Context: an optimization exercise on an open-source flow, tuned for small area. The choices shown serve that exercise and are no tape-out recipe.
Only simulation tests tie the RTL to the original design; equivalence was not proved.
Some runs may be left out. An edit can pass the tests and still lose a function that they never use.
With no activity given, the tool overestimates toggling in this design, so its power and IR-drop figures are unreliable.

<file path="flow/run.sh">
#!/bin/bash
# synth_recipe.tcl (not shown) runs the flow's synth.tcl, then flattens the netlist and writes it again
# the make line also repeats each setting of config.mk as NAME=value (left out here)
make -C /OpenROAD-flow-scripts/flow DESIGN_CONFIG=/design/flow/config.mk WORK_HOME=/design/flow/orfs CLKGATE_MAP_FILE= SYNTH_SCRIPT=/design/flow/synth_recipe.tcl finish
</file>
<file path="flow/config.mk">
export PLATFORM = sky130hd
export DESIGN_NAME = sd_card_top
export DESIGN_NICKNAME = sd_card_top
export VERILOG_FILES = /design/flow/design.v
export SDC_FILE = /design/flow/constraint.sdc
export NUM_CORES = 4
export LEC_CHECK = 0
export CAP_MARGIN = 20
export CORE_MARGIN = 2
export CORE_UTILIZATION = 40
export SLEW_MARGIN = 20
</file>
<file path="flow/constraint.sdc">
create_clock -name core_clock -period 5.0 [get_ports {clk}]
set_input_delay 1.0000 -clock core_clock [delete_from_list [all_inputs] [get_ports {clk}]]
set_output_delay 1.0000 -clock core_clock [all_outputs]
set_load 0.01 [all_outputs]
</file>
<file path="flow/design.v">
module spi_master
(
	input                       sys_clk,
	input                       rst,
	output                      nCS,        
	output                      DCLK,       
	output                      MOSI,       
	input                       MISO,       
	input                       CPOL,
	input                       CPHA,
	input                       nCS_ctrl,
	input[15:0]                 clk_div,
	input                       wr_req,
	output                      wr_ack,
	input[7:0]                  data_in,
	output[7:0]                 data_out
);
localparam                   IDLE            = 0;
localparam                   DCLK_EDGE       = 1;
localparam                   DCLK_IDLE       = 2;
localparam                   ACK             = 3;
localparam                   LAST_HALF_CYCLE = 4;
localparam                   ACK_WAIT        = 5;
reg                          DCLK_reg;
reg[7:0]                     MOSI_shift;
reg[7:0]                     MISO_shift;
reg[2:0]                     state;
reg[2:0]                     next_state;
reg [15:0]                   clk_cnt;
reg[4:0]                     clk_edge_cnt;
assign MOSI = MOSI_shift[7];
assign DCLK = DCLK_reg;
assign data_out = MISO_shift;
assign wr_ack = (state == ACK);
assign nCS = nCS_ctrl;
always@(posedge sys_clk or posedge rst)
begin
	if(rst)
		state <= IDLE;
	else
		state <= next_state;
end
always@(*)
begin
	case(state)
		IDLE:
			if(wr_req == 1'b1)
				next_state <= DCLK_IDLE;
			else
				next_state <= IDLE;
		DCLK_IDLE:
			if(clk_cnt == clk_div)
				next_state <= DCLK_EDGE;
			else
				next_state <= DCLK_IDLE;
		DCLK_EDGE:
			if(clk_edge_cnt == 5'd15)
				next_state <= LAST_HALF_CYCLE;
			else
				next_state <= DCLK_IDLE;
		LAST_HALF_CYCLE:
			if(clk_cnt == clk_div)
				next_state <= ACK;
			else
				next_state <= LAST_HALF_CYCLE;
		ACK:
			next_state <= ACK_WAIT;
		ACK_WAIT:
			next_state <= IDLE;
		default:
			next_state <= IDLE;
	endcase
end
always@(posedge sys_clk or posedge rst)
begin
	if(rst)
		DCLK_reg <= 1'b0;
	else if(state == IDLE)
		DCLK_reg <= CPOL;
	else if(state == DCLK_EDGE)
		DCLK_reg <= ~DCLK_reg; 
end
always@(posedge sys_clk or posedge rst)
begin
	if(rst)
		clk_cnt <= 16'd0;
	else if(state == DCLK_IDLE || state == LAST_HALF_CYCLE)
		clk_cnt <= clk_cnt + 16'd1;
	else
		clk_cnt <= 16'd0;
end
always@(posedge sys_clk or posedge rst)
begin
	if(rst)
		clk_edge_cnt <= 5'd0;
	else if(state == DCLK_EDGE)
		clk_edge_cnt <= clk_edge_cnt + 5'd1;
	else if(state == IDLE)
		clk_edge_cnt <= 5'd0;
end
always@(posedge sys_clk or posedge rst)
begin
	if(rst)
		MOSI_shift <= 8'd0;
	else if(state == IDLE && wr_req)
		MOSI_shift <= data_in;
	else if(state == DCLK_EDGE)
		if(CPHA == 1'b0 && clk_edge_cnt[0] == 1'b1)
			MOSI_shift <= {MOSI_shift[6:0],MOSI_shift[7]};
		else if(CPHA == 1'b1 && (clk_edge_cnt != 5'd0 && clk_edge_cnt[0] == 1'b0))
			MOSI_shift <= {MOSI_shift[6:0],MOSI_shift[7]};
end
always@(posedge sys_clk or posedge rst)
begin
	if(rst)
		MISO_shift <= 8'd0;
	else if(state == IDLE && wr_req)
		MISO_shift <= 8'h00;
	else if(state == DCLK_EDGE)
		if(CPHA == 1'b0 && clk_edge_cnt[0] == 1'b0)
			MISO_shift <= {MISO_shift[6:0],MISO};
		else if(CPHA == 1'b1 && (clk_edge_cnt[0] == 1'b1))
			MISO_shift <= {MISO_shift[6:0],MISO};
end
endmodule
module sd_card_cmd(
	input                       sys_clk,
	input                       rst,
	input[15:0]                 spi_clk_div,                   
	input                       cmd_req,                       
	output                      cmd_req_ack,                   
	output reg                  cmd_req_error,                 
	input[47:0]                 cmd,                           
	input[7:0]                  cmd_r1,                        
	input[15:0]                 cmd_data_len,                  
	input                       block_read_req,                
	output reg                  block_read_valid,              
	output reg[7:0]             block_read_data,               
	output                      block_read_req_ack,            
	input                       block_write_req,               
	input[7:0]                  block_write_data,              
	output                      block_write_data_rd,           
	output                      block_write_req_ack,           
	output                      nCS_ctrl,                      
	output reg[15:0]            clk_div,
	output reg                  spi_wr_req,                    
	input                       spi_wr_ack,                    
	output[7:0]                 spi_data_in,                   
	input[7:0]                  spi_data_out                   
);
parameter S_IDLE         = 0;
parameter S_WAIT         = 1;
parameter S_INIT         = 2;
parameter S_CMD_PRE      = 3;
parameter S_CMD          = 4;
parameter S_CMD_DATA     = 5;
parameter S_READ_WAIT    = 6;
parameter S_READ         = 7;
parameter S_READ_ACK     = 8;
parameter S_WRITE_TOKEN  = 9;
parameter S_WRITE_DATA_0 = 10;
parameter S_WRITE_DATA_1 = 11;
parameter S_WRITE_CRC    = 12;
parameter S_WRITE_SUC    = 13;
parameter S_WRITE_BUSY   = 14;
parameter S_WRITE_ACK    = 15;
parameter S_ERR          = 16;
parameter S_END          = 17;
reg[4:0]                      state;
reg                           CS_reg;
reg[15:0]                     byte_cnt;
reg[7:0]                      send_data;
wire[7:0]                     data_recv;
reg[9:0]                      wr_data_cnt;
assign cmd_req_ack = (state == S_END);
assign block_read_req_ack = (state == S_READ_ACK);
assign block_write_req_ack= (state == S_WRITE_ACK);
assign block_write_data_rd = (state == S_WRITE_DATA_0);
assign spi_data_in = send_data;
assign data_recv = spi_data_out;
assign nCS_ctrl = CS_reg;
always@(posedge sys_clk or posedge rst)
begin
	if(rst == 1'b1)
	begin
		CS_reg <= 1'b1;
		spi_wr_req <= 1'b0;
		byte_cnt <= 16'd0;
		clk_div <= 16'd0;
		send_data <= 8'hff;
		state <= S_IDLE;
		cmd_req_error <= 1'b0;
		wr_data_cnt <= 10'd0;
	end
	else
		case(state)
			S_IDLE:
			begin
				state <= S_INIT;
				clk_div <= spi_clk_div;
				CS_reg <= 1'b1;
			end
			S_INIT:
			begin
				if(spi_wr_ack == 1'b1)
				begin
					if(byte_cnt >= 16'd10)
					begin
						byte_cnt <= 16'd0;
						spi_wr_req <= 1'b0;
						state <= S_WAIT;
					end
					begin
						byte_cnt <= byte_cnt + 16'd1;
					end
				end
				else
				begin
					spi_wr_req <= 1'b1;
					send_data <= 8'hff;
				end
			end
			S_WAIT:
			begin
				cmd_req_error <= 1'b0;
				wr_data_cnt <= 10'd0;
				if(cmd_req == 1'b1)
					state <= S_CMD_PRE;
				else if(block_read_req == 1'b1)
					state <= S_READ_WAIT;
				else if(block_write_req == 1'b1)
					state <= S_WRITE_TOKEN;
				clk_div <= spi_clk_div;
			end
			S_CMD_PRE:
			begin
				if(spi_wr_ack == 1'b1)
				begin
					state <= S_CMD;
					spi_wr_req <= 1'b0;
					byte_cnt <= 16'd0;
				end
				else
				begin
					spi_wr_req <= 1'b1;
					CS_reg <= 1'b1;
					send_data <= 8'hff;
				end
			end
			S_CMD:
			begin
				if(spi_wr_ack == 1'b1)
				begin
					if((byte_cnt == 16'hffff) || (data_recv != cmd_r1 && data_recv[7] == 1'b0))
					begin
						state <= S_ERR;
						spi_wr_req <= 1'b0;
						byte_cnt <= 16'd0;
					end
					else if(data_recv == cmd_r1)
					begin
						spi_wr_req <= 1'b0;
						if(cmd_data_len != 16'd0)
						begin
							state <= S_CMD_DATA;
							byte_cnt <= 16'd0;
						end
						else
						begin
							state <= S_END;
							byte_cnt <= 16'd0;
						end
					end
					else
						byte_cnt <=  byte_cnt + 16'd1;
				end
				else
				begin
					spi_wr_req <= 1'b1;
					CS_reg <= 1'b0;
					if(byte_cnt == 16'd0)
						send_data <= (cmd[47:40] | 8'h40);
					else if(byte_cnt == 16'd1)
						send_data <= cmd[39:32];
					else if(byte_cnt == 16'd2)
						send_data <= cmd[31:24];
					else if(byte_cnt == 16'd3)
						send_data <= cmd[23:16];
					else if(byte_cnt == 16'd4)
						send_data <= cmd[15:8];
					else if(byte_cnt == 16'd5)
						send_data <= cmd[7:0];
					else
						send_data <= 8'hff;
				end
			end
			S_CMD_DATA:
			begin
				if(spi_wr_ack == 1'b1)
				begin
					if(byte_cnt == cmd_data_len - 16'd1)
					begin
						state <= S_END;
						spi_wr_req <= 1'b0;
						byte_cnt <= 16'd0;
					end
					else
					begin
						byte_cnt <= byte_cnt + 16'd1;
					end
				end
				else
				begin
					spi_wr_req <= 1'b1;
					send_data <= 8'hff;
				end
			end
			S_READ_WAIT:
			begin
				if(spi_wr_ack == 1'b1 && data_recv == 8'hfe)
				begin
					spi_wr_req <= 1'b0;
					state <= S_READ;
					byte_cnt <= 16'd0;
				end
				else
				begin
					spi_wr_req <= 1'b1;
					send_data <= 8'hff;
				end
			end
			S_READ:
			begin
				if(spi_wr_ack == 1'b1)
				begin
					if(byte_cnt == 16'd513)
					begin
						state <= S_READ_ACK;
						spi_wr_req <= 1'b0;
						byte_cnt <= 16'd0;
					end
					else
					begin
						byte_cnt <= byte_cnt + 16'd1;
					end
				end
				else
				begin
					spi_wr_req <= 1'b1;
					send_data <= 8'hff;
				end
			end
			S_WRITE_TOKEN:
				if(spi_wr_ack == 1'b1)
				begin
					state <= S_WRITE_DATA_0;
					spi_wr_req <= 1'b0;
					byte_cnt <= 16'd0;  
				end
				else
				begin
					spi_wr_req <= 1'b1;
					send_data <= 8'hfe;
				end
			S_WRITE_DATA_0:
			begin
				state <= S_WRITE_DATA_1;
				wr_data_cnt <= wr_data_cnt + 10'd1;
			end
			S_WRITE_DATA_1:
			begin
				if(spi_wr_ack == 1'b1 && wr_data_cnt == 10'd512)
				begin
					state <= S_WRITE_CRC;
					spi_wr_req <= 1'b0;
				end
				else if(spi_wr_ack == 1'b1)
				begin
					state <= S_WRITE_DATA_0;
					spi_wr_req <= 1'b0;
				end
				else
				begin
					spi_wr_req <= 1'b1;
					send_data <= block_write_data;
				end
			end
			S_WRITE_CRC:
			begin
				if(spi_wr_ack == 1'b1)
				begin
					if(byte_cnt == 16'd1)
					begin
						state <= S_WRITE_SUC;
						spi_wr_req <= 1'b0;
						byte_cnt <= 16'd0;
					end
					else
					begin
						byte_cnt <= byte_cnt + 16'd1;
					end
				end
				else
				begin
					spi_wr_req <= 1'b1;
					send_data <= 8'hff;
				end
			end
			S_WRITE_SUC :
			begin
				if(spi_wr_ack == 1'b1)
				begin
					if(data_recv[4:0] == 5'b00101)
					begin
						state <= S_WRITE_BUSY;
						spi_wr_req <= 1'b0;
					end
				end
				else
				begin
					spi_wr_req <= 1'b1;
					send_data <= 8'hff;
				end
			end
			S_WRITE_BUSY :
			begin
				if(spi_wr_ack == 1'b1)
				begin
					if(data_recv == 8'hff)
					begin
						state <= S_WRITE_ACK;
						spi_wr_req <= 1'b0;
					end
				end
				else
				begin
					spi_wr_req <= 1'b1;
					send_data <= 8'hff;
				end
			end
			S_ERR:
			begin
				state <= S_END;
				cmd_req_error <= 1'b1;
			end
			S_READ_ACK,S_WRITE_ACK,S_END:
			begin
				state <= S_WAIT;
			end
			default:
				state <= S_IDLE;
		endcase
end
always@(posedge sys_clk or posedge rst)
begin
	if(rst == 1'b1)
		block_read_valid <= 1'b0;
	else if(state == S_READ && byte_cnt < 16'd512)
		block_read_valid <= spi_wr_ack;
	else
		block_read_valid <= 1'b0;
end
always@(posedge sys_clk or posedge rst)
begin
	if(rst == 1'b1)
		block_read_data <= 8'd0;
	else if(state == S_READ && spi_wr_ack == 1'b1)
		block_read_data <= data_recv;
end
endmodule
module sd_card_sec_read_write
#(
	parameter  SPI_LOW_SPEED_DIV = 248,          
	parameter  SPI_HIGH_SPEED_DIV = 0            
)
(
	input            clk,
	input            rst,
	output reg       sd_init_done,
	input            sd_sec_read,
	input[31:0]      sd_sec_read_addr,
	output[7:0]      sd_sec_read_data,
	output           sd_sec_read_data_valid,
	output           sd_sec_read_end,
	input            sd_sec_write,
	input[31:0]      sd_sec_write_addr,
	input[7:0]       sd_sec_write_data,
	output           sd_sec_write_data_req,
	output           sd_sec_write_end,
	output reg[15:0] spi_clk_div,
	output reg       cmd_req,
	input            cmd_req_ack,
	input            cmd_req_error,
	output reg[47:0] cmd,
	output reg[7:0]  cmd_r1,
	output reg[15:0] cmd_data_len,
	output reg       block_read_req,
	input            block_read_valid,
	input[7:0]       block_read_data,
	input            block_read_req_ack,
	output reg       block_write_req,
	output[7:0]      block_write_data,
	input            block_write_data_rd,
	input            block_write_req_ack
);
reg[7:0] read_data;
reg[31:0] timer;
localparam S_IDLE               = 0;
localparam S_CMD0               = 1;
localparam S_CMD8               = 2;
localparam S_CMD55              = 3;
localparam S_CMD41              = 4;
localparam S_CMD17              = 5;
localparam S_READ               = 6;
localparam S_CMD24              = 7;
localparam S_WRITE              = 8;
localparam S_ERR                = 14;
localparam S_WRITE_END          = 15;
localparam S_READ_END           = 16;
localparam S_WAIT_READ_WRITE    = 17;
localparam S_CMD16              = 18;
reg[4:0]                       state;
reg[31:0]                      sec_addr;
assign sd_sec_read_data_valid = (state == S_READ) && block_read_valid;
assign sd_sec_read_data = block_read_data;
assign sd_sec_read_end = (state == S_READ_END);
assign sd_sec_write_data_req = (state == S_WRITE) && block_write_data_rd;
assign block_write_data = sd_sec_write_data;
assign sd_sec_write_end = (state == S_WRITE_END);
always@(posedge clk or posedge rst)
begin
	if(rst == 1'b1)
	begin
		state <= S_IDLE;
		cmd_req <= 1'b0;
		cmd_data_len <= 16'd0;
		cmd_r1 <= 8'd0;
		cmd <= 48'd0;
		spi_clk_div <= SPI_LOW_SPEED_DIV[15:0];
		block_write_req <= 1'b0;
		block_read_req <= 1'b0;
		sec_addr <= 32'd0;
		sd_init_done <= 1'b0;
	end
	else
		case(state)
			S_IDLE:
			begin
				state <= S_CMD0;
				sd_init_done <= 1'b0;
				spi_clk_div <= SPI_LOW_SPEED_DIV[15:0];
			end
			S_CMD0:
			begin
				if(cmd_req_ack & ~cmd_req_error)
				begin
					state <= S_CMD8;
					cmd_req <= 1'b0;
				end
				else
				begin
					cmd_req <= 1'b1;
					cmd_data_len <= 16'd0;
					cmd_r1 <= 8'h01;
					cmd <= {8'd0,8'h00,8'h00,8'h00,8'h00,8'h95};
				end
			end
			S_CMD8:
			begin
				if(cmd_req_ack & ~cmd_req_error)
				begin
					state <= S_CMD55;
					cmd_req <= 1'b0;
				end
				else
				begin
					cmd_req <= 1'b1;
					cmd_data_len <= 16'd4;
					cmd_r1 <= 8'h01;
					cmd <= {8'd8,8'h00,8'h00,8'h01,8'haa,8'h87};
				end
			end
			S_CMD55:
			begin
				if(cmd_req_ack & ~cmd_req_error)
				begin
					state <= S_CMD41;
					cmd_req <= 1'b0;
				end
				else
				begin
					cmd_req <= 1'b1;
					cmd_data_len <= 16'd0;
					cmd_r1 <= 8'h01;
					cmd <= {8'd55,8'h00,8'h00,8'h00,8'h00,8'hff};
				end
			end
			S_CMD41:
			begin
				if(cmd_req_ack & ~cmd_req_error)
				begin
					state <= S_CMD16;
					cmd_req <= 1'b0;
					sd_init_done <= 1'b1;
					spi_clk_div <= SPI_HIGH_SPEED_DIV[15:0];
				end
				else if(cmd_req_ack)
				begin
					state <= S_CMD55;
				end
				else
				begin
					cmd_req <= 1'b1;
					cmd_data_len <= 16'd0;
					cmd_r1 <= 8'h00;
					cmd <= {8'd41,8'h40,8'h00,8'h00,8'h00,8'hff};
				end
			end
			S_CMD16:
			begin
				if(cmd_req_ack & ~cmd_req_error)
				begin
					state <= S_WAIT_READ_WRITE;
					cmd_req <= 1'b0;
					sd_init_done <= 1'b1;
					spi_clk_div <= SPI_HIGH_SPEED_DIV[15:0];
				end
				else if(cmd_req_ack)
				begin
					state <= S_CMD55;
				end
				else
				begin
					cmd_req <= 1'b1;
					cmd_data_len <= 16'd0;
					cmd_r1 <= 8'h00;
					cmd <= {8'd16,32'd512,8'hff};
				end
			end			
			S_WAIT_READ_WRITE:
			begin
				if(sd_sec_write ==  1'b1)
				begin
					state <= S_CMD24;
					sec_addr <= sd_sec_write_addr;
				end
				else if(sd_sec_read == 1'b1)
				begin
					state <= S_CMD17;
					sec_addr <= sd_sec_read_addr;
				end
				spi_clk_div <= 16'd0;
			end
			S_CMD24:
			begin
				if(cmd_req_ack & ~cmd_req_error)
				begin
					state <= S_WRITE;
					cmd_req <= 1'b0;
				end
				else
				begin
					cmd_req <= 1'b1;
					cmd_data_len <= 16'd0;
					cmd_r1 <= 8'h00;
					cmd <= {8'd24,sec_addr,8'hff};
				end
			end
			S_WRITE:
			begin
				if(block_write_req_ack == 1'b1)
				begin
					block_write_req <= 1'b0;
					state <= S_WRITE_END;
				end
				else
					block_write_req <= 1'b1;
			end
			S_CMD17:
			begin
				if(cmd_req_ack & ~cmd_req_error)
				begin
					state <= S_READ;
					cmd_req <= 1'b0;
				end
				else
				begin
					cmd_req <= 1'b1;
					cmd_data_len <= 16'd0;
					cmd_r1 <= 8'h00;
					cmd <= {8'd17,sec_addr,8'hff};
				end
			end
			S_READ:
			begin
				if(block_read_req_ack)
				begin
					state <= S_READ_END;
					block_read_req <= 1'b0;
				end
				else
				begin
					block_read_req <= 1'b1;
				end
			end
			S_WRITE_END:
			begin
				state <= S_WAIT_READ_WRITE;
			end
			S_READ_END:
			begin
				state <= S_WAIT_READ_WRITE;
			end
			default:
				state <= S_IDLE;
		endcase
end
endmodule
module sd_card_top
#(
	parameter  SPI_LOW_SPEED_DIV = 248,          
	parameter  SPI_HIGH_SPEED_DIV = 0            
)
(
	input            clk,
	input            rst,
	output           SD_nCS,                     
	output           SD_DCLK,                    
	output           SD_MOSI,                    
	input            SD_MISO,                    
	output           sd_init_done,               
	input            sd_sec_read,                
	input[31:0]      sd_sec_read_addr,           
	output[7:0]      sd_sec_read_data,           
	output           sd_sec_read_data_valid,     
	output           sd_sec_read_end,            
	input            sd_sec_write,               
	input[31:0]      sd_sec_write_addr,          
	input[7:0]       sd_sec_write_data,          
	output           sd_sec_write_data_req,      
	output           sd_sec_write_end            
);
wire[15:0]           spi_clk_div;                
wire                 cmd_req;                    
wire                 cmd_req_ack;                
wire                 cmd_req_error;              
wire[47:0]           cmd;                        
wire[7:0]            cmd_r1;                     
wire[15:0]           cmd_data_len;               
wire                 block_read_req;             
wire                 block_read_valid;           
wire[7:0]            block_read_data;            
wire                 block_read_req_ack;         
wire                 block_write_req;            
wire[7:0]            block_write_data;           
wire                 block_write_data_rd;        
wire                 block_write_req_ack;        
wire                 nCS_ctrl;                   
wire                 spi_wr_req;                 
wire                 spi_wr_ack;                 
wire[7:0]            spi_data_in;                
wire[7:0]            spi_data_out;               
wire[15:0]           clk_div;
sd_card_sec_read_write
#(
	.SPI_LOW_SPEED_DIV(SPI_LOW_SPEED_DIV),
	.SPI_HIGH_SPEED_DIV(SPI_HIGH_SPEED_DIV)
)
sd_card_sec_read_write_m0(
	.clk                            (clk                    ),
	.rst                            (rst                    ),
	.sd_init_done                   (sd_init_done           ),
	.sd_sec_read                    (sd_sec_read            ),
	.sd_sec_read_addr               (sd_sec_read_addr       ),
	.sd_sec_read_data               (sd_sec_read_data       ),
	.sd_sec_read_data_valid         (sd_sec_read_data_valid ),
	.sd_sec_read_end                (sd_sec_read_end        ),
	.sd_sec_write                   (sd_sec_write           ),
	.sd_sec_write_addr              (sd_sec_write_addr      ),
	.sd_sec_write_data              (sd_sec_write_data      ),
	.sd_sec_write_data_req          (sd_sec_write_data_req  ),
	.sd_sec_write_end               (sd_sec_write_end       ),
	.spi_clk_div                    (spi_clk_div            ),
	.cmd_req                        (cmd_req                ),
	.cmd_req_ack                    (cmd_req_ack            ),
	.cmd_req_error                  (cmd_req_error          ),
	.cmd                            (cmd                    ),
	.cmd_r1                         (cmd_r1                 ),
	.cmd_data_len                   (cmd_data_len           ),
	.block_read_req                 (block_read_req         ),
	.block_read_valid               (block_read_valid       ),
	.block_read_data                (block_read_data        ),
	.block_read_req_ack             (block_read_req_ack     ),
	.block_write_req                (block_write_req        ),
	.block_write_data               (block_write_data       ),
	.block_write_data_rd            (block_write_data_rd    ),
	.block_write_req_ack            (block_write_req_ack    )
);
sd_card_cmd sd_card_cmd_m0(
	.sys_clk                        (clk                    ),
	.rst                            (rst                    ),
	.spi_clk_div                    (spi_clk_div            ),
	.cmd_req                        (cmd_req                ),
	.cmd_req_ack                    (cmd_req_ack            ),
	.cmd_req_error                  (cmd_req_error          ),
	.cmd                            (cmd                    ),
	.cmd_r1                         (cmd_r1                 ),
	.cmd_data_len                   (cmd_data_len           ),
	.block_read_req                 (block_read_req         ),
	.block_read_req_ack             (block_read_req_ack     ),
	.block_read_data                (block_read_data        ),
	.block_read_valid               (block_read_valid       ),
	.block_write_req                (block_write_req        ),
	.block_write_data               (block_write_data       ),
	.block_write_data_rd            (block_write_data_rd    ),
	.block_write_req_ack            (block_write_req_ack    ),
	.nCS_ctrl                       (nCS_ctrl               ),
	.clk_div                        (clk_div                ),
	.spi_wr_req                     (spi_wr_req             ),
	.spi_wr_ack                     (spi_wr_ack             ),
	.spi_data_in                    (spi_data_in            ),
	.spi_data_out                   (spi_data_out           )
);
spi_master spi_master_m0(
	.sys_clk                        (clk                    ),
	.rst                            (rst                    ),
	.nCS                            (SD_nCS                 ),
	.DCLK                           (SD_DCLK                ),
	.MOSI                           (SD_MOSI                ),
	.MISO                           (SD_MISO                ),
	.clk_div                        (clk_div                ),
	.CPOL                           (1'b1                   ),
	.CPHA                           (1'b1                   ),
	.nCS_ctrl                       (nCS_ctrl               ),
	.wr_req                         (spi_wr_req             ),
	.wr_ack                         (spi_wr_ack             ),
	.data_in                        (spi_data_in            ),
	.data_out                       (spi_data_out           )
);
endmodule
</file>
Run 1, sequential cells coloured by netlist name:
Bar = 50 µm.
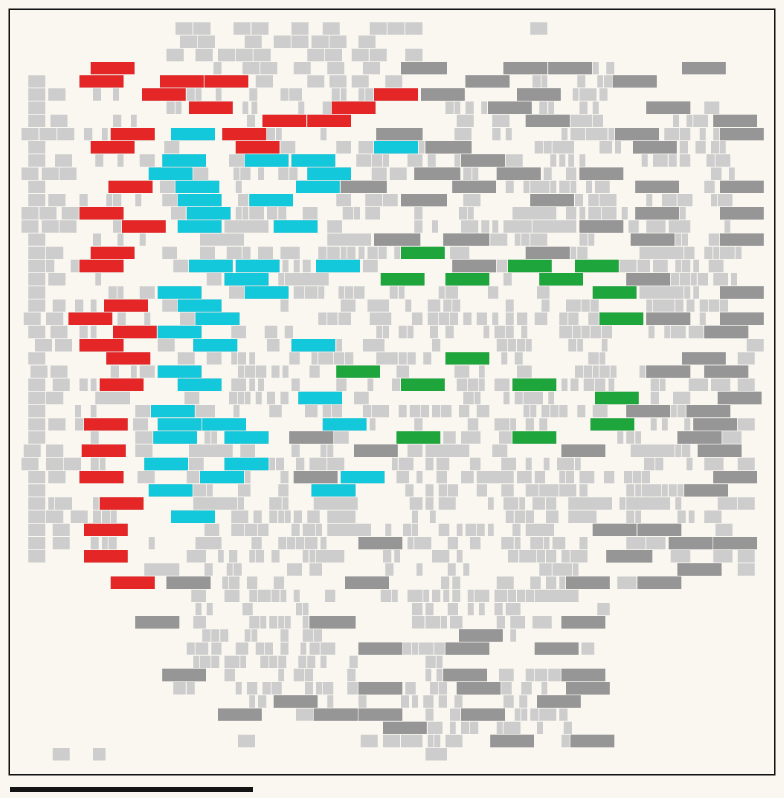
| colour | name in the netlist | flops |
|---|---|---|
| cyan | sd_card_sec_read_write_m0.cmd | 41 |
| green | sd_card_cmd_m0.byte_cnt | 16 |
| red | sd_card_sec_read_write_m0.sec_addr | 32 |
not coloured: 89

Run 1, clock routing:
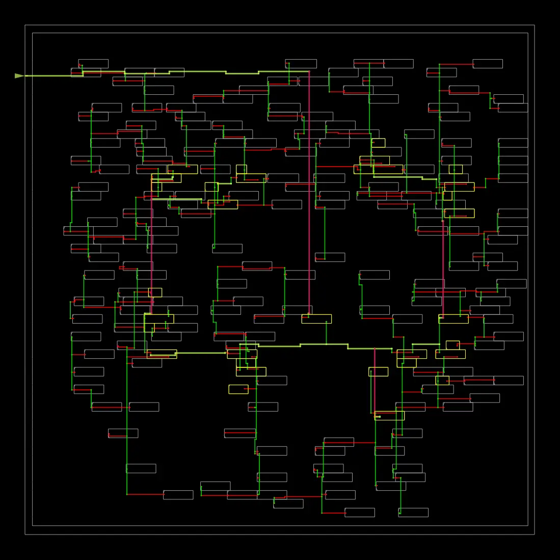
clk latency of the worst-skew pair: 440 ps
clock skew: 12.4 ps
# clk buffers: 17

==> impl_results.md, run 1 <==
- Layout area overhead: 19.5%
- Final instance area: between 0.01 and 0.015 mm²
- Relative slew slack: 38.0%
- # IOs: 93
- Wire per inst: 16.7 µm
- Least-Margin Pin Slew: between 900 and 1000 ps
- Nets: about 1.2k
- Die Wd: ~160 µm
- Max_cap viols: 0
- DP Area: 0.0106 mm²
- Largest register FFs: approximately 40
- Period utilization: between 70 and 80%
- Worst Setup Start Kind: flop
- Vias in the first global route: 7444
- Seq/Total Area, Yosys: 47.4%
- Critical path type: reg -> out
- Drt via density: approximately 5.6
- Drc violations: 0
- Final Hold Fails: 0
- Slew Viols, Final: 0
- Flop-to-flop setup slack: about 1600 ps
- Post-synth EDFFs: 0
- Top Registers: sd_card_sec_read_write_m0.cmd: 41 flops, sd_card_sec_read_write_m0.sec_addr: 32 flops
- Cells after Synth: 1034
- Worst hold slack: about 480 ps
- Initial antenna violation count: 0
- CP required: about 4000 ps
- WHS Endpoint: sd_card_sec_read_write_m0.cmd[7]$_DFFE_PP0P_
- Core box area: 0.0233 mm²
- Unrepaired setup endpoints after global routing: false
- N_diodes: 0
- Run status: complete, no violations
- DP HPWL: between 15000 and 20000 µm
- Fill count: 2263
- Largest net degree at the start of global routing: between 100 and 150
- Reg2reg path depth: 8
- R2R Path Start: sd_card_cmd_m0.state[2]$_DFFE_PP0P_
- Hold path startpoint: sd_card_sec_read_write_m0.cmd[7]$_DFFE_PP0P_
- Crit. End Element: output port
- Distinct cells, synth: between 60 and 70
- IO buf count: approximately 90
- Crit path max fanout: 28
Run 1, zoomed window:
Window x 59 to 99, y 90 to 130 µm. Cells in grey, sequential cells in the stronger grey; small squares are vias.
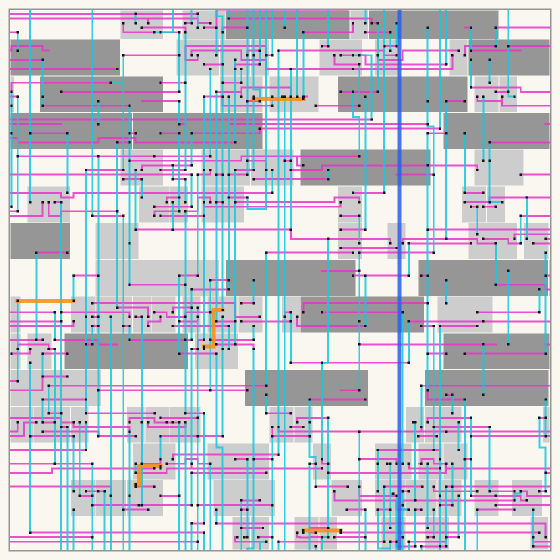
| colour | layer |
|---|---|
| blue | M4 |
| magenta | M1 |
| cyan | M2 |
| orange | M3 |
netlist names of flops here include: sd_card_cmd_m0.send_data (6), sd_card_sec_read_write_m0.cmd (5), sd_card_cmd_m0.byte_cnt (3)
cells with their middle in the window: 93
sequential cells in the window: 17
most frequent: dfrtp_1 (11), nand2_1 (10), a21oi_1 (9)

## run 1: through the flow
| step | std cells | setup WS, ps | utilization, % |
|---|---|---|---|
| finish | 1429 | 1120 | 48.3 |
| global route | 1429 | 1020 | 48.3 |
| CTS | 1428 | 1130 | 48.2 |
| detailed placement | 1396 | 1600 | 45.6 |
| global placement | 1396 | 1610 | 45.6 |
| floorplan | 1034 | 1730 | - |
## run 1: synth_stat cells, types with 13 or more instances
| library cell | n | share of area (%) |
|---|---|---|
| o21ai_0 | 83 | 4.4 |
| inv_1 | 29 | 1.2 |
| nor2b_1 | 13 | 0.86 |
| nand3_1 | 39 | 2.1 |
| a22o_1 | 29 | 2.7 |
| and3_1 | 16 | 1.1 |
| a21oi_1 | 86 | 4.6 |
| clkbuf_1 | 53 | 2.1 |
| nor2_1 | 114 | 4.5 |
| dfrtp_1 | 168 | 45 |
| mux2i_1 | 46 | 4.9 |
| nor3_1 | 17 | 0.90 |
| nand2_1 | 104 | 4.1 |
## run 1: cell type report
class | count | area, µm² | share of cell area [%]
inverter | 29 | 113 | 1.00
clock buffer | 17 | 425 | 3.78
sequential | 178 | 4470 | 39.6
multi-input combinational | 765 | 4630 | 41.1
tap | 319 | 399 | 3.54
timing repair buffer | 106 | 1050 | 9.28
clock inverter | 15 | 183 | 1.62
## run 1: critical path, cell delays in order, from the launching register on
cell and delay [ps]:
dfrtp_1 700, or3b_2 630, or2_2 360, nor3_1 190, clkdlybuf4s50_1 570
## run 1: layer usage
layer	vias to the layer above	global-route usage, %	part of all wire (%)
met5	-	0	0
met1	3828	28.2	48
met3	19	2.78	3.7
met4	0	5.32	1.3
li1	3905	-	-
met2	202	32.5	47
## run 1: kinds of logic (layout without fill, tap and decap cells)
group           Yosys count  in the layout  synth area share (%)
buf+inv                  91            167                  3.65
simple gates            374            374                  18.9
fa+ha+maj                11             11                  1.46
flops                   178            178                  47.4
xor+xnor                 15             15                  1.39
compound gates          307            307                  20.9
mux                      58             58                  6.32
## run 1: cell usage in the layout (no fill, tap or decap), types with 28 or more instances in the layout
cell type	netlist	final
nand2_1	104	104
o21ai_0	83	83
inv_1	29	28
nand3_1	39	39
a22o_1	29	29
mux2i_1	46	46
clkdlybuf4s50_1	0	91
a21oi_1	86	86
nor2_1	114	113
dfrtp_1	168	168
## run 1: how the worst max path moves through the flow
stage                                   startpoint                                             to  slack [ps]
2_1_floorplan                                  rst  sd_card_cmd_m0.block_read_data[0]$_DFFE_PP0P_        1730
5_1_grt        sd_card_cmd_m0.state[2]$_DFFE_PP0P_                          sd_sec_write_data_req        1020
4_1_cts        sd_card_cmd_m0.state[2]$_DFFE_PP0P_                          sd_sec_write_data_req        1130
6_report       sd_card_cmd_m0.state[2]$_DFFE_PP0P_                          sd_sec_write_data_req        1120
3_5_place_dp   sd_card_cmd_m0.state[2]$_DFFE_PP0P_                          sd_sec_write_data_req        1600
3_3_place_gp   sd_card_cmd_m0.state[2]$_DFFE_PP0P_                          sd_sec_write_data_req        1610
Run 1, IR drop map:
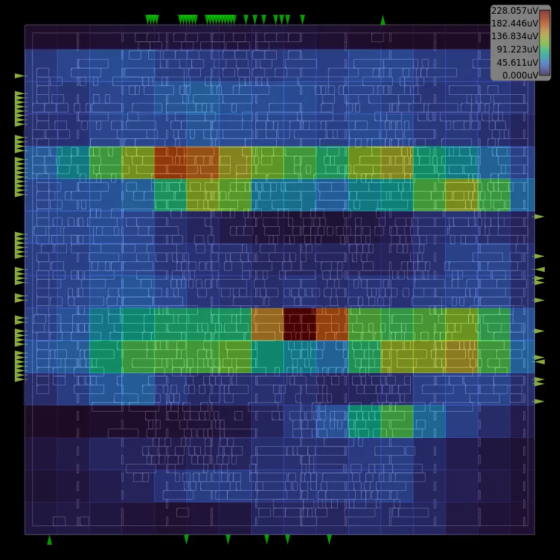

## Run 2: files that changed since run 1, shown whole
==> flow/design.v <==
module sd_card_top
#(
	parameter  SPI_LOW_SPEED_DIV = 248,
	parameter  SPI_HIGH_SPEED_DIV = 0
)
(
	input            clk,
	input            rst,
	output           SD_nCS,
	output           SD_DCLK,
	output           SD_MOSI,
	input            SD_MISO,
	output reg       sd_init_done,
	input            sd_sec_read,
	input[31:0]      sd_sec_read_addr,
	output reg[7:0]  sd_sec_read_data,
	output reg       sd_sec_read_data_valid,
	output           sd_sec_read_end,
	input            sd_sec_write,
	input[31:0]      sd_sec_write_addr,
	input[7:0]       sd_sec_write_data,
	output           sd_sec_write_data_req,
	output           sd_sec_write_end
);
localparam [4:0] H_LAST = 5'd16, H_AW = 5'd18, H_IDLE = 5'd20, H_RST = 5'd21;
reg  [4:0] h;
reg  [7:0] cc;           
reg  [7:0] tx;           
reg  [7:0] rx;           
reg        mosi_q;       
reg        wr_req;
wire edge_c = cc[0] & ~cc[1] & ~cc[2] & (cc[7:3] == {5{~sd_init_done}});
wire active = ~h[4] | (h == H_LAST);
wire ack    = (h == H_LAST) & edge_c;
reg  [2:0] idx;
always @(*)
	case (h[3:0])
		4'd0, 4'd1, 4'd2: idx = 3'd7;
		4'd3, 4'd4:       idx = 3'd6;
		4'd5, 4'd6:       idx = 3'd5;
		4'd7, 4'd8:       idx = 3'd4;
		4'd9, 4'd10:      idx = 3'd3;
		4'd11, 4'd12:     idx = 3'd2;
		4'd13, 4'd14:     idx = 3'd1;
		default:          idx = 3'd0;
	endcase
assign SD_MOSI = h[4] ? mosi_q : tx[idx];
assign SD_DCLK = ~h[0];
always @(posedge clk or posedge rst)
	if (rst) begin
		h <= H_RST;
		mosi_q <= 1'b0;
	end else begin
		mosi_q <= SD_MOSI;
		if (h == H_RST || h == H_AW)
			h <= H_IDLE;
		else if (h == H_IDLE) begin
			if (wr_req) h <= 5'd0;
		end else if (edge_c)
			h <= (h == H_LAST) ? H_AW : h + 5'd1;
	end
always @(posedge clk) begin
	cc <= (active & ~edge_c) ? cc + 8'd1 : 8'd0;
	if (~h[4] & edge_c & h[0]) rx <= {rx[6:0], SD_MISO};
end
localparam [3:0] S_IDLE = 4'd0, S_CMD0 = 4'd1, S_CMD8 = 4'd2, S_CMD55 = 4'd3,
	S_CMD41 = 4'd4, S_CMD16 = 4'd5, S_CMD17 = 4'd6, S_CMD24 = 4'd7,
	S_READ = 4'd8, S_WRITE = 4'd9, S_REND = 4'd10, S_WEND = 4'd11, S_WRW = 4'd12;
localparam [4:0] C_IDLE = 5'd0, C_INIT = 5'd1, C_WAIT = 5'd2, C_PRE = 5'd3,
	C_CMD = 5'd4, C_CDATA = 5'd5, C_RWAIT = 5'd6, C_READ = 5'd7, C_RACK = 5'd8,
	C_WTOK = 5'd9, C_WD0 = 5'd10, C_WD1 = 5'd11, C_WCRC = 5'd12, C_WSUC = 5'd13,
	C_WBUSY = 5'd14, C_WACK = 5'd15, C_ERR = 5'd16, C_END = 5'd17, C_ENDE = 5'd18;
reg  [3:0]  ss;
reg  [4:0]  cs;
reg         req;
reg  [31:0] addr;
reg  [15:0] bc;
reg         ncs;
assign SD_nCS = ncs;
assign sd_sec_read_end = (ss == S_REND);
assign sd_sec_write_end = (ss == S_WEND);
assign sd_sec_write_data_req = (cs == C_WD0);
wire r1 = (ss == S_CMD0) | (ss == S_CMD8) | (ss == S_CMD55);
wire r1_ok = (rx[7:1] == 7'd0) & (rx[0] == r1);
always @(posedge clk or posedge rst)
	if (rst) begin
		ss <= S_IDLE;
		req <= 1'b0;
		sd_init_done <= 1'b0;
	end else begin
		req <= ~((ss == S_IDLE) | (ss == S_WRW) | (ss == S_REND) | (ss == S_WEND)) &
		       ~((cs == C_END) | (cs == C_RACK) | (cs == C_WACK));
		if (ss == S_CMD41 && cs == C_END) sd_init_done <= 1'b1;
		case (ss)
			S_IDLE:  ss <= S_CMD0;
			S_CMD0:  if (cs == C_END) ss <= S_CMD8;
			S_CMD8:  if (cs == C_END) ss <= S_CMD55;
			S_CMD55: if (cs == C_END) ss <= S_CMD41;
			S_CMD41: if (cs == C_END) ss <= S_CMD16; else if (cs == C_ENDE) ss <= S_CMD55;
			S_CMD16: if (cs == C_END) ss <= S_WRW;   else if (cs == C_ENDE) ss <= S_CMD55;
			S_WRW:   if (sd_sec_write) ss <= S_CMD24; else if (sd_sec_read) ss <= S_CMD17;
			S_CMD24: if (cs == C_END) ss <= S_WRITE;
			S_CMD17: if (cs == C_END) ss <= S_READ;
			S_WRITE: if (cs == C_WACK) ss <= S_WEND;
			S_READ:  if (cs == C_RACK) ss <= S_REND;
			default: ss <= S_WRW;
		endcase
	end
always @(posedge clk)
	if (ss == S_WRW) addr <= sd_sec_write ? sd_sec_write_addr : sd_sec_read_addr;
reg [7:0] cbyte;
always @(*) begin
	cbyte = 8'hff;
	if (bc[15:3] == 13'd0)
		case (bc[2:0])
			3'd0: case (ss)
				S_CMD0:  cbyte = 8'h40;
				S_CMD8:  cbyte = 8'h48;
				S_CMD55: cbyte = 8'h77;
				S_CMD41: cbyte = 8'h69;
				S_CMD16: cbyte = 8'h50;
				S_CMD17: cbyte = 8'h51;
				default: cbyte = 8'h58;
			endcase
			3'd1: cbyte = (ss == S_CMD17 || ss == S_CMD24) ? addr[31:24] : (ss == S_CMD41) ? 8'h40 : 8'h00;
			3'd2: cbyte = (ss == S_CMD17 || ss == S_CMD24) ? addr[23:16] : 8'h00;
			3'd3: cbyte = (ss == S_CMD17 || ss == S_CMD24) ? addr[15:8] : (ss == S_CMD8) ? 8'h01 : (ss == S_CMD16) ? 8'h02 : 8'h00;
			3'd4: cbyte = (ss == S_CMD17 || ss == S_CMD24) ? addr[7:0] : (ss == S_CMD8) ? 8'haa : 8'h00;
			3'd5: cbyte = (ss == S_CMD0) ? 8'h95 : (ss == S_CMD8) ? 8'h87 : 8'hff;
			default: cbyte = 8'hff;
		endcase
end
always @(posedge clk)
	case (cs)
		C_CMD:   tx <= cbyte;
		C_WTOK:  tx <= 8'hfe;
		C_WD1:   tx <= wr_req ? tx : sd_sec_write_data;
		default: tx <= 8'hff;
	endcase
reg [4:0] cn;
always @(*) begin
	cn = cs;
	case (cs)
		C_IDLE:  cn = C_INIT;
		C_INIT:  if (ack & bc[3] & bc[1]) cn = C_WAIT;
		C_WAIT:  if (req) cn = (ss == S_READ) ? C_RWAIT : (ss == S_WRITE) ? C_WTOK : C_PRE;
		C_PRE:   if (ack) cn = C_CMD;
		C_CMD:   if (ack) begin
				if ((&bc) | (~r1_ok & ~rx[7])) cn = C_ERR;
				else if (r1_ok) cn = (ss == S_CMD8) ? C_CDATA : C_END;
			end
		C_CDATA: if (ack & bc[1] & bc[0]) cn = C_END;
		C_RWAIT: if (ack & (rx == 8'hfe)) cn = C_READ;
		C_READ:  if (ack & bc[9] & bc[0]) cn = C_RACK;
		C_WTOK:  if (ack) cn = C_WD0;
		C_WD0:   cn = C_WD1;
		C_WD1:   if (ack) cn = bc[9] ? C_WCRC : C_WD0;
		C_WCRC:  if (ack & bc[0]) cn = C_WSUC;
		C_WSUC:  if (ack & (rx[4:0] == 5'b00101)) cn = C_WBUSY;
		C_WBUSY: if (ack & (&rx)) cn = C_WACK;
		C_ERR:   cn = C_ENDE;
		default: cn = C_WAIT;
	endcase
end
wire xfer = (cs == C_INIT) | (cs == C_PRE) | (cs == C_CMD) | (cs == C_CDATA) |
            (cs == C_RWAIT) | (cs == C_READ) | (cs == C_WTOK) | (cs == C_WD1) |
            (cs == C_WCRC) | (cs == C_WSUC) | (cs == C_WBUSY);
always @(posedge clk or posedge rst)
	if (rst) begin
		cs <= C_IDLE;
		wr_req <= 1'b0;
		ncs <= 1'b1;
		sd_sec_read_data_valid <= 1'b0;
		sd_sec_read_data <= 8'd0;
	end else begin
		cs <= cn;
		wr_req <= xfer & (cn == cs);
		if (cs == C_PRE) ncs <= 1'b1;
		else if (cs == C_CMD) ncs <= 1'b0;
		sd_sec_read_data_valid <= (cs == C_READ) & ~bc[9] & ack;
		if (cs == C_READ && ack) sd_sec_read_data <= rx;
	end
wire bc_clr = (cs == C_IDLE) | (cs == C_WAIT) |
              ((cs == C_CMD) & ack & r1_ok & (ss == S_CMD8)) |
              ((cs == C_WD1) & ack & bc[9]);
wire bc_inc = (cs == C_WD0) | (ack & ((cs == C_INIT) | (cs == C_CMD) | (cs == C_CDATA) |
              (cs == C_READ) | (cs == C_WCRC)));
always @(posedge clk)
	if (bc_clr) bc <= 16'd0;
	else if (bc_inc) bc <= bc + 16'd1;
endmodule
==> flow/config.mk <==
export PLATFORM = sky130hd
export DESIGN_NAME = sd_card_top
export DESIGN_NICKNAME = sd_card_top
export VERILOG_FILES = /design/flow/design.v
export SDC_FILE = /design/flow/constraint.sdc
export NUM_CORES = 4
export LEC_CHECK = 0
export ABC_AREA = 1
export ABC_CLOCK_PERIOD_IN_PS = 5000
export CAP_MARGIN = 20
export CORE_MARGIN = 2
export CORE_UTILIZATION = 40
export SLEW_MARGIN = 20
Run 2, IR drop map:
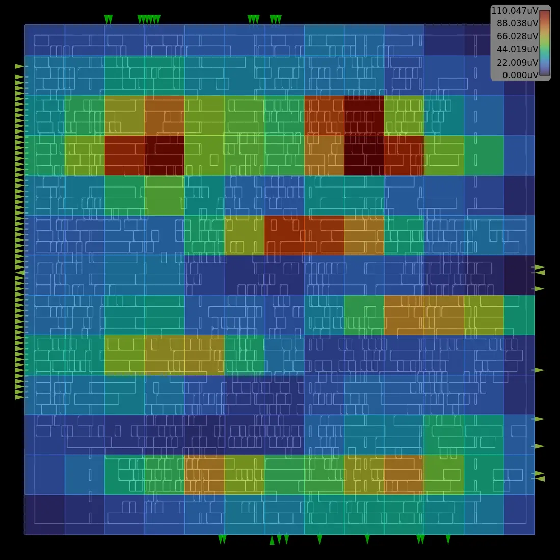

==> run 2 against run 1 <==
Setup slack worse by 270 ps. Maximum frequency down 6.5%. Clock skew decreased by 4.2 ps. Utilization rose by 1.6 points. Non-clock buffer count down 9. Via count decreased by 30%. Count of clock-buffer cells in the layout is 4 lower. Critical path type unchanged.
==> impl_results.md, run 2 <==
- Critical path type: reg -> out
- Vias in the first global route: 5241 (-30%)
- Crit-path slowest cell: clkdlybuf4s50_1
- Fill count: 1519 (-33%)
- Unrepaired setup endpoints after global routing: false
- Drt via density: 4.99 (-10%)
- Largest net degree at the start of global routing: 35 (-68%)
- Post-synth top area share: 23.6% (-21 points)
- Most frequent cells in the layout: nand2_1 (250), inv_1 (95), clkdlybuf4s50_1 (92)
- Wire per inst: 14.4 µm (-14%)
- N_diodes: 0 (unchanged)
- Initial antenna violation count: 1 (+1)
- Clk latency of the worst-skew pair: 360 ps (-80 ps)
- Max layer used: met5
- Met2 Routed Length: 7180 µm (-37%)
- CP max stage delay: 570 ps (-130 ps)
- Largest register FFs: 32 (-22%)
- IO buf count: 92 (unchanged)
- Drc violations: 0 (unchanged)
- Top-count cell post-synth: nand2_1
- Die Wd: 128 µm (-19%)
- Critical-path cell list: inv_1 -> ha_1 -> o21ai_0 -> nor2_1 -> o32ai_1 -> o21ai_0 -> o21ai_0 -> clkdlybuf4s50_1
- Top cells by count, synth: nand2_1 (250), inv_1 (95), nor2_1 (73)
- M1 WL: 7640 µm (-33%)
- Largest area contributor in the netlist: edfxtp_1
- Cells after Synth: 825 (-20%)
- DR WL met3: 723 µm (-18%)
- Clock skew: 8.27 ps (-4.17 ps)
- DP HPWL: 12300 µm (-28%)
- Worst path bufs/invs: 2 (+1)
- Largest cells by area after synthesis: edfxtp_1 (24%), nand2_1 (15%), dfrtp_1 (9.8%)
- Worst Setup Start Kind: flop
- Most common cell after layout, fill and taps aside: nand2_1
- Cell family with most CP delay: compound AO/OA/AOI/OAI gates
- Top Registers: addr: 32 flops, bc: 16 flops
- Max_cap viols: 0 (unchanged)
- Nets: 1006 (-15%)
- Run status: complete, no violations
Run 2, sequential cells coloured by netlist name:
Bar = 50 µm.
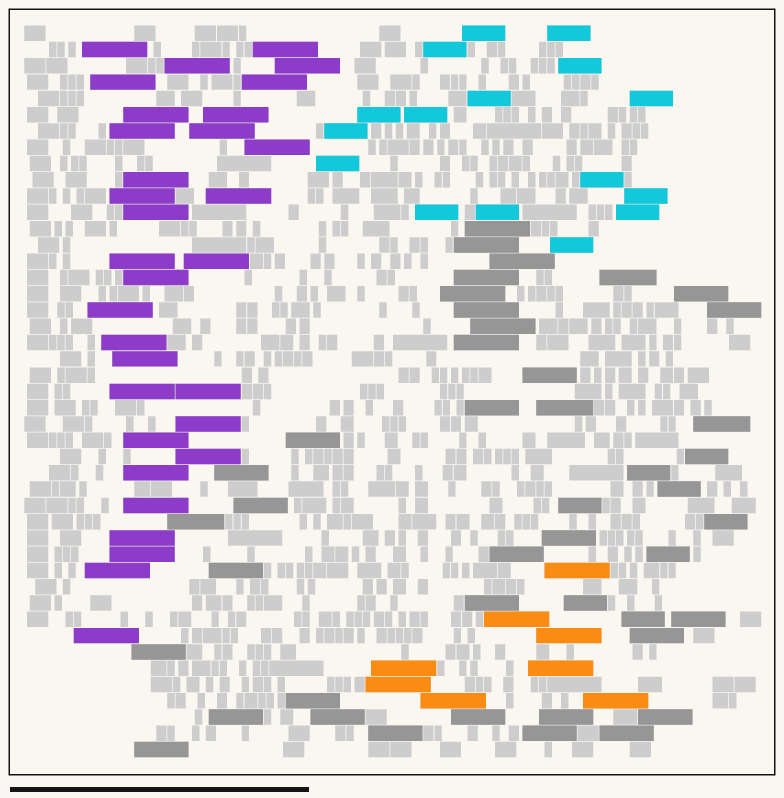
| colour | name in the netlist | flops |
|---|---|---|
| cyan | bc | 16 |
| orange | rx | 8 |
| purple | addr | 32 |
not coloured: 44

-- run 2: cell types whose count changed in the layout (fill, tap and decap cells not counted), sizes merged, moves of 13 or more --
cell,change
dfrtp,-144
edfxtp,+48
nand2,+156
mux2i,-45
nor2,-20
nand3,+22
and3,-16
nor2b,-13
a22o,-21
o21ai,-26
inv,+72
a21oi,-55
dfxtp,+24
-- run 2: layer usage --
metal  up-vias  track usage (%)
met5         -                0
met4         2             8.73
met3        30             3.80
met2       153             32.8
met1      2457             27.7
li1       2895                -
-- run 2: final timing paths --
| kind | start | to | slack [ps] | cells after the start |
|---|---|---|---|---|
| min in group asynchronous | rst | mosi_q$_DFF_PP0_ | 1030 | 3 |
| hold reg to reg | cc[0]$_SDFF_PN0_ | cc[0]$_SDFF_PN0_ | 470 | 1 |
| hold / removal | cc[0]$_SDFF_PN0_ | cc[0]$_SDFF_PN0_ | 470 | 1 |
| setup / recovery | h[0]$_DFFE_PP1P_ | SD_MOSI | 850 | 8 |
| setup reg to reg | h[0]$_DFFE_PP1P_ | bc[12]$_SDFFE_PP0P_ | 2520 | 15 |
| max in group asynchronous | rst | ncs$_DFFE_PP1P_ | 3640 | 3 |
-- run 2: logic make-up after synthesis --
family,count (synthesis),share of synthesized area (%)
mux,3,0.532
buf+inv,130,8.20
xor+xnor,8,1.15
compound gates,120,11.5
simple gates,452,33.2
flops,100,43.0
fa+ha+maj,12,2.45
-- run 2: layout make-up --
type	count	area, µm²	share of cell area (%)
sequential	100	2630	34.9
clock inverter	3	20.0	0.266
multi-input combinational	595	2990	39.7
clock buffer	13	272	3.60
timing repair buffer	97	958	12.7
inverter	114	430	5.71
tap	188	235	3.12
-- run 2: through the flow --
stage / util (%) / cells / worst slack (ps) / instance area (µm²)
after global routing: 49.9 / 1110 / 632 / 7530
after detailed placement: 48.0 / 1094 / 1290 / 7240
after CTS: 49.9 / 1110 / 880 / 7530
final: 49.9 / 1110 / 849 / 7530
after floorplan: - / 825 / 1320 / 6120
after global placement: 48.0 / 1094 / 1330 / 7240
==> run 2 -> run 3 <==
--- a/flow/config.mk
+++ b/flow/config.mk
@@ -8,3 +8,2 @@
 export ABC_AREA = 1
-export ABC_CLOCK_PERIOD_IN_PS = 5000
 export CAP_MARGIN = 20
Run 3, routed clock nets over the placement:
Bar = 50 µm.
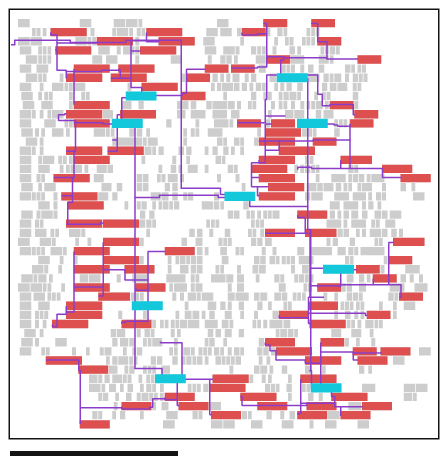
[red] flip-flops | count: 100
[cyan] clock-net drivers | count: 9
[purple] clock wires | length: 1370 µm
flops lie: all over the die
routed clock nets: 10
clk latency of the worst-skew pair: 360 ps

Run 3, wiring heat map:
The die is cut into 26 by 26 equal tiles; white is low, dark blue is high, scaled to the fullest tile. Values are wire area over tile area, all layers added.
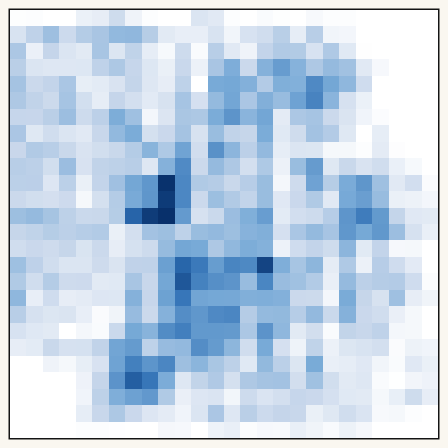
emptiest ninth of the die: north-east
densest ninth of the die: centre
tiles over half the peak: 12%
nearly empty tiles: 13%
fullest tile: 0.63

==> run 3 against run 2 <==
Final area stayed put. Utilization stayed put. Maximum frequency stayed put. Count of clock-buffer cells in the layout stayed put. First-iteration DRC count stayed put. Setup slack stayed put. Critical path type unchanged. Highest routed layer unchanged.
==> impl_results.md, run 3 <==
- Largest register FFs: 32 (unchanged)
- Nets: 1006 (unchanged)
- Most common cell after layout, fill and taps aside: nand2_1
- Drc violations: 0 (unchanged)
- Unrepaired setup endpoints after global routing: false
- R2R Path End: bc[12]$_SDFFE_PP0P_
- Largest net degree at the start of global routing: 35 (unchanged)
- Top-count cell post-synth: nand2_1
- Critical path type: reg -> out
- CP Launch Point: h[0]$_DFFE_PP1P_
- Max_cap viols: 0 (unchanged)
- Critical path endpoint: SD_MOSI
- R2R Path Start: h[0]$_DFFE_PP1P_
- Run status: complete, no violations
- Multi-input logic area: 0.00299 mm² (unchanged)
- Reg2reg path depth: 15 (unchanged)
- Most frequent cells in the layout: nand2_1 (250), inv_1 (95), clkdlybuf4s50_1 (92)
- Final instance area: 0.00753 mm² (unchanged)
- IO buf count: 92 (unchanged)
- Worst Setup Start Kind: flop
- Post-synth top area share: 23.6% (unchanged)
- N_diodes: 0 (unchanged)
- Flop-to-flop setup slack: 2520 ps (about the same)
- Fill count: 1519 (unchanged)
## run 3: cell counts after synthesis
Identical to the previous run, type by type.
## run 3: critical path: stages (launching register included)
cell,delay [ps]
dfstp_2,560
inv_1,120
ha_1,330
o21ai_0,480
nor2_1,100
o32ai_1,270
o21ai_0,140
o21ai_0,220
clkdlybuf4s50_1,570
## run 3: logic make-up after synthesis
| logic type | count (synthesis) | share of synthesized area, % |
|---|---|---|
| flops | 100 | 43.0 |
| fa+ha+maj | 12 | 2.45 |
| xor+xnor | 8 | 1.15 |
| compound gates | 120 | 11.5 |
| simple gates | 452 | 33.2 |
| mux | 3 | 0.532 |
| buf+inv | 130 | 8.20 |
## run 3: cell type report
| cell class | count | share of cell area, % |
|---|---|---|
| clock buffer | 13 | 3.60 |
| clock inverter | 3 | 0.266 |
| inverter | 114 | 5.71 |
| multi-input combinational | 595 | 39.7 |
| sequential | 100 | 34.9 |
| tap | 188 | 3.12 |
| timing repair buffer | 97 | 12.7 |
## run 3: routing by layer
metal	routed length [µm]	GRT usage (%)	vias up
met3	723	3.80	30
li1	-	-	2895
met4	447	8.73	2
met1	7640	27.7	2457
met2	7180	32.8	153
met5	16	0	-
## run 3: worst min-delay path by stage
stage	startpoint	to	depth (start not counted)
floorplan	cc[0]$_SDFF_PN0_	cc[0]$_SDFF_PN0_	1
global placement	cc[0]$_SDFF_PN0_	cc[0]$_SDFF_PN0_	1
detailed placement	ncs$_DFFE_PP1P_	ncs$_DFFE_PP1P_	2
CTS	cc[0]$_SDFF_PN0_	cc[0]$_SDFF_PN0_	1
global route	cc[0]$_SDFF_PN0_	cc[0]$_SDFF_PN0_	1
finish	cc[0]$_SDFF_PN0_	cc[0]$_SDFF_PN0_	1
## run 3: stage by stage
| step | worst slack [ps] | hold WS, ps | std cells | util, % |
|---|---|---|---|---|
| floorplan | 1320 | 434 | 825 | - |
| global placement | 1330 | 453 | 1094 | 48.0 |
| detailed placement | 1290 | 458 | 1094 | 48.0 |
| CTS | 880 | 473 | 1110 | 49.9 |
| global route | 632 | 490 | 1110 | 49.9 |
| finish | 849 | 472 | 1110 | 49.9 |
Run 3, clock routing:
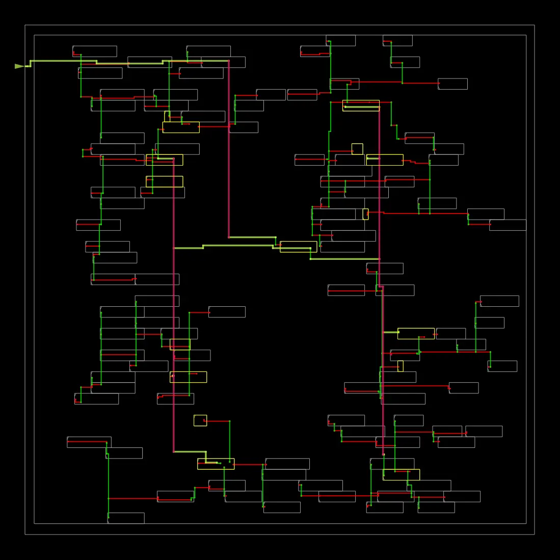

==> run 3 -> run 4 <==
--- a/flow/config.mk
+++ b/flow/config.mk
@@ -7,3 +7,2 @@
 export LEC_CHECK = 0
-export ABC_AREA = 1
 export CAP_MARGIN = 20
Run 4, clock routing:
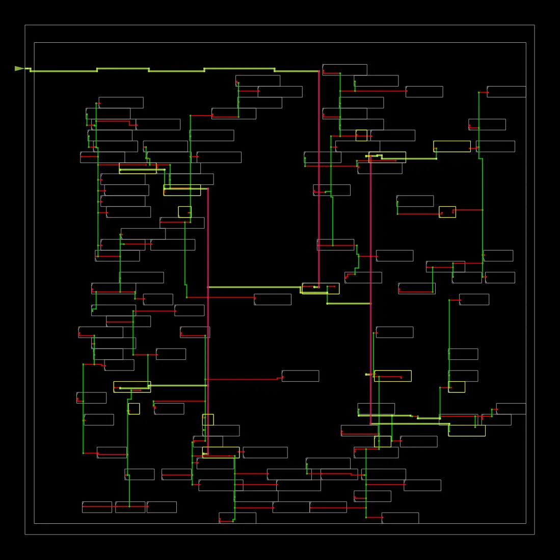
Seq cells: 100
CTS Sinks: 100
clk latency of the worst-skew pair: 370 ps

==> run 4 against run 3 <==
Critical path depth stayed put. Maximum frequency is 3.6% lower.
==> impl_results.md, run 4 <==
- Wire per inst: ~18 µm
- Unrepaired setup endpoints after global routing: false
- Most common cell after layout, fill and taps aside: clkdlybuf4s50_1
- Cells after Synth: 621
- Worst Setup Start Kind: flop
- Most frequent cells in the layout: clkdlybuf4s50_1 (92), nor2_1 (59), nand2_1 (53)
- Drc violations: 0 (unchanged)
- Run status: complete, no violations
- Crit. End Element: output port
- Post-Synth Simple-Gate Area: 18.3% (-15 points)
- Max_cap viols: 0 (unchanged)
- Flop-to-flop setup slack: 1830 ps (-690 ps)
- CTS tree: yes
- Top-count cell post-synth: nor2_1
- Top Registers: addr: 32 flops, bc: 16 flops
- Met1 Use GR: 26.9% (-0.82 points)
- Final instance area: 0.00733 mm² (-2.7%)
- First-pass detailed-route iteration total: 5
- Largest register FFs: 32 (unchanged)
- Main combinational cell family by area after synthesis: compound AO/OA/AOI/OAI gates
- Synth Area in Adders: 2.49% (+0.035 points)
- GR Util met2: 33.6% (+0.86 points)
- DP Area: approximately 0.0070 mm²
- Met3 layer usage reported by global route: 4.30% (+0.50 points)
- Post-synth EDFFs: 48
- Initial drt markers: about 400
- Layout area overhead: 21.5%
- Compound-Gate Fraction of Synth Area: 19.2% (+7.7 points)
- Initial Utilization: roughly 41%
- IO buf count: 92 (unchanged)
- Register bit total from synthesis: 100
- Largest net degree at the start of global routing: 34 (-2.9%)
- Post-synth top area share: 23.9% (+0.34 points)
- Post-synthesis mux area share: 9.36% (+8.8 points)
- Total GRT Usage: 20.4%
- Final min period: around 4300 ps
- Nets: 779 (-23%)
- N_diodes: 0 (unchanged)
- Post-Synth XOR/XNOR Area: 2.76% (+1.6 points)
- GRT busiest layer: met2
- Critical path type: reg -> out
- Hold buffers post-CTS: 0
Run 4, routed clock nets over the placement:
Bar = 50 µm.
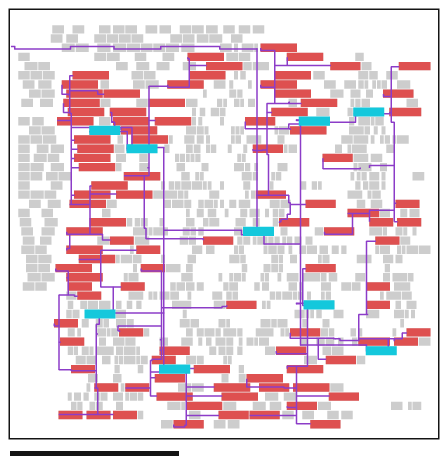
[cyan] clock-net drivers | count: 9
[red] flip-flops | count: 100
[purple] clock wires | length: 1430 µm
flops lie: all over the die
routed clock nets: 10

## run 4: cell types whose count changed in the layout (fill, tap and decap cells not counted), moves of 10 or more
cell	change
nand2_1	-197
inv_1	-74
mux2_2	+41
nand3_1	-41
o21ai_0	-17
nor2_1	-14
xnor2_1	+14
inv_2	-13
nor2b_1	+13
a31oi_1	+11
nand2b_1	+10
nor2_2	-10
## run 4: kinds of logic (layout without fill, tap and decap cells)
| family | Yosys count | in the layout |
|---|---|---|
| compound gates | 161 | 161 |
| xor+xnor | 19 | 19 |
| fa+ha+maj | 12 | 12 |
| buf+inv | 60 | 134 |
| flops | 100 | 100 |
| mux | 51 | 51 |
| simple gates | 218 | 218 |
## run 4: critical path, stage by stage (launching register included)
cell	delay, ps
dfstp_2	570
inv_1	110
ha_1	320
mux2i_1	390
mux2_2	390
o32ai_1	260
a222oi_1	120
mux2_2	290
clkdlybuf4s50_1	480
## run 4: path summary, 6_finish.rpt
path | startpoint | end | depth (start not counted)
setup / recovery | h[0]$_DFFE_PP1P_ | SD_MOSI | 8
hold / removal | ncs$_DFFE_PP1P_ | ncs$_DFFE_PP1P_ | 2
setup reg to reg | bc[2]$_SDFFE_PP0P_ | wr_req$_DFF_PP0_ | 5
hold reg to reg | ncs$_DFFE_PP1P_ | ncs$_DFFE_PP1P_ | 2
max in group asynchronous | rst | h[2]$_DFFE_PP1P_ | 3
min in group asynchronous | rst | cs[0]$_DFF_PP0_ | 3
## run 4: routing by layer
layer	wire length, µm	vias to the layer above
met2	7800	182
met3	972	20
met1	7050	2516
met4	266	0
met5	0	-
li1	-	2484
## run 4: final cells by class
cell class | instances | area, µm²
Multi-Input combinational cell | 461 | 3140
Timing Repair Buffer | 97 | 958
Clock inverter | 7 | 65.1
Clock buffer | 9 | 225
Fill cell | 1370 | 7320
Sequential cell | 100 | 2630
Inverter | 21 | 78.8
Tap cell | 184 | 230
## run 4: through the flow
stage               util, %  std cells  hold WS (ps)  worst slack [ps]
floorplan                 -        621           441              1700
global placement       48.1        863           457              1150
detailed placement     48.1        863           481              1090
CTS                    50.0        879           491               680
global route           50.0        879           519               517
finish                 50.0        879           488               693
Run 4, wiring heat map:
The die is cut into 25 by 25 equal tiles; white is low, dark blue is high, scaled to the fullest tile. Values are wire area over tile area, all layers added.
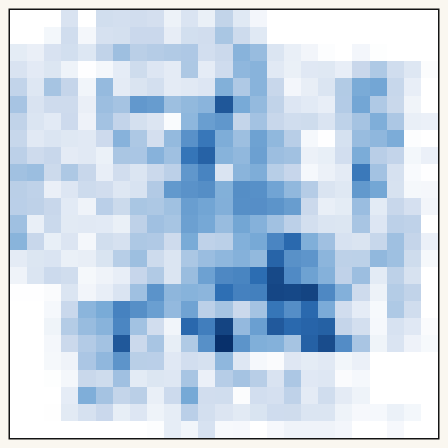

==> run 4 -> run 5 <==
--- a/flow/design.v
+++ b/flow/design.v
@@ -31,3 +31,3 @@
 reg        wr_req;
-wire edge_c = cc[0] & ~cc[1] & ~cc[2] & (cc[7:3] == {5{~sd_init_done}});
+wire edge_c = sd_init_done ? (cc == 8'h01) : (cc == 8'hec);
 wire active = ~h[4] | (h == H_LAST);
@@ -62,3 +62,3 @@
 always @(posedge clk) begin
-	cc <= (active & ~edge_c) ? cc + 8'd1 : 8'd0;
+	cc <= (active & ~edge_c) ? {cc[6:0], ~(cc[7] ^ cc[5] ^ cc[4] ^ cc[3])} : 8'd0;
 	if (~h[4] & edge_c & h[0]) rx <= {rx[6:0], SD_MISO};
@@ -77,2 +77,5 @@
 reg  [15:0] bc;
+wire bc_512  = (bc == 16'ha031);
+wire bc_513  = (bc == 16'h4062);
+wire bc_last = (bc == 16'h8000);
 reg         ncs;
@@ -113,5 +116,5 @@
 	cbyte = 8'hff;
-	if (bc[15:3] == 13'd0)
-		case (bc[2:0])
-			3'd0: case (ss)
+	if (bc[15:5] == 11'd0)
+		case (bc[4:0])
+			5'h00: case (ss)
 				S_CMD0:  cbyte = 8'h40;
@@ -124,7 +127,7 @@
 			endcase
-			3'd1: cbyte = (ss == S_CMD17 || ss == S_CMD24) ? addr[31:24] : (ss == S_CMD41) ? 8'h40 : 8'h00;
-			3'd2: cbyte = (ss == S_CMD17 || ss == S_CMD24) ? addr[23:16] : 8'h00;
-			3'd3: cbyte = (ss == S_CMD17 || ss == S_CMD24) ? addr[15:8] : (ss == S_CMD8) ? 8'h01 : (ss == S_CMD16) ? 8'h02 : 8'h00;
-			3'd4: cbyte = (ss == S_CMD17 || ss == S_CMD24) ? addr[7:0] : (ss == S_CMD8) ? 8'haa : 8'h00;
-			3'd5: cbyte = (ss == S_CMD0) ? 8'h95 : (ss == S_CMD8) ? 8'h87 : 8'hff;
+			5'h01: cbyte = (ss == S_CMD17 || ss == S_CMD24) ? addr[31:24] : (ss == S_CMD41) ? 8'h40 : 8'h00;
+			5'h02: cbyte = (ss == S_CMD17 || ss == S_CMD24) ? addr[23:16] : 8'h00;
+			5'h04: cbyte = (ss == S_CMD17 || ss == S_CMD24) ? addr[15:8] : (ss == S_CMD8) ? 8'h01 : (ss == S_CMD16) ? 8'h02 : 8'h00;
+			5'h08: cbyte = (ss == S_CMD17 || ss == S_CMD24) ? addr[7:0] : (ss == S_CMD8) ? 8'haa : 8'h00;
+			5'h10: cbyte = (ss == S_CMD0) ? 8'h95 : (ss == S_CMD8) ? 8'h87 : 8'hff;
 			default: cbyte = 8'hff;
@@ -144,3 +147,3 @@
 		C_IDLE:  cn = C_INIT;
-		C_INIT:  if (ack & bc[3] & bc[1]) cn = C_WAIT;
+		C_INIT:  if (ack & bc[9]) cn = C_WAIT;
 		C_WAIT:  if (req) cn = (ss == S_READ) ? C_RWAIT : (ss == S_WRITE) ? C_WTOK : C_PRE;
@@ -148,11 +151,11 @@
 		C_CMD:   if (ack) begin
-				if ((&bc) | (~r1_ok & ~rx[7])) cn = C_ERR;
+				if (bc_last | (~r1_ok & ~rx[7])) cn = C_ERR;
 				else if (r1_ok) cn = (ss == S_CMD8) ? C_CDATA : C_END;
 			end
-		C_CDATA: if (ack & bc[1] & bc[0]) cn = C_END;
+		C_CDATA: if (ack & bc[2]) cn = C_END;
 		C_RWAIT: if (ack & (rx == 8'hfe)) cn = C_READ;
-		C_READ:  if (ack & bc[9] & bc[0]) cn = C_RACK;
+		C_READ:  if (ack & bc_513) cn = C_RACK;
 		C_WTOK:  if (ack) cn = C_WD0;
 		C_WD0:   cn = C_WD1;
-		C_WD1:   if (ack) cn = bc[9] ? C_WCRC : C_WD0;
+		C_WD1:   if (ack) cn = bc_512 ? C_WCRC : C_WD0;
 		C_WCRC:  if (ack & bc[0]) cn = C_WSUC;
@@ -179,3 +182,3 @@
 		else if (cs == C_CMD) ncs <= 1'b0;
-		sd_sec_read_data_valid <= (cs == C_READ) & ~bc[9] & ack;
+		sd_sec_read_data_valid <= (cs == C_READ) & ~bc_512 & ~bc_513 & ack;
 		if (cs == C_READ && ack) sd_sec_read_data <= rx;
@@ -184,3 +187,3 @@
               ((cs == C_CMD) & ack & r1_ok & (ss == S_CMD8)) |
-              ((cs == C_WD1) & ack & bc[9]);
+              ((cs == C_WD1) & ack & bc_512);
 wire bc_inc = (cs == C_WD0) | (ack & ((cs == C_INIT) | (cs == C_CMD) | (cs == C_CDATA) |
@@ -189,3 +192,3 @@
 	if (bc_clr) bc <= 16'd0;
-	else if (bc_inc) bc <= bc + 16'd1;
+	else if (bc_inc) bc <= {bc[14:0], bc[15] ^ bc[13] ^ bc[12] ^ bc[10] ^ (bc[14:0] == 15'd0)};
 endmodule
Run 5, wiring heat map:
The die is cut into 25 by 25 equal tiles; white is low, dark blue is high, scaled to the fullest tile. Values are wire area over tile area, all layers added.
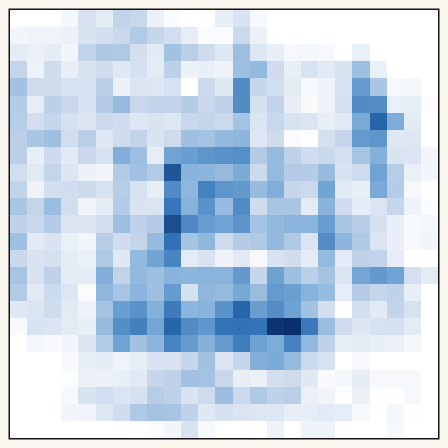
densest ninth of the die: centre
emptiest ninth of the die: south-east
nearly empty tiles: 15%
mean over tiles: 0.16
fullest tile: 0.68

==> run 5 against run 4 <==
Via count fell by 8.3%. Final area fell by 4.5%. Sequential share of layout area rose by 1.7 points. Flip-flop and latch count did not move. Register-to-register slack improved by 280 ps. Routed wire length fell by 7.4%. Setup slack improved by 62 ps. Global-route usage barely moved. Still clean on timing, DRC and antenna.
==> impl_results.md, run 5 <==
- Run status: complete, no violations
- Cells after Synth: 585 (-5.8%)
- Clk latency of the worst-skew pair: 350 ps (-20 ps)
- Critical path type: reg -> out
- Top Registers: addr: 32 flops, bc: 16 flops
- Largest register FFs: 32 (unchanged)
- Initial Utilization: 40.9% (-0.23 points)
- Max_cap viols: 0 (unchanged)
- Wire per inst: 17.7 µm (-3.5%)
- Nets: 740 (-5.0%)
- CTS Sinks: 100 (unchanged)
- Layout area overhead: 23.7%
- Post-synth EDFFs: 48 (unchanged)
- Drc violations: 0 (unchanged)
- N_diodes: 0 (unchanged)
- CP max stage delay: 570 ps (about the same)
- Critical-path cell list: inv_1 -> ha_1 -> o21ai_0 -> mux2_2 -> o32ai_1 -> a211oi_1 -> a21o_1 -> clkdlybuf4s50_1
- Top-count cell post-synth: nor2_1
- Crit-path slowest cell: dfstp_2
- CTS tree: yes
- Worst Setup Start Kind: flop
- Largest net degree at the start of global routing: 35 (+2.9%)
- Initial antenna violation count: 0
- Hold buffers post-CTS: 0 (unchanged)
- Total GRT Usage: 20.4% (+0.043 points)
- Most common cell after layout, fill and taps aside: clkdlybuf4s50_1
- Unrepaired setup endpoints after global routing: false
- IO buf count: 92 (unchanged)
Run 5, sequential cells coloured by netlist name:
Bar = 20 µm.
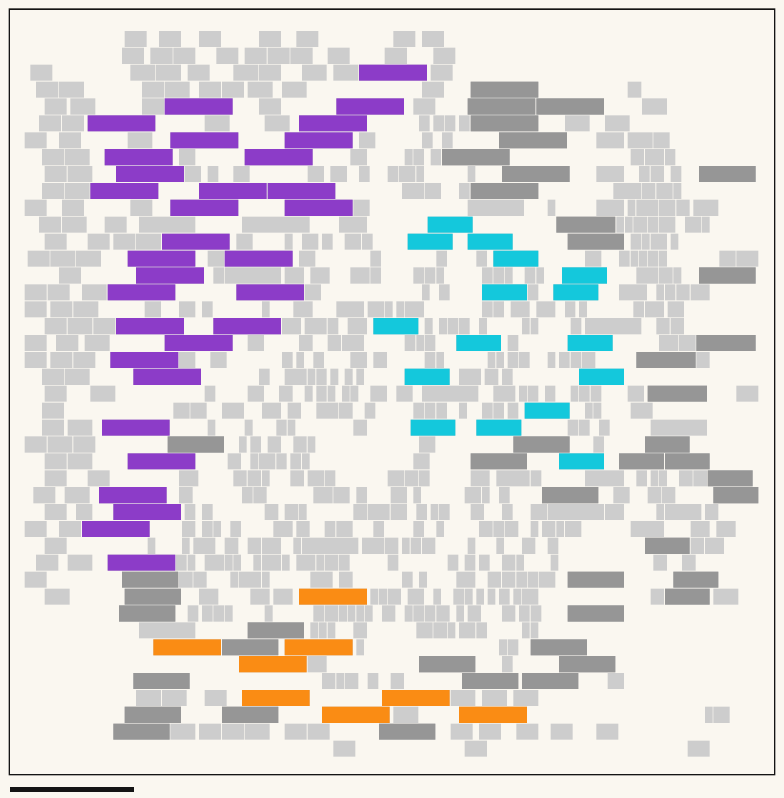
| colour | name in the netlist | flops |
|---|---|---|
| purple | addr | 32 |
| cyan | bc | 16 |
| orange | rx | 8 |
not coloured: 44

## run 5: cell types whose count changed after synthesis, moves of 7 or more
| cell | change |
|---|---|
| and2_1 | +9 |
| xnor2_1 | -13 |
| ha_1 | -7 |
| a21oi_1 | +18 |
| nor3_1 | +7 |
| nand2_1 | -7 |
| nand4_1 | -7 |
| inv_1 | -13 |
| a22oi_1 | +13 |
| clkbuf_1 | +8 |
| nor2_1 | -9 |
| o21ai_0 | +8 |
## run 5: kinds of logic (layout without fill, tap and decap cells)
| logic type | count (synthesis) | count (layout) | synth area share (%) |
|---|---|---|---|
| xor gates and xnor gates | 7 | 7 | 1.08 |
| adders and majority gates | 6 | 6 | 1.28 |
| muxes | 48 | 48 | 9.57 |
| AOI/OAI and AO/OA | 170 | 170 | 19.2 |
| and+or+nand+nor | 206 | 206 | 19.0 |
| DFF | 100 | 100 | 46.4 |
| buffers and inverters | 48 | 126 | 3.45 |
## run 5: routing by layer
layer	global-route usage, %	vias up	part of all wire [%]
met1	28.1	2250	46
met5	0	-	0
li1	-	2343	-
met4	7.10	0	2.0
met2	31.5	154	46
met3	5.03	23	6.2
## run 5: final cells by class
| type | count | area (µm²) |
|---|---|---|
| repair buffers | 101 | 988 |
| inverters | 9 | 33.8 |
| well taps | 180 | 225 |
| fillers | 1280 | 6830 |
| multi-input cells | 437 | 2840 |
| flip-flops and latches | 100 | 2630 |
| clock buffers | 11 | 233 |
| clock inverters | 5 | 52.6 |
## run 5: path summary, 6_finish.rpt
path                             startpoint                               to  slack [ps]  depth (start not counted)
max                        h[0]$_DFFE_PP1P_                          SD_MOSI         750                          8
min                        cc[1]$_SDFF_PN0_                 cc[2]$_SDFF_PN0_         470                          1
max in group asynchronous               rst                 h[4]$_DFFE_PP1P_        3650                          3
min in group asynchronous               rst  sd_sec_read_data[4]$_DFFE_PP0P_        1030                          3
max reg2reg                h[0]$_DFFE_PP1P_               bc[2]$_SDFFE_PP0P_        2110                          9
min reg2reg                cc[1]$_SDFF_PN0_                 cc[2]$_SDFF_PN0_         470                          1
## run 5: stage by stage
stage | area, µm² | utilization [%] | hold WS [ps] | setup slack [ps] | instances
global route | 7000 | 50.6 | 488 | 518 | 843
detailed placement | 6720 | 48.6 | 450 | 1120 | 827
CTS | 7000 | 50.6 | 473 | 744 | 843
floorplan | 5660 | - | 431 | 1770 | 585
global placement | 6720 | 48.6 | 440 | 1250 | 827
finish | 7000 | 50.6 | 467 | 755 | 843
## run 5: worst max-delay path, delay by kind of cell (launching register included)
family                   cells  cell delay [ps]
AO/OA/AOI/OAI                4             1000
buffers and inverters        2              590
flip-flops                   1              570
multiplexers                 1              400
adder cells (fa/ha/maj)      1              340
Run 5, routed clock nets over the placement:
Bar = 20 µm.
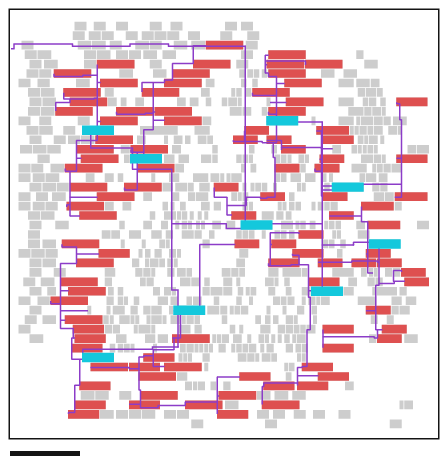

==> run 5 -> run 6 <==
==> flow/flow/run.sh (new file) <==
#!/bin/bash
# Own layout flow: the standard layout (standard.sh, all ORFS steps) with two changes:
#  1. synthesis maps logic with an area-oriented ABC script (flow/area.abc) instead of
#     ORFS's speed script; everything else in synthesis (registers included) is unchanged;
#  2. clock tree synthesis inserts no dummy loads (CTS_ARGS, from CTS_ARGS_OWN below).
# Each tool's output is in the ORFS logs under orfs/logs/; make's own output is in flow_make.log.
set -euo pipefail
W=$(pwd)
F="$W/flow"
cat > "$W/own_synth.tcl" <<EOT
# The standard flow's synthesis (synth_recipe.tcl), with abc's -script and -D replaced by flow/area.abc
proc abc {args} {
  set out {}
  set skip 0
  foreach a \$args {
    if {\$skip} { set skip 0; continue }
    if {\$a eq "-script" || \$a eq "-D"} { set skip 1; continue }
    lappend out \$a
  }
  yosys abc -script $F/area.abc {*}\$out
}
source $W/synth_recipe.tcl
EOT
sed "s#SYNTH_SCRIPT=[^ ]*synth_recipe.tcl#SYNTH_SCRIPT=$W/own_synth.tcl#" "$W/standard.sh" > "$W/own_standard.sh"
grep -q "SYNTH_SCRIPT=$W/own_synth.tcl" "$W/own_standard.sh"
export CTS_ARGS="${CTS_ARGS_OWN:--sink_clustering_enable -repair_clock_nets -dont_use_dummy_load}"
bash "$W/own_standard.sh" > "$W/flow_make.log" 2>&1
==> flow/flow/area.abc (new file) <==
strash
&get -n
&deepsyn -T 30
&put
dch -f
map -a
topo
==> flow/standard.sh (new file) <==
#!/bin/bash
# synth_recipe.tcl (not shown) runs the flow's synth.tcl, then flattens the netlist and writes it again
# the make line also repeats each setting of config.mk as NAME=value (left out here)
make -C /OpenROAD-flow-scripts/flow DESIGN_CONFIG=/design/flow/config.mk WORK_HOME=/design/flow/orfs CLKGATE_MAP_FILE= SYNTH_SCRIPT=/design/flow/synth_recipe.tcl "${@:-finish}"
removed: flow/run.sh
Run 6, routed clock nets over the placement:
Bar = 20 µm.
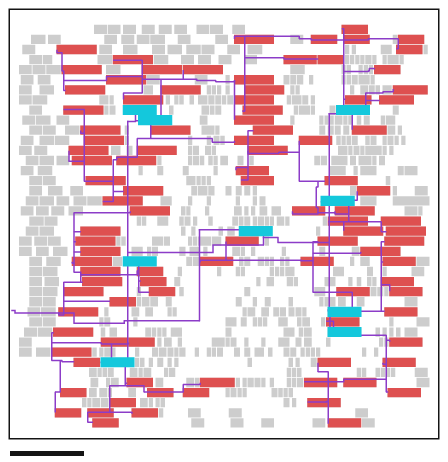
[purple] clock wires | length: 1180 µm
[red] flip-flops | count: 100
[cyan] clock-net drivers | count: 9
routed clock nets: 10

==> run 6 against run 5 <==
Synthesized area decreased by 12%. Setup slack improved by 300 ps. Maximum frequency increased by 7.5%. Non-clock buffer count shrank 6. Via count down 9.8%. Die area is 12% lower. Final area fell by 9.0%. Critical path depth did not move. Register-to-register slack worse by 950 ps. Final cell count fell by 3.3%. Critical endpoint unchanged.
==> impl_results.md, run 6 <==
- Run status: complete, no violations
- Most frequent cells in the layout: clkdlybuf4s50_1 (92), nand2_1 (80), nor2_1 (78)
- Critical-path cell list: clkinv_1 -> ha_1 -> o21ai_0 -> nand2_1 -> a21boi_0 -> a221o_2 -> a21oi_1 -> clkdlybuf4s50_1
- N_diodes: 0 (unchanged)
- Cell family with most CP delay: buffers and inverters
- Drc violations: 0 (unchanged)
- Nets: 731 (-1.2%)
- Wire per inst: 15.5 µm (-12%)
- Post-synth EDFFs: 48 (unchanged)
- Layout area overhead: 28.4%
- Largest register FFs: 32 (unchanged)
- Slew Viols, Final: 0
- GR Util met2: 32.0% (+0.52 points)
- # Post-CTS Setup Buffers: 0
- Initial Utilization: 41.1% (+0.18 points)
- Critical path type: reg -> out
- Reg2reg path depth: 15 (+6)
- Hold buffers post-CTS: 0 (unchanged)
- CP max stage delay: 560 ps (about the same)
- Final wirelength: approximately 13000 µm
- Met3 layer usage reported by global route: 3.53% (-1.5 points)
- Unrepaired setup endpoints after global routing: false
- Placed insts: 806 (-2.5%)
- Die Y: approximately 120 µm
- Crit-path slowest cell: dfstp_2
- Maximum buffer depth of the clock tree: 2
- Top Registers: addr: 32 flops, bc: 16 flops
- Fill count: 1108 (-13%)
- GRT busiest layer: met2
- Total GRT Usage: 19.8% (-0.63 points)
- CTS Sinks: 100 (unchanged)
- Flop-to-flop setup slack: 1160 ps (-950 ps)
- CP required: ~4000 ps
- Met1 Use GR: 26.5% (-1.6 points)
- CTS tree: yes
- Critical path depth: 8 (unchanged)
- Largest net degree at the start of global routing: 35 (unchanged)
- Hold depth: 2 (+1)
- Clk latency of the worst-skew pair: 350 ps (about the same)
- Most common cell after layout, fill and taps aside: clkdlybuf4s50_1
- Worst Setup Start Kind: flop
- Worst path bufs/invs: 2 (unchanged)
- Max_cap viols: 0 (unchanged)
- IO buf count: 92 (unchanged)
- Cells after Synth: 543 (-7.2%)
Run 6, clock routing:
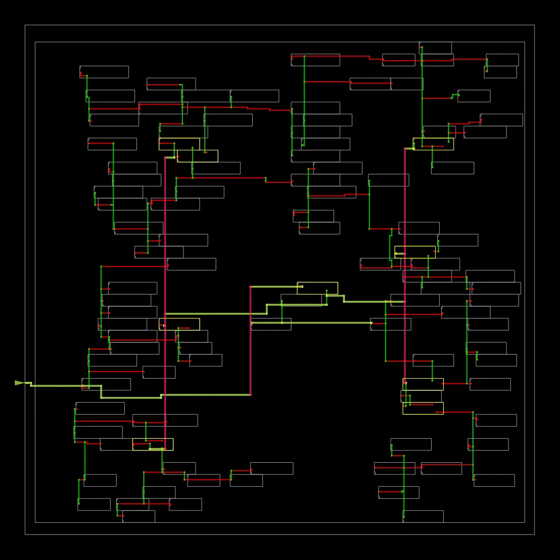
CTS buffer count: 9
# clk buffers: 9

-- run 6: changes by cell type after synthesis, moves of 11 or more --
cell | before | now
a22oi_1 | 18 | 6
nand2_1 | 46 | 80
nor2b_1 | 11 | 0
clkbuf_1 | 30 | 0
nor2_1 | 51 | 78
a21oi_1 | 46 | 29
o21ai_0 | 40 | 24
o22ai_1 | 7 | 20
clkinv_1 | 1 | 77
-- run 6: worst paths after layout --
path / startpoint / end
max in group asynchronous: rst / ncs$_DFFE_PP1P_
min: cc[5]$_SDFF_PN0_ / cc[6]$_SDFF_PN0_
max: h[0]$_DFFE_PP1P_ / SD_MOSI
min in group asynchronous: rst / mosi_q$_DFF_PP0_
max reg2reg: h[0]$_DFFE_PP1P_ / wr_req$_DFF_PP0_
min reg2reg: cc[5]$_SDFF_PN0_ / cc[6]$_SDFF_PN0_
-- run 6: area by class of cell --
class	count	share of cell area [%]
clock buffers	9	3.54
inverters	77	4.54
multi-input cells	366	32.3
flip-flops and latches	100	41.2
well taps	168	3.30
repair buffers	95	15.1
-- run 6: cells by family (layout without fill, tap and decap cells) --
group	Yosys count	in the layout	share of synthesized area [%]
muxes	32	32	7.26
xor gates and xnor gates	4	4	0.706
adders and majority gates	5	5	1.26
AOI/OAI and AO/OA	114	114	14.4
and+or+nand+nor	211	211	17.6
DFF	100	100	53.0
buffers and inverters	77	181	5.83
-- run 6: layer usage --
layer | vias to the layer above | share of wire (%) | wire [µm]
li1 | 2132 | - | -
met1 | 1988 | 45 | 5670
met2 | 160 | 47 | 5940
met3 | 24 | 5.6 | 710
met4 | 0 | 2.6 | 332
met5 | - | 0 | 0
-- run 6: per-stage QoR --
step	util [%]	cell area, µm²	hold WS, ps	worst slack, ps
finish	52.8	6370	438	1050
global route	52.8	6370	457	808
CTS	52.8	6360	441	1020
detailed placement	50.9	6140	429	1270
global placement	50.7	6110	423	1470
floorplan	-	4960	404	1210
-- run 6: tightest hold or removal path: cells and delay by family (launching register included) --
kind          cells  cell delay [ps]
buf+inv           1               50
flops             1              310
simple gates      1               40
Run 6, IR drop map:
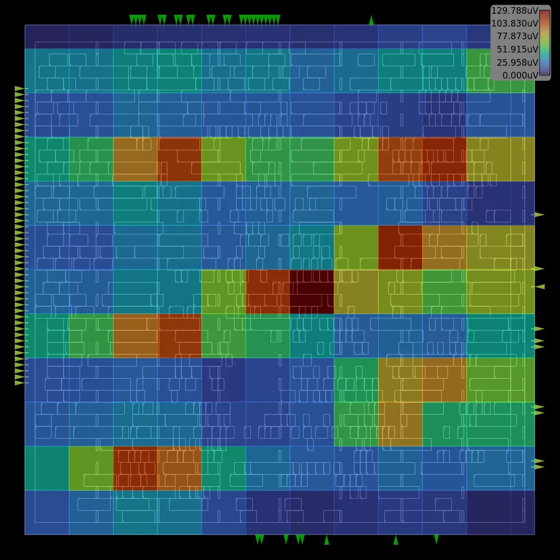

==> run 6 -> run 7 <==
--- a/flow/design.v
+++ b/flow/design.v
@@ -111,4 +111,5 @@
 	end
+wire wsel = (ss == S_WRW) & sd_sec_write, rsel = (ss == S_WRW) & ~sd_sec_write, hsel = (ss != S_WRW);
 always @(posedge clk)
-	if (ss == S_WRW) addr <= sd_sec_write ? sd_sec_write_addr : sd_sec_read_addr;
+	addr <= ({32{wsel}} & sd_sec_write_addr) | ({32{rsel}} & sd_sec_read_addr) | ({32{hsel}} & addr);
 reg [7:0] cbyte;
--- a/flow/flow/run.sh
+++ b/flow/flow/run.sh
@@ -25,3 +25,3 @@
 grep -q "SYNTH_SCRIPT=$W/own_synth.tcl" "$W/own_standard.sh"
-export CTS_ARGS="${CTS_ARGS_OWN:--sink_clustering_enable -repair_clock_nets -dont_use_dummy_load}"
+export CTS_ARGS="-sink_clustering_enable -repair_clock_nets -dont_use_dummy_load -buf_list sky130_fd_sc_hd__clkbuf_4 -root_buf sky130_fd_sc_hd__clkbuf_8 -sink_clustering_size 10 -sink_clustering_max_diameter 60"
 bash "$W/own_standard.sh" > "$W/flow_make.log" 2>&1
==> flow/flow/area.abc (replaced) <==
strash
&get -n
&deepsyn -T 30
&nf -a
&put
Run 7, IR drop map:
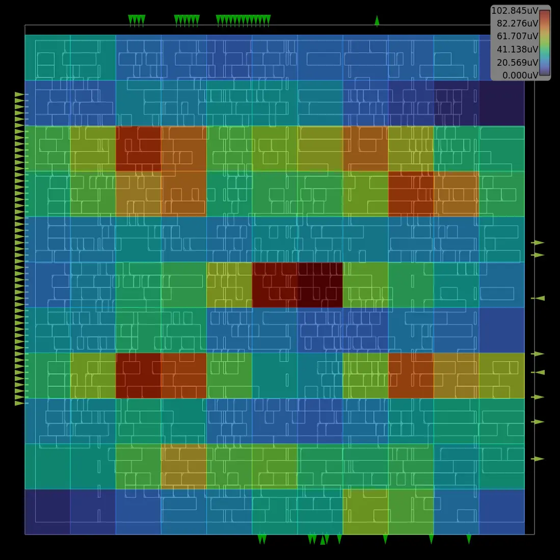

Run 7, zoomed window:
Window x 36 to 76, y 59 to 99 µm. Cells in grey, sequential cells in the stronger grey; small squares are vias.
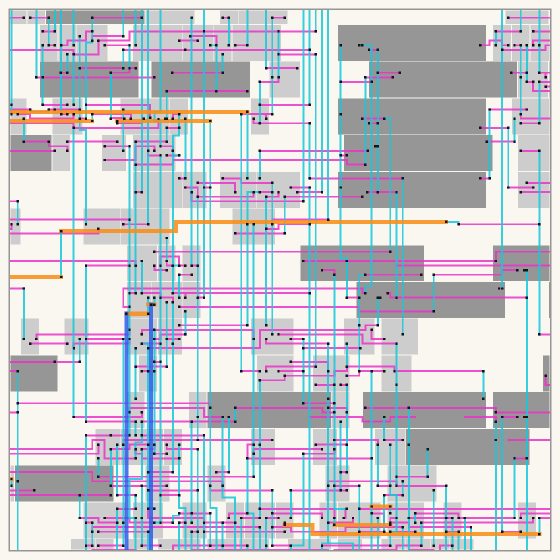
| colour | layer |
|---|---|
| magenta | M1 |
| cyan | M2 |
| blue | M4 |
| orange | M3 |
most frequent: nor2_1 (14), nand2_1 (8), edfxtp_1 (6)
netlist names of flops here include: tx (6), ss (4), addr (3)
cells with their middle in the window: 82
sequential cells in the window: 13

==> run 7 against run 6 <==
Register-to-register slack improved by 560 ps. Flip-flop and latch count did not move. First-iteration DRC count increased by 17%. Synthesized area shrank 5.6%. Count of clock-buffer cells in the layout is the same. Clock skew grew 1.6 ps. Final cell count decreased by 7.7%. Highest routed layer unchanged.
==> impl_results.md, run 7 <==
- Post-Synth XOR/XNOR Area: 1.12% (+0.42 points)
- Drc violations: 0 (unchanged)
- Main combinational cell family by area after synthesis: simple AND/OR/NAND/NOR gates
- Die Y: 112 µm (-2.8%)
- Hold buffers post-CTS: 0 (unchanged)
- Critical path type: reg -> out
- CP required: 4000 ps (about the same)
- Total GRT Usage: 20.1% (+0.35 points)
- Slew Viols, Final: 0 (unchanged)
- Hold depth: 1 (-1)
- Compound-Gate Fraction of Synth Area: 21.8% (+7.4 points)
- Most frequent cells in the layout: nor2_1 (96), clkdlybuf4s50_1 (92), dfxtp_1 (56)
- Maximum buffer depth of the clock tree: 2 (unchanged)
- CTS tree: yes
- Reg2reg path depth: 6 (-9)
- Clk latency of the worst-skew pair: 380 ps (+30 ps)
- Synth Area in Adders: 1.34% (+0.075 points)
- M1 WL: 5870 µm (+3.4%)
- Final wirelength: 12700 µm (+0.68%)
- Met2 Routed Length: 5820 µm (-2.1%)
- Wire per inst: 16.9 µm (+9.1%)
- Fmax: roughly 250 MHz
- CTS Sinks: 100 (unchanged)
- # Post-CTS Setup Buffers: 0 (unchanged)
- Final setup margin: 1080 ps (+25.3 ps)
- Cells after Synth: 504 (-7.2%)
- Top Registers: addr: 32 flops, bc: 16 flops
- Fill count: 1089 (-1.7%)
- Largest net degree at the start of global routing: 35 (unchanged)
- Run status: complete, no violations
- Post-Synth Simple-Gate Area: 21.9% (+4.3 points)
- Layout area overhead: 26.9%
- Post-synthesis mux area share: 3.21% (-4.1 points)
- Most common cell after layout, fill and taps aside: nor2_1
- Post-synth EDFFs: 16 (-67%)
- Max_cap viols: 0 (unchanged)
- Placed insts: 743 (-7.8%)
- Nets: 693 (-5.2%)
- Post-Place Setup Slack: 1520 ps (+255 ps)
- Worst Setup Start Kind: flop
- N_diodes: 0 (unchanged)
- DR WL met3: 757 µm (+6.6%)
## run 7: changes by cell type in the layout (fill, tap and decap cells not counted), moves of 16 or more
| cell | change |
|---|---|
| dfxtp_1 | +32 |
| nor2_1 | +18 |
| nand2_1 | -46 |
| mux2_2 | -32 |
| clkinv_1 | -61 |
| a22o_1 | +16 |
| edfxtp_1 | -32 |
## run 7: cells by family after synthesis
family / after synthesis
compound gates: 144
xor+xnor: 6
fa+ha+maj: 5
buf+inv: 17
flops: 100
mux: 14
simple gates: 218
## run 7: metal layers
layer  vias to the layer above  track usage, %
met1                      2032            26.9
met5                         -               0
li1                       2113               -
met2                       152            31.5
met3                        21            4.48
met4                         0            8.94
## run 7: final timing paths
path                                  startpoint                               end  slack [ps]
worst max-delay path            h[0]$_DFFE_PP1P_                           SD_MOSI        1080
worst min-delay path            cc[2]$_SDFF_PN0_                  cc[3]$_SDFF_PN0_         490
worst max register to register  h[4]$_DFFE_PP1P_   sd_sec_read_data[1]$_DFFE_PP0P_        1720
worst min register to register  cc[2]$_SDFF_PN0_                  cc[3]$_SDFF_PN0_         490
max in group asynchronous                    rst                  h[0]$_DFFE_PP1P_        3680
min in group asynchronous                    rst  sd_sec_read_data_valid$_DFF_PP0_         960
## run 7: final cells by class
class,instances,share of cell area [%]
Clock buffer,9,2.08
Timing Repair Buffer,96,16.0
Inverter,17,1.09
Sequential cell,100,38.8
Tap cell,143,3.01
Multi-Input combinational cell,387,39.0
## run 7: stage by stage
stage	cell area [µm²]	util, %	hold slack, ps
3_5_place_dp	5820	51.0	476
5_1_grt	5940	52.0	501
3_3_place_gp	5810	50.9	463
2_1_floorplan	4680	-	423
6_report	5940	52.0	488
4_1_cts	5940	52.0	496
## run 7: worst max-delay path, cell delays in order, from the launching register on
cell and delay [ps]:
dfstp_2 590, clkinv_1 170, ha_1 290, clkinv_1 90
a22o_1 200, a31oi_1 60, a221oi_1 310, a311oi_1 90
a21oi_1 180, clkdlybuf4s50_1 560
==> run 7 -> run 8 <==
--- a/flow/flow/run.sh
+++ b/flow/flow/run.sh
@@ -25,3 +25,3 @@
 grep -q "SYNTH_SCRIPT=$W/own_synth.tcl" "$W/own_standard.sh"
-export CTS_ARGS="-sink_clustering_enable -repair_clock_nets -dont_use_dummy_load -buf_list sky130_fd_sc_hd__clkbuf_4 -root_buf sky130_fd_sc_hd__clkbuf_8 -sink_clustering_size 10 -sink_clustering_max_diameter 60"
+export CTS_ARGS="-sink_clustering_enable -repair_clock_nets -dont_use_dummy_load -buf_list sky130_fd_sc_hd__clkbuf_8 -root_buf sky130_fd_sc_hd__clkbuf_8 -sink_clustering_size 30 -sink_clustering_max_diameter 150"
 bash "$W/own_standard.sh" > "$W/flow_make.log" 2>&1
Run 8, wiring heat map:
The die is cut into 22 by 22 equal tiles; white is low, dark blue is high, scaled to the fullest tile. Values are wire area over tile area, all layers added.
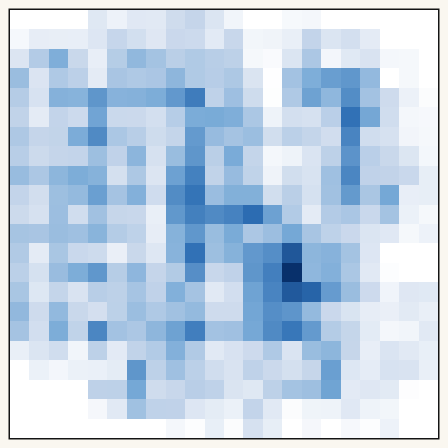
mean over tiles: 0.16
fullest tile: 0.61
nearly empty tiles: 12%
densest ninth of the die: centre

Run 8, clock routing:
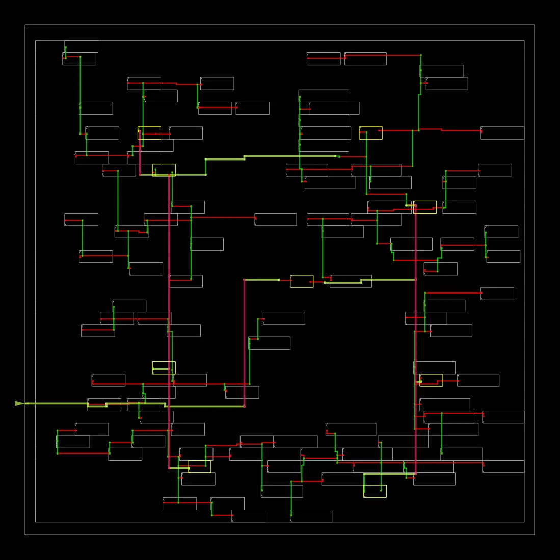
clock skew: 18.7 ps

==> run 8 against run 7 <==
Still clean. Final area unchanged. Global-route usage unchanged. First-iteration DRC count unchanged. Synthesized area unchanged. Synthesized cell count unchanged. Maximum frequency unchanged. Routed wire length unchanged. Flip-flop and latch count unchanged. Critical endpoint unchanged.
==> impl_results.md, run 8 <==
- Run status: complete, no violations
- Slew Viols, Final: 0 (unchanged)
- DR WL met3: 757 µm (unchanged)
- Largest net degree at the start of global routing: 35 (unchanged)
- Critical path type: reg -> out
- Nets: 693 (unchanged)
- Final Hold Fails: 0
- Cells after Synth: 504 (unchanged)
- Initial antenna violation count: 0
- Wire per inst: 16.9 µm (unchanged)
- Maximum buffer depth of the clock tree: 2 (unchanged)
- Relative slew slack: about 29%
- Final wirelength: 12700 µm (unchanged)
- M1 WL: 5870 µm (unchanged)
- Most frequent cells in the layout: nor2_1 (96), clkdlybuf4s50_1 (92), dfxtp_1 (56)
- Top Registers: addr: 32 flops, bc: 16 flops
- Post-Place Setup Slack: 1520 ps (unchanged)
- Die Y: 112 µm (unchanged)
- Die area: between 0.01 and 0.015 mm²
- Hold buffers post-CTS: 0 (unchanged)
- Fill count: 1089 (unchanged)
- Fmax: 255 MHz (unchanged)
- Clk latency of the worst-skew pair: 380 ps (about the same)
- Gpl congestion: approximately 0.92
- Drc violations: 0 (unchanged)
- Most common cell after layout, fill and taps aside: nor2_1
- N_diodes: 0 (unchanged)
- CP required: 4000 ps (about the same)
- Worst Setup Start Kind: flop
- Total GRT Usage: 20.1% (unchanged)
- Post-synth EDFFs: 16 (unchanged)
- Avg Inst Size Synth: between 9 and 10 µm²
- Ys Warns: 1
- Core box area: ~0.011 mm²
- Final setup viols: 0
- Met2 Routed Length: 5820 µm (unchanged)
- Vias in the first global route: about 4k
- Initial drt markers: 290
- Final setup margin: 1080 ps (unchanged)
- Layout area overhead: 26.9% (unchanged)
- ANT nets after route: 0
- CTS tree: yes
- Least-Margin Pin Slew: 1060 ps
- # Post-CTS Setup Buffers: 0 (unchanged)
==> run 8: cell counts after synthesis <==
Identical to the previous run, type by type.
==> run 8: layout make-up <==
cell class | count | area (µm²) | area share (%)
multi-input combinational | 387 | 2320 | 39.0
tap | 143 | 179 | 3.01
inverter | 17 | 65.1 | 1.09
clock buffer | 9 | 124 | 2.08
sequential | 100 | 2310 | 38.8
timing repair buffer | 96 | 951 | 16.0
==> run 8: worst max-delay path, stage by stage (launching register included) <==
cell and delay, ps:
dfstp_2 590, clkinv_1 170, ha_1 290, clkinv_1 90, a22o_1 200, a31oi_1 60, a221oi_1 310, a311oi_1 90
a21oi_1 180, clkdlybuf4s50_1 560
==> run 8: per-layer routing <==
| metal | GRT usage (%) | vias to the layer above |
|---|---|---|
| met5 | 0 | - |
| met4 | 8.94 | 0 |
| met3 | 4.48 | 21 |
| met2 | 31.5 | 152 |
| met1 | 26.9 | 2032 |
| li1 | - | 2113 |
==> run 8: worst paths after layout <==
| check | start | cells past startpoint | slack, ps | end |
|---|---|---|---|---|
| worst min register to register | cc[2]$_SDFF_PN0_ | 1 | 490 | cc[3]$_SDFF_PN0_ |
| worst max register to register | h[4]$_DFFE_PP1P_ | 6 | 1720 | sd_sec_read_data[1]$_DFFE_PP0P_ |
| worst min-delay path | cc[2]$_SDFF_PN0_ | 1 | 490 | cc[3]$_SDFF_PN0_ |
| worst max-delay path | h[0]$_DFFE_PP1P_ | 9 | 1080 | SD_MOSI |
| min in group asynchronous | rst | 2 | 960 | sd_sec_read_data_valid$_DFF_PP0_ |
| max in group asynchronous | rst | 2 | 3680 | h[0]$_DFFE_PP1P_ |
==> run 8: kinds of logic after synthesis <==
logic type               synth area share (%)
flip-flops                               49.3
AND/OR/NAND/NOR                          21.9
multiplexers                             3.21
XOR/XNOR                                 1.12
adder cells (fa/ha/maj)                  1.34
AO/OA/AOI/OAI                            21.8
buffers and inverters                    1.36
==> run 8: stage by stage <==
stage	utilization (%)	cell area (µm²)	hold slack [ps]	instances
final	52.0	5940	488	752
after global routing	52.0	5940	501	752
after CTS	52.0	5940	496	752
after detailed placement	51.0	5820	476	743
after global placement	50.9	5810	463	743
after floorplan	-	4680	423	504
Run 8, routed clock nets over the placement:
Bar = 20 µm.
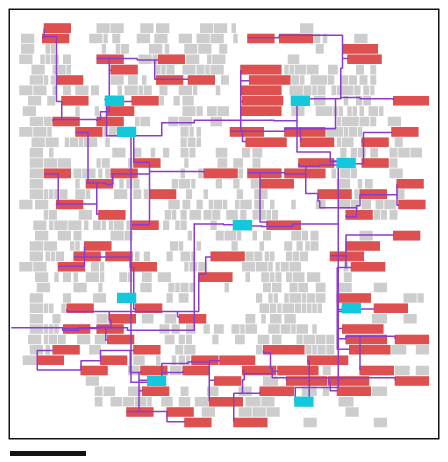

==> run 8 -> run 9 <==
--- a/flow/flow/run.sh
+++ b/flow/flow/run.sh
@@ -25,3 +25,3 @@
 grep -q "SYNTH_SCRIPT=$W/own_synth.tcl" "$W/own_standard.sh"
-export CTS_ARGS="-sink_clustering_enable -repair_clock_nets -dont_use_dummy_load -buf_list sky130_fd_sc_hd__clkbuf_8 -root_buf sky130_fd_sc_hd__clkbuf_8 -sink_clustering_size 30 -sink_clustering_max_diameter 150"
+export CTS_ARGS="-sink_clustering_enable -repair_clock_nets -dont_use_dummy_load -buf_list sky130_fd_sc_hd__clkbuf_8 -root_buf sky130_fd_sc_hd__clkbuf_8"
 bash "$W/own_standard.sh" > "$W/flow_make.log" 2>&1
Run 9, routed clock nets over the placement:
Bar = 20 µm.
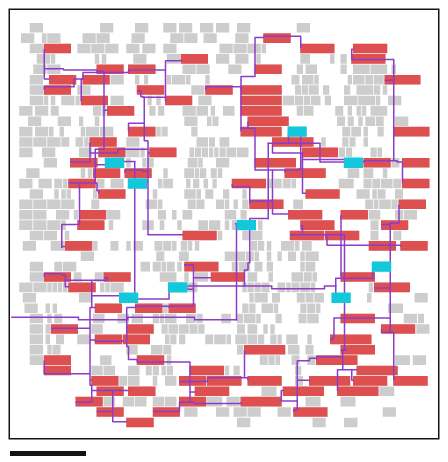
[purple] clock wires | length: 1250 µm
[red] flip-flops | count: 100
[cyan] clock-net drivers | count: 9
routed clock nets: 10
flops lie: all over the die
clock skew: 24.9 ps

==> run 9 against run 8 <==
Clock skew grew 6.2 ps. Critical path depth down 1. First-iteration DRC count up 40%. Non-clock buffer count decreased by 1. Maximum frequency grew 2.2%. Setup slack gained 84 ps. Die area decreased by 0.18%. Highest routed layer unchanged.
==> impl_results.md, run 9 <==
- Initial antenna violation count: 0 (unchanged)
- Multi-input logic area: 0.00225 mm² (-2.9%)
- Maximum buffer depth of the clock tree: 2 (unchanged)
- Critical path endpoint: SD_MOSI
- Critical path type: reg -> out
- Core box area: 0.0114 mm² (unchanged)
- Least-Margin Pin Slew: 1090 ps (+28.3 ps)
- Die Y: 112 µm (about the same)
- Hold buffers post-CTS: 0 (unchanged)
- Final setup viols: 0 (unchanged)
- Total GRT Usage: 20.8% (+0.69 points)
- Layout area overhead: 26.8% (about the same)
- Initial drt markers: 405 (+40%)
- Top Registers: addr: 32 flops, bc: 16 flops
- Nets: 676 (-2.5%)
- Fill count: 1086 (-0.28%)
- Fmax: 261 MHz (+2.2%)
- Gpl congestion: 0.869 (-5.1%)
- Final wirelength: 12900 µm (+1.2%)
- Largest net degree at the start of global routing: 29 (-17%)
- Run status: complete, no violations
- Clk latency of the worst-skew pair: 370 ps (about the same)
- Drc violations: 0 (unchanged)
- Storage element area: 0.00231 mm² (unchanged)
- Ys Warns: 1 (unchanged)
- Core Util, Final: 51.9% (-0.13 points)
- Flop-to-flop setup slack: 2040 ps (+320 ps)
- Vias in the first global route: 4261 (+3.9%)
- Post-synth EDFFs: 16 (unchanged)
- Die Wd: 112 µm
- Most common cell after layout, fill and taps aside: clkdlybuf4s50_1
- Most frequent cells in the layout: clkdlybuf4s50_1 (92), nor2_1 (61), dfxtp_1 (56)
- # Post-CTS Setup Buffers: 0 (unchanged)
- Avg Inst Size Synth: 9.58 µm² (+3.1%)
- Wire per inst: 17.5 µm (+3.5%)
- R2R Path End: wr_req$_DFF_PP0_
- DP Area: 0.00580 mm² (-0.26%)
- Final Hold Fails: 0 (unchanged)
- Slew Viols, Final: 0 (unchanged)
- Cells after Synth: 488 (-3.2%)
- N_diodes: 0 (unchanged)
- Relative slew slack: 27.2% (-1.9 points)
- Worst Setup Start Kind: flop
- Grt total ovfl: 0
- R2R Path Start: cs[2]$_DFF_PP0_
- CP Launch Point: h[0]$_DFFE_PP1P_
- Final instance area: 0.00593 mm² (-0.25%)
Run 9, clock routing:
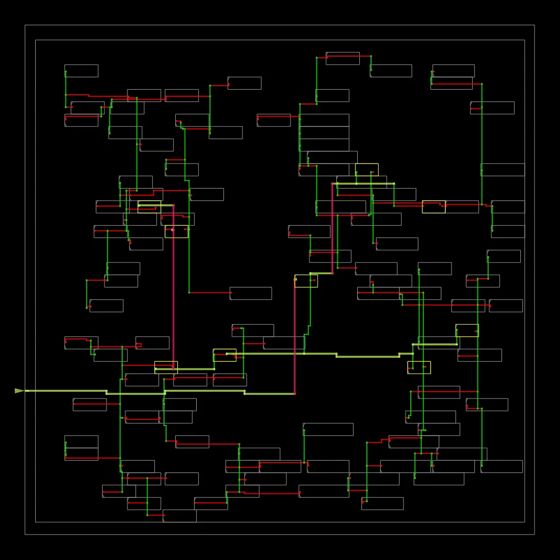

==> run 9: per-stage QoR <==
step	hold WS, ps	std cells	worst slack (ps)
after floorplan	432	488	2110
after global placement	440	726	1630
after detailed placement	453	726	1560
after CTS	461	735	1160
after global routing	489	735	970
final	456	735	1160
==> run 9: final cells by class <==
| cell class | count | area share (%) |
|---|---|---|
| repair buffers | 95 | 15.9 |
| flip-flops and latches | 100 | 38.9 |
| clock buffers | 9 | 2.09 |
| well taps | 143 | 3.02 |
| inverters | 33 | 2.11 |
| multi-input cells | 355 | 37.9 |
==> run 9: routing by layer <==
layer | share of wire, % | GRT usage [%] | vias up
met5 | 0 | 0 | -
met4 | 1.3 | 5.85 | 0
met3 | 6.2 | 4.75 | 15
met2 | 47 | 33.9 | 152
met1 | 46 | 28.1 | 2017
li1 | - | - | 2101
==> run 9: how the worst min path moves through the flow <==
stage | depth (start not counted) | slack, ps | end | from
after floorplan | 1 | 430 | cc[2]$_SDFF_PN0_ | cc[1]$_SDFF_PN0_
after global placement | 1 | 440 | cc[2]$_SDFF_PN0_ | cc[1]$_SDFF_PN0_
after detailed placement | 1 | 450 | cc[2]$_SDFF_PN0_ | cc[1]$_SDFF_PN0_
after CTS | 1 | 460 | cc[2]$_SDFF_PN0_ | cc[1]$_SDFF_PN0_
after global routing | 2 | 490 | ncs$_DFFE_PP1P_ | ncs$_DFFE_PP1P_
final | 1 | 460 | cc[2]$_SDFF_PN0_ | cc[1]$_SDFF_PN0_
==> run 9: cells by family after synthesis <==
| family | after synthesis | share of synthesized area (%) |
|---|---|---|
| compound gates | 146 | 23.8 |
| xor+xnor | 7 | 1.31 |
| fa+ha+maj | 5 | 1.34 |
| buf+inv | 33 | 2.65 |
| flops | 100 | 49.4 |
| mux | 10 | 2.33 |
| simple gates | 187 | 19.2 |
==> run 9: worst max-delay path, cell delays in order (launching register included) <==
cell and delay [ps]:
dfstp_2 600, clkinv_1 150, ha_1 330, nor2_1 230, a211oi_1 110, a221oi_1 250, a31oi_1 120, a22o_1 220
clkdlybuf4s50_1 470
Run 9, wiring heat map:
The die is cut into 22 by 22 equal tiles; white is low, dark blue is high, scaled to the fullest tile. Values are wire area over tile area, all layers added.
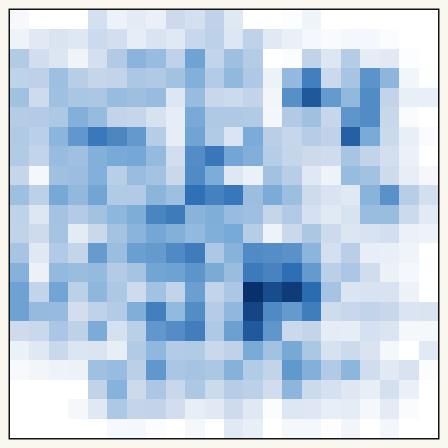

--- run 10: outline of the changes from run 9 ---
flow/design.v: 195 -> 206 lines; modules unchanged: 0
  sd_card_top: edited, 195 -> 206 lines
==> flow/flow/area.abc (replaced) <==
strash
&get -n
&deepsyn -T 30
&nf -a
&put
mfs3 -a
topo
Run 10, wiring heat map:
The die is cut into 22 by 22 equal tiles; white is low, dark blue is high, scaled to the fullest tile. Values are wire area over tile area, all layers added.
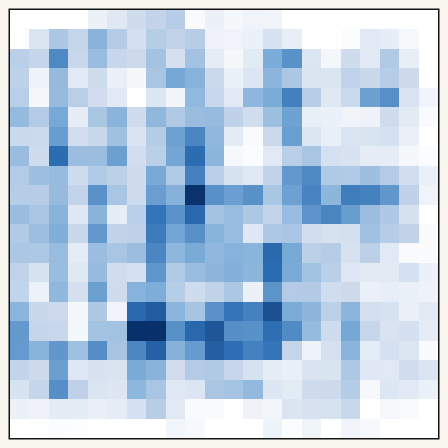
emptiest ninth of the die: north-east
nearly empty tiles: 8.7%
tiles over half the peak: 16%

Run 10, IR drop map:
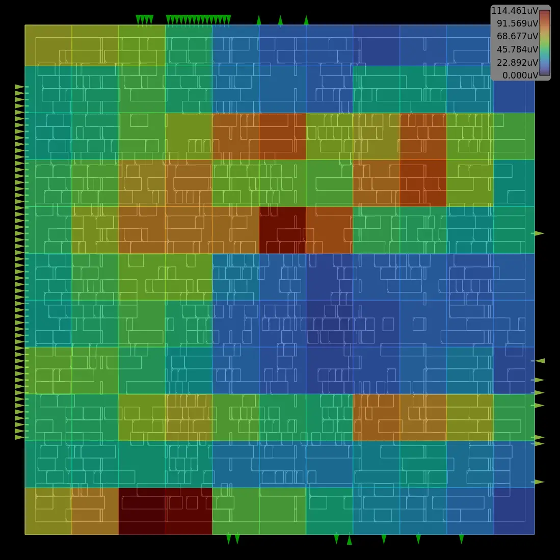

==> run 10 against run 9 <==
Utilization rose by 1.3 points. Die area fell by 5.9%. Register-to-register slack got worse by 570 ps. Synthesized area fell by 6.1%. First-iteration DRC count rose by 1.7%. Non-clock buffer count rose by 10. Final cell count fell by 2.0%. Final area fell by 3.1%. Via count fell by 0.16%. Count of clock-buffer cells in the layout did not move. Critical path type unchanged. Highest routed layer unchanged.
==> impl_results.md, run 10 <==
- Final instance area: 0.00574 mm² (-3.1%)
- Largest register FFs: 32
- Final Hold Fails: 0 (unchanged)
- Vias in the first global route: 4121 (-3.3%)
- Slew Viols, Final: 0 (unchanged)
- First-pass GRT wire length: between 20000 and 25000 µm
- Core box area: 0.0108 mm² (-5.5%)
- Grt total ovfl: 0 (unchanged)
- Relative slew slack: 35.7% (+8.5 points)
- Met1 Use GR: 29.0% (+0.83 points)
- Initial drt markers: 412 (+1.7%)
- Clock skew: 22.1 ps (-2.81 ps)
- Worst Setup Start Kind: flop
- Final setup viols: 0 (unchanged)
- DP Area: 0.00560 mm² (-3.5%)
- Run status: complete, no violations
- Most common cell after layout, fill and taps aside: clkdlybuf4s50_1
- Gpl congestion: 0.922 (+6.2%)
- Placed insts: 710 (-2.2%)
- Post-synth EDFFs: 8 (-8)
- Least-Margin Pin Slew: 962 ps (-127 ps)
- Critical path type: reg -> out
- Die Y: 109 µm (-3.0%)
- Met3 layer usage reported by global route: 5.02% (+0.27 points)
- Vias: 4278
- Final wirelength: 12800 µm (-0.43%)
- Cells after Synth: 466 (-4.5%)
- GR Util met2: 37.0% (+3.2 points)
- Die Wd: 109 µm (-3.0%)
- Multi-input logic area: 0.00217 mm² (-3.5%)
- Largest net degree at the start of global routing: 33 (+14%)
- Final min period: ~4700 ps
- Fmax: 213 MHz (-18%)
- Non-filler cells, final: 720 (-2.0%)
- Initial antenna violation count: 0 (unchanged)
- Clk latency of the worst-skew pair: 360 ps (about the same)
- Post-Place Setup Slack: 510 ps (-1050 ps)
- Most frequent cells in the layout: clkdlybuf4s50_1 (92), dfxtp_1 (57), nand2_1 (49)
- Wire per inst: 17.8 µm (+1.6%)
- Avg Inst Size Synth: 9.42 µm² (-1.7%)
- Top Registers: addr: 32 flops, bc: 16 flops
- Ys Warns: 1 (unchanged)
- Layout area overhead: 30.9%
- Total GRT Usage: 22.4% (+1.6 points)
- Hold buffers post-CTS: 0 (unchanged)
- Storage element area: 0.00206 mm² (-11%)
- N_diodes: 0 (unchanged)
- GRT busiest layer: met2
- Drc violations: 0 (unchanged)
[run 10: cell count changes after synthesis, sizes merged, moves of 7 or more]
cell    change
edfxtp      -8
a222oi      +9
clkinv     +12
nand2       +9
nand2b      +7
nor2       -27
o22ai      -13
[run 10: layer usage]
layer	vias up	routed length (µm)
li1	2035	-
met1	2037	5620
met2	189	6140
met3	17	887
met4	0	187
met5	-	0
[run 10: worst paths after layout]
check	from	to	slack [ps]	depth (start not counted)
worst max-delay path	h[0]$_DFFE_PP1P_	SD_MOSI	300	7
worst min-delay path	addr[3]$_DFF_P_	addr[3]$_DFF_P_	440	2
worst max register to register	cc[7]$_SDFF_PN0_	cs[4]$_DFFE_PP0P_	1470	9
worst min register to register	addr[3]$_DFF_P_	addr[3]$_DFF_P_	440	2
max in group asynchronous	rst	ss[3]$_DFFE_PP1P_	3510	3
min in group asynchronous	rst	sd_init_done$_DFFE_PP0P_	940	2
[run 10: timing repair]
action / in CTS / in global routing
gates resized for setup: 0 / 4
endpoints found under the setup margin: 0 / 1
setup buffers: 0 / 1
[run 10: final cells by class]
cell class | count | share of cell area, %
well taps | 140 | 3.05
clock buffers | 9 | 2.16
inverters | 45 | 2.94
flip-flops and latches | 92 | 36.0
multi-input cells | 329 | 37.8
repair buffers | 105 | 18.1
[run 10: kinds of logic after synthesis]
| kind of cell | synth area share, % |
|---|---|
| AO/OA/AOI/OAI | 25.1 |
| XOR/XNOR | 0.998 |
| adder cells (fa/ha/maj) | 1.14 |
| buffers and inverters | 3.85 |
| flip-flops | 47.0 |
| multiplexers | 2.51 |
| AND/OR/NAND/NOR | 19.4 |
[run 10: critical path, stage by stage, from the launching register on]
cell and delay, ps:
dfstp_2 400, ha_1 230, o31ai_1 770, o221ai_1 430
a2111o_1 480, a32o_1 210, o41a_1 340, clkdlybuf4s50_1 490
[run 10: through the flow]
stage / hold WS, ps / utilization, %
5_1_grt: 476 / 53.2
2_1_floorplan: 411 / -
6_report: 443 / 53.2
3_3_place_gp: 430 / 51.6
4_1_cts: 444 / 53.0
3_5_place_dp: 432 / 51.9

==> gallery <==
IR drop map.
image #1
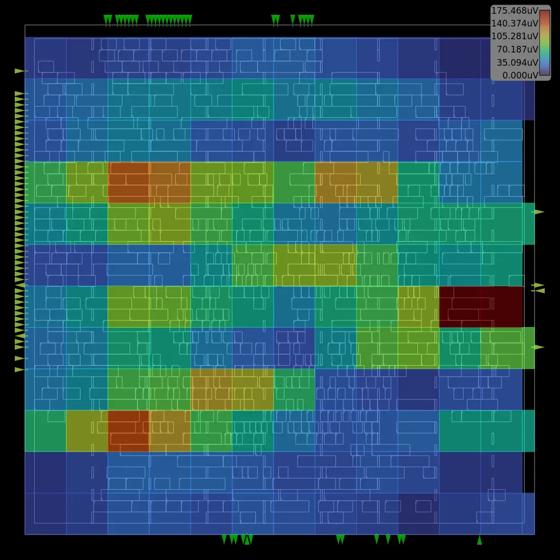
image #2
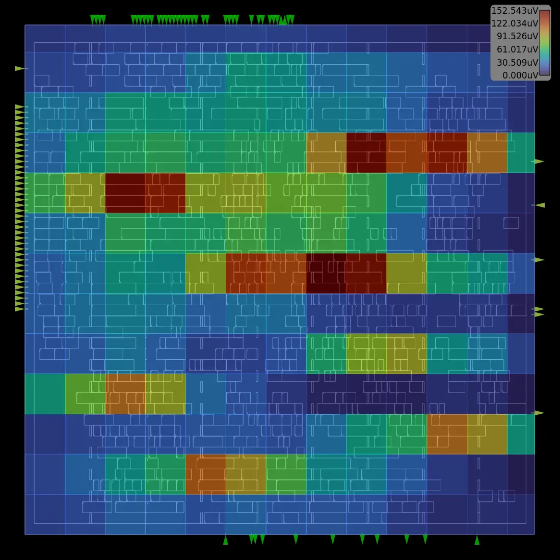
image #3
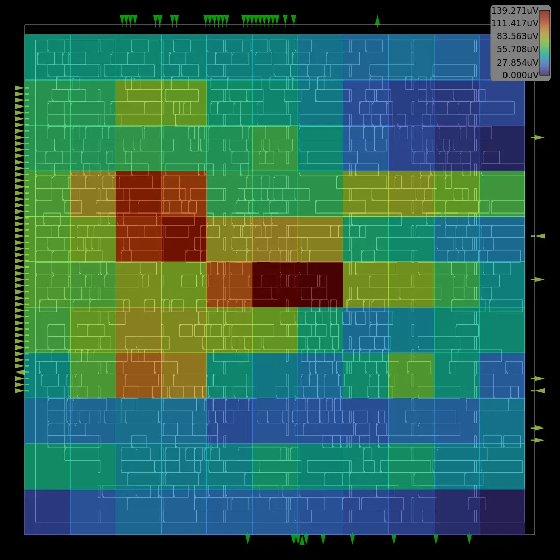
| from | picture |
|---|---|
| run 5 | image #1 |
| run 4 | image #2 |
| run 9 | image #3 |

-- static timing again, ports no longer ideal --
The results above use ideal ports. As a check the final layouts listed here were re-extracted and re-timed, cells and wires unchanged.
Step 1 assumes that a clkbuf_16 drives the clock port and a buf_2 every other input.
Step 2, shift: input delay + t, output delay - t, t = (earliest + latest rising clock arrival at the registers) / 2. This alone moves slack from input paths to output paths.
a / b / c = ideal / step 1 / step 2; a / b = the first two.
run	t (ns)	setup WS [ns]	worst register clock-pin slew, ns	cell pins on the clock port's net
run 1	0.482	1.120 / 1.070 / 1.552	0.08 / 0.08	1
run 2	0.394	0.849 / 0.807 / 1.201	0.07 / 0.07	1
run 3	0.394	0.849 / 0.807 / 1.201	0.07 / 0.07	1
run 4	0.407	0.693 / 0.647 / 1.054	0.08 / 0.08	1
run 5	0.394	0.755 / 0.711 / 1.105	0.07 / 0.07	1
run 6	0.373	1.052 / 1.015 / 1.159	0.07 / 0.07	1
run 7	0.407	1.077 / 1.043 / 1.451	0.09 / 0.09	1
run 8	0.407	1.077 / 1.043 / 1.451	0.09 / 0.09	1
run 9	0.390	1.161 / 1.127 / 1.517	0.10 / 0.10	1
run 10	0.385	0.296 / 0.260 / 0.644	0.09 / 0.09	1
After both steps setup and hold are still met in every run listed.
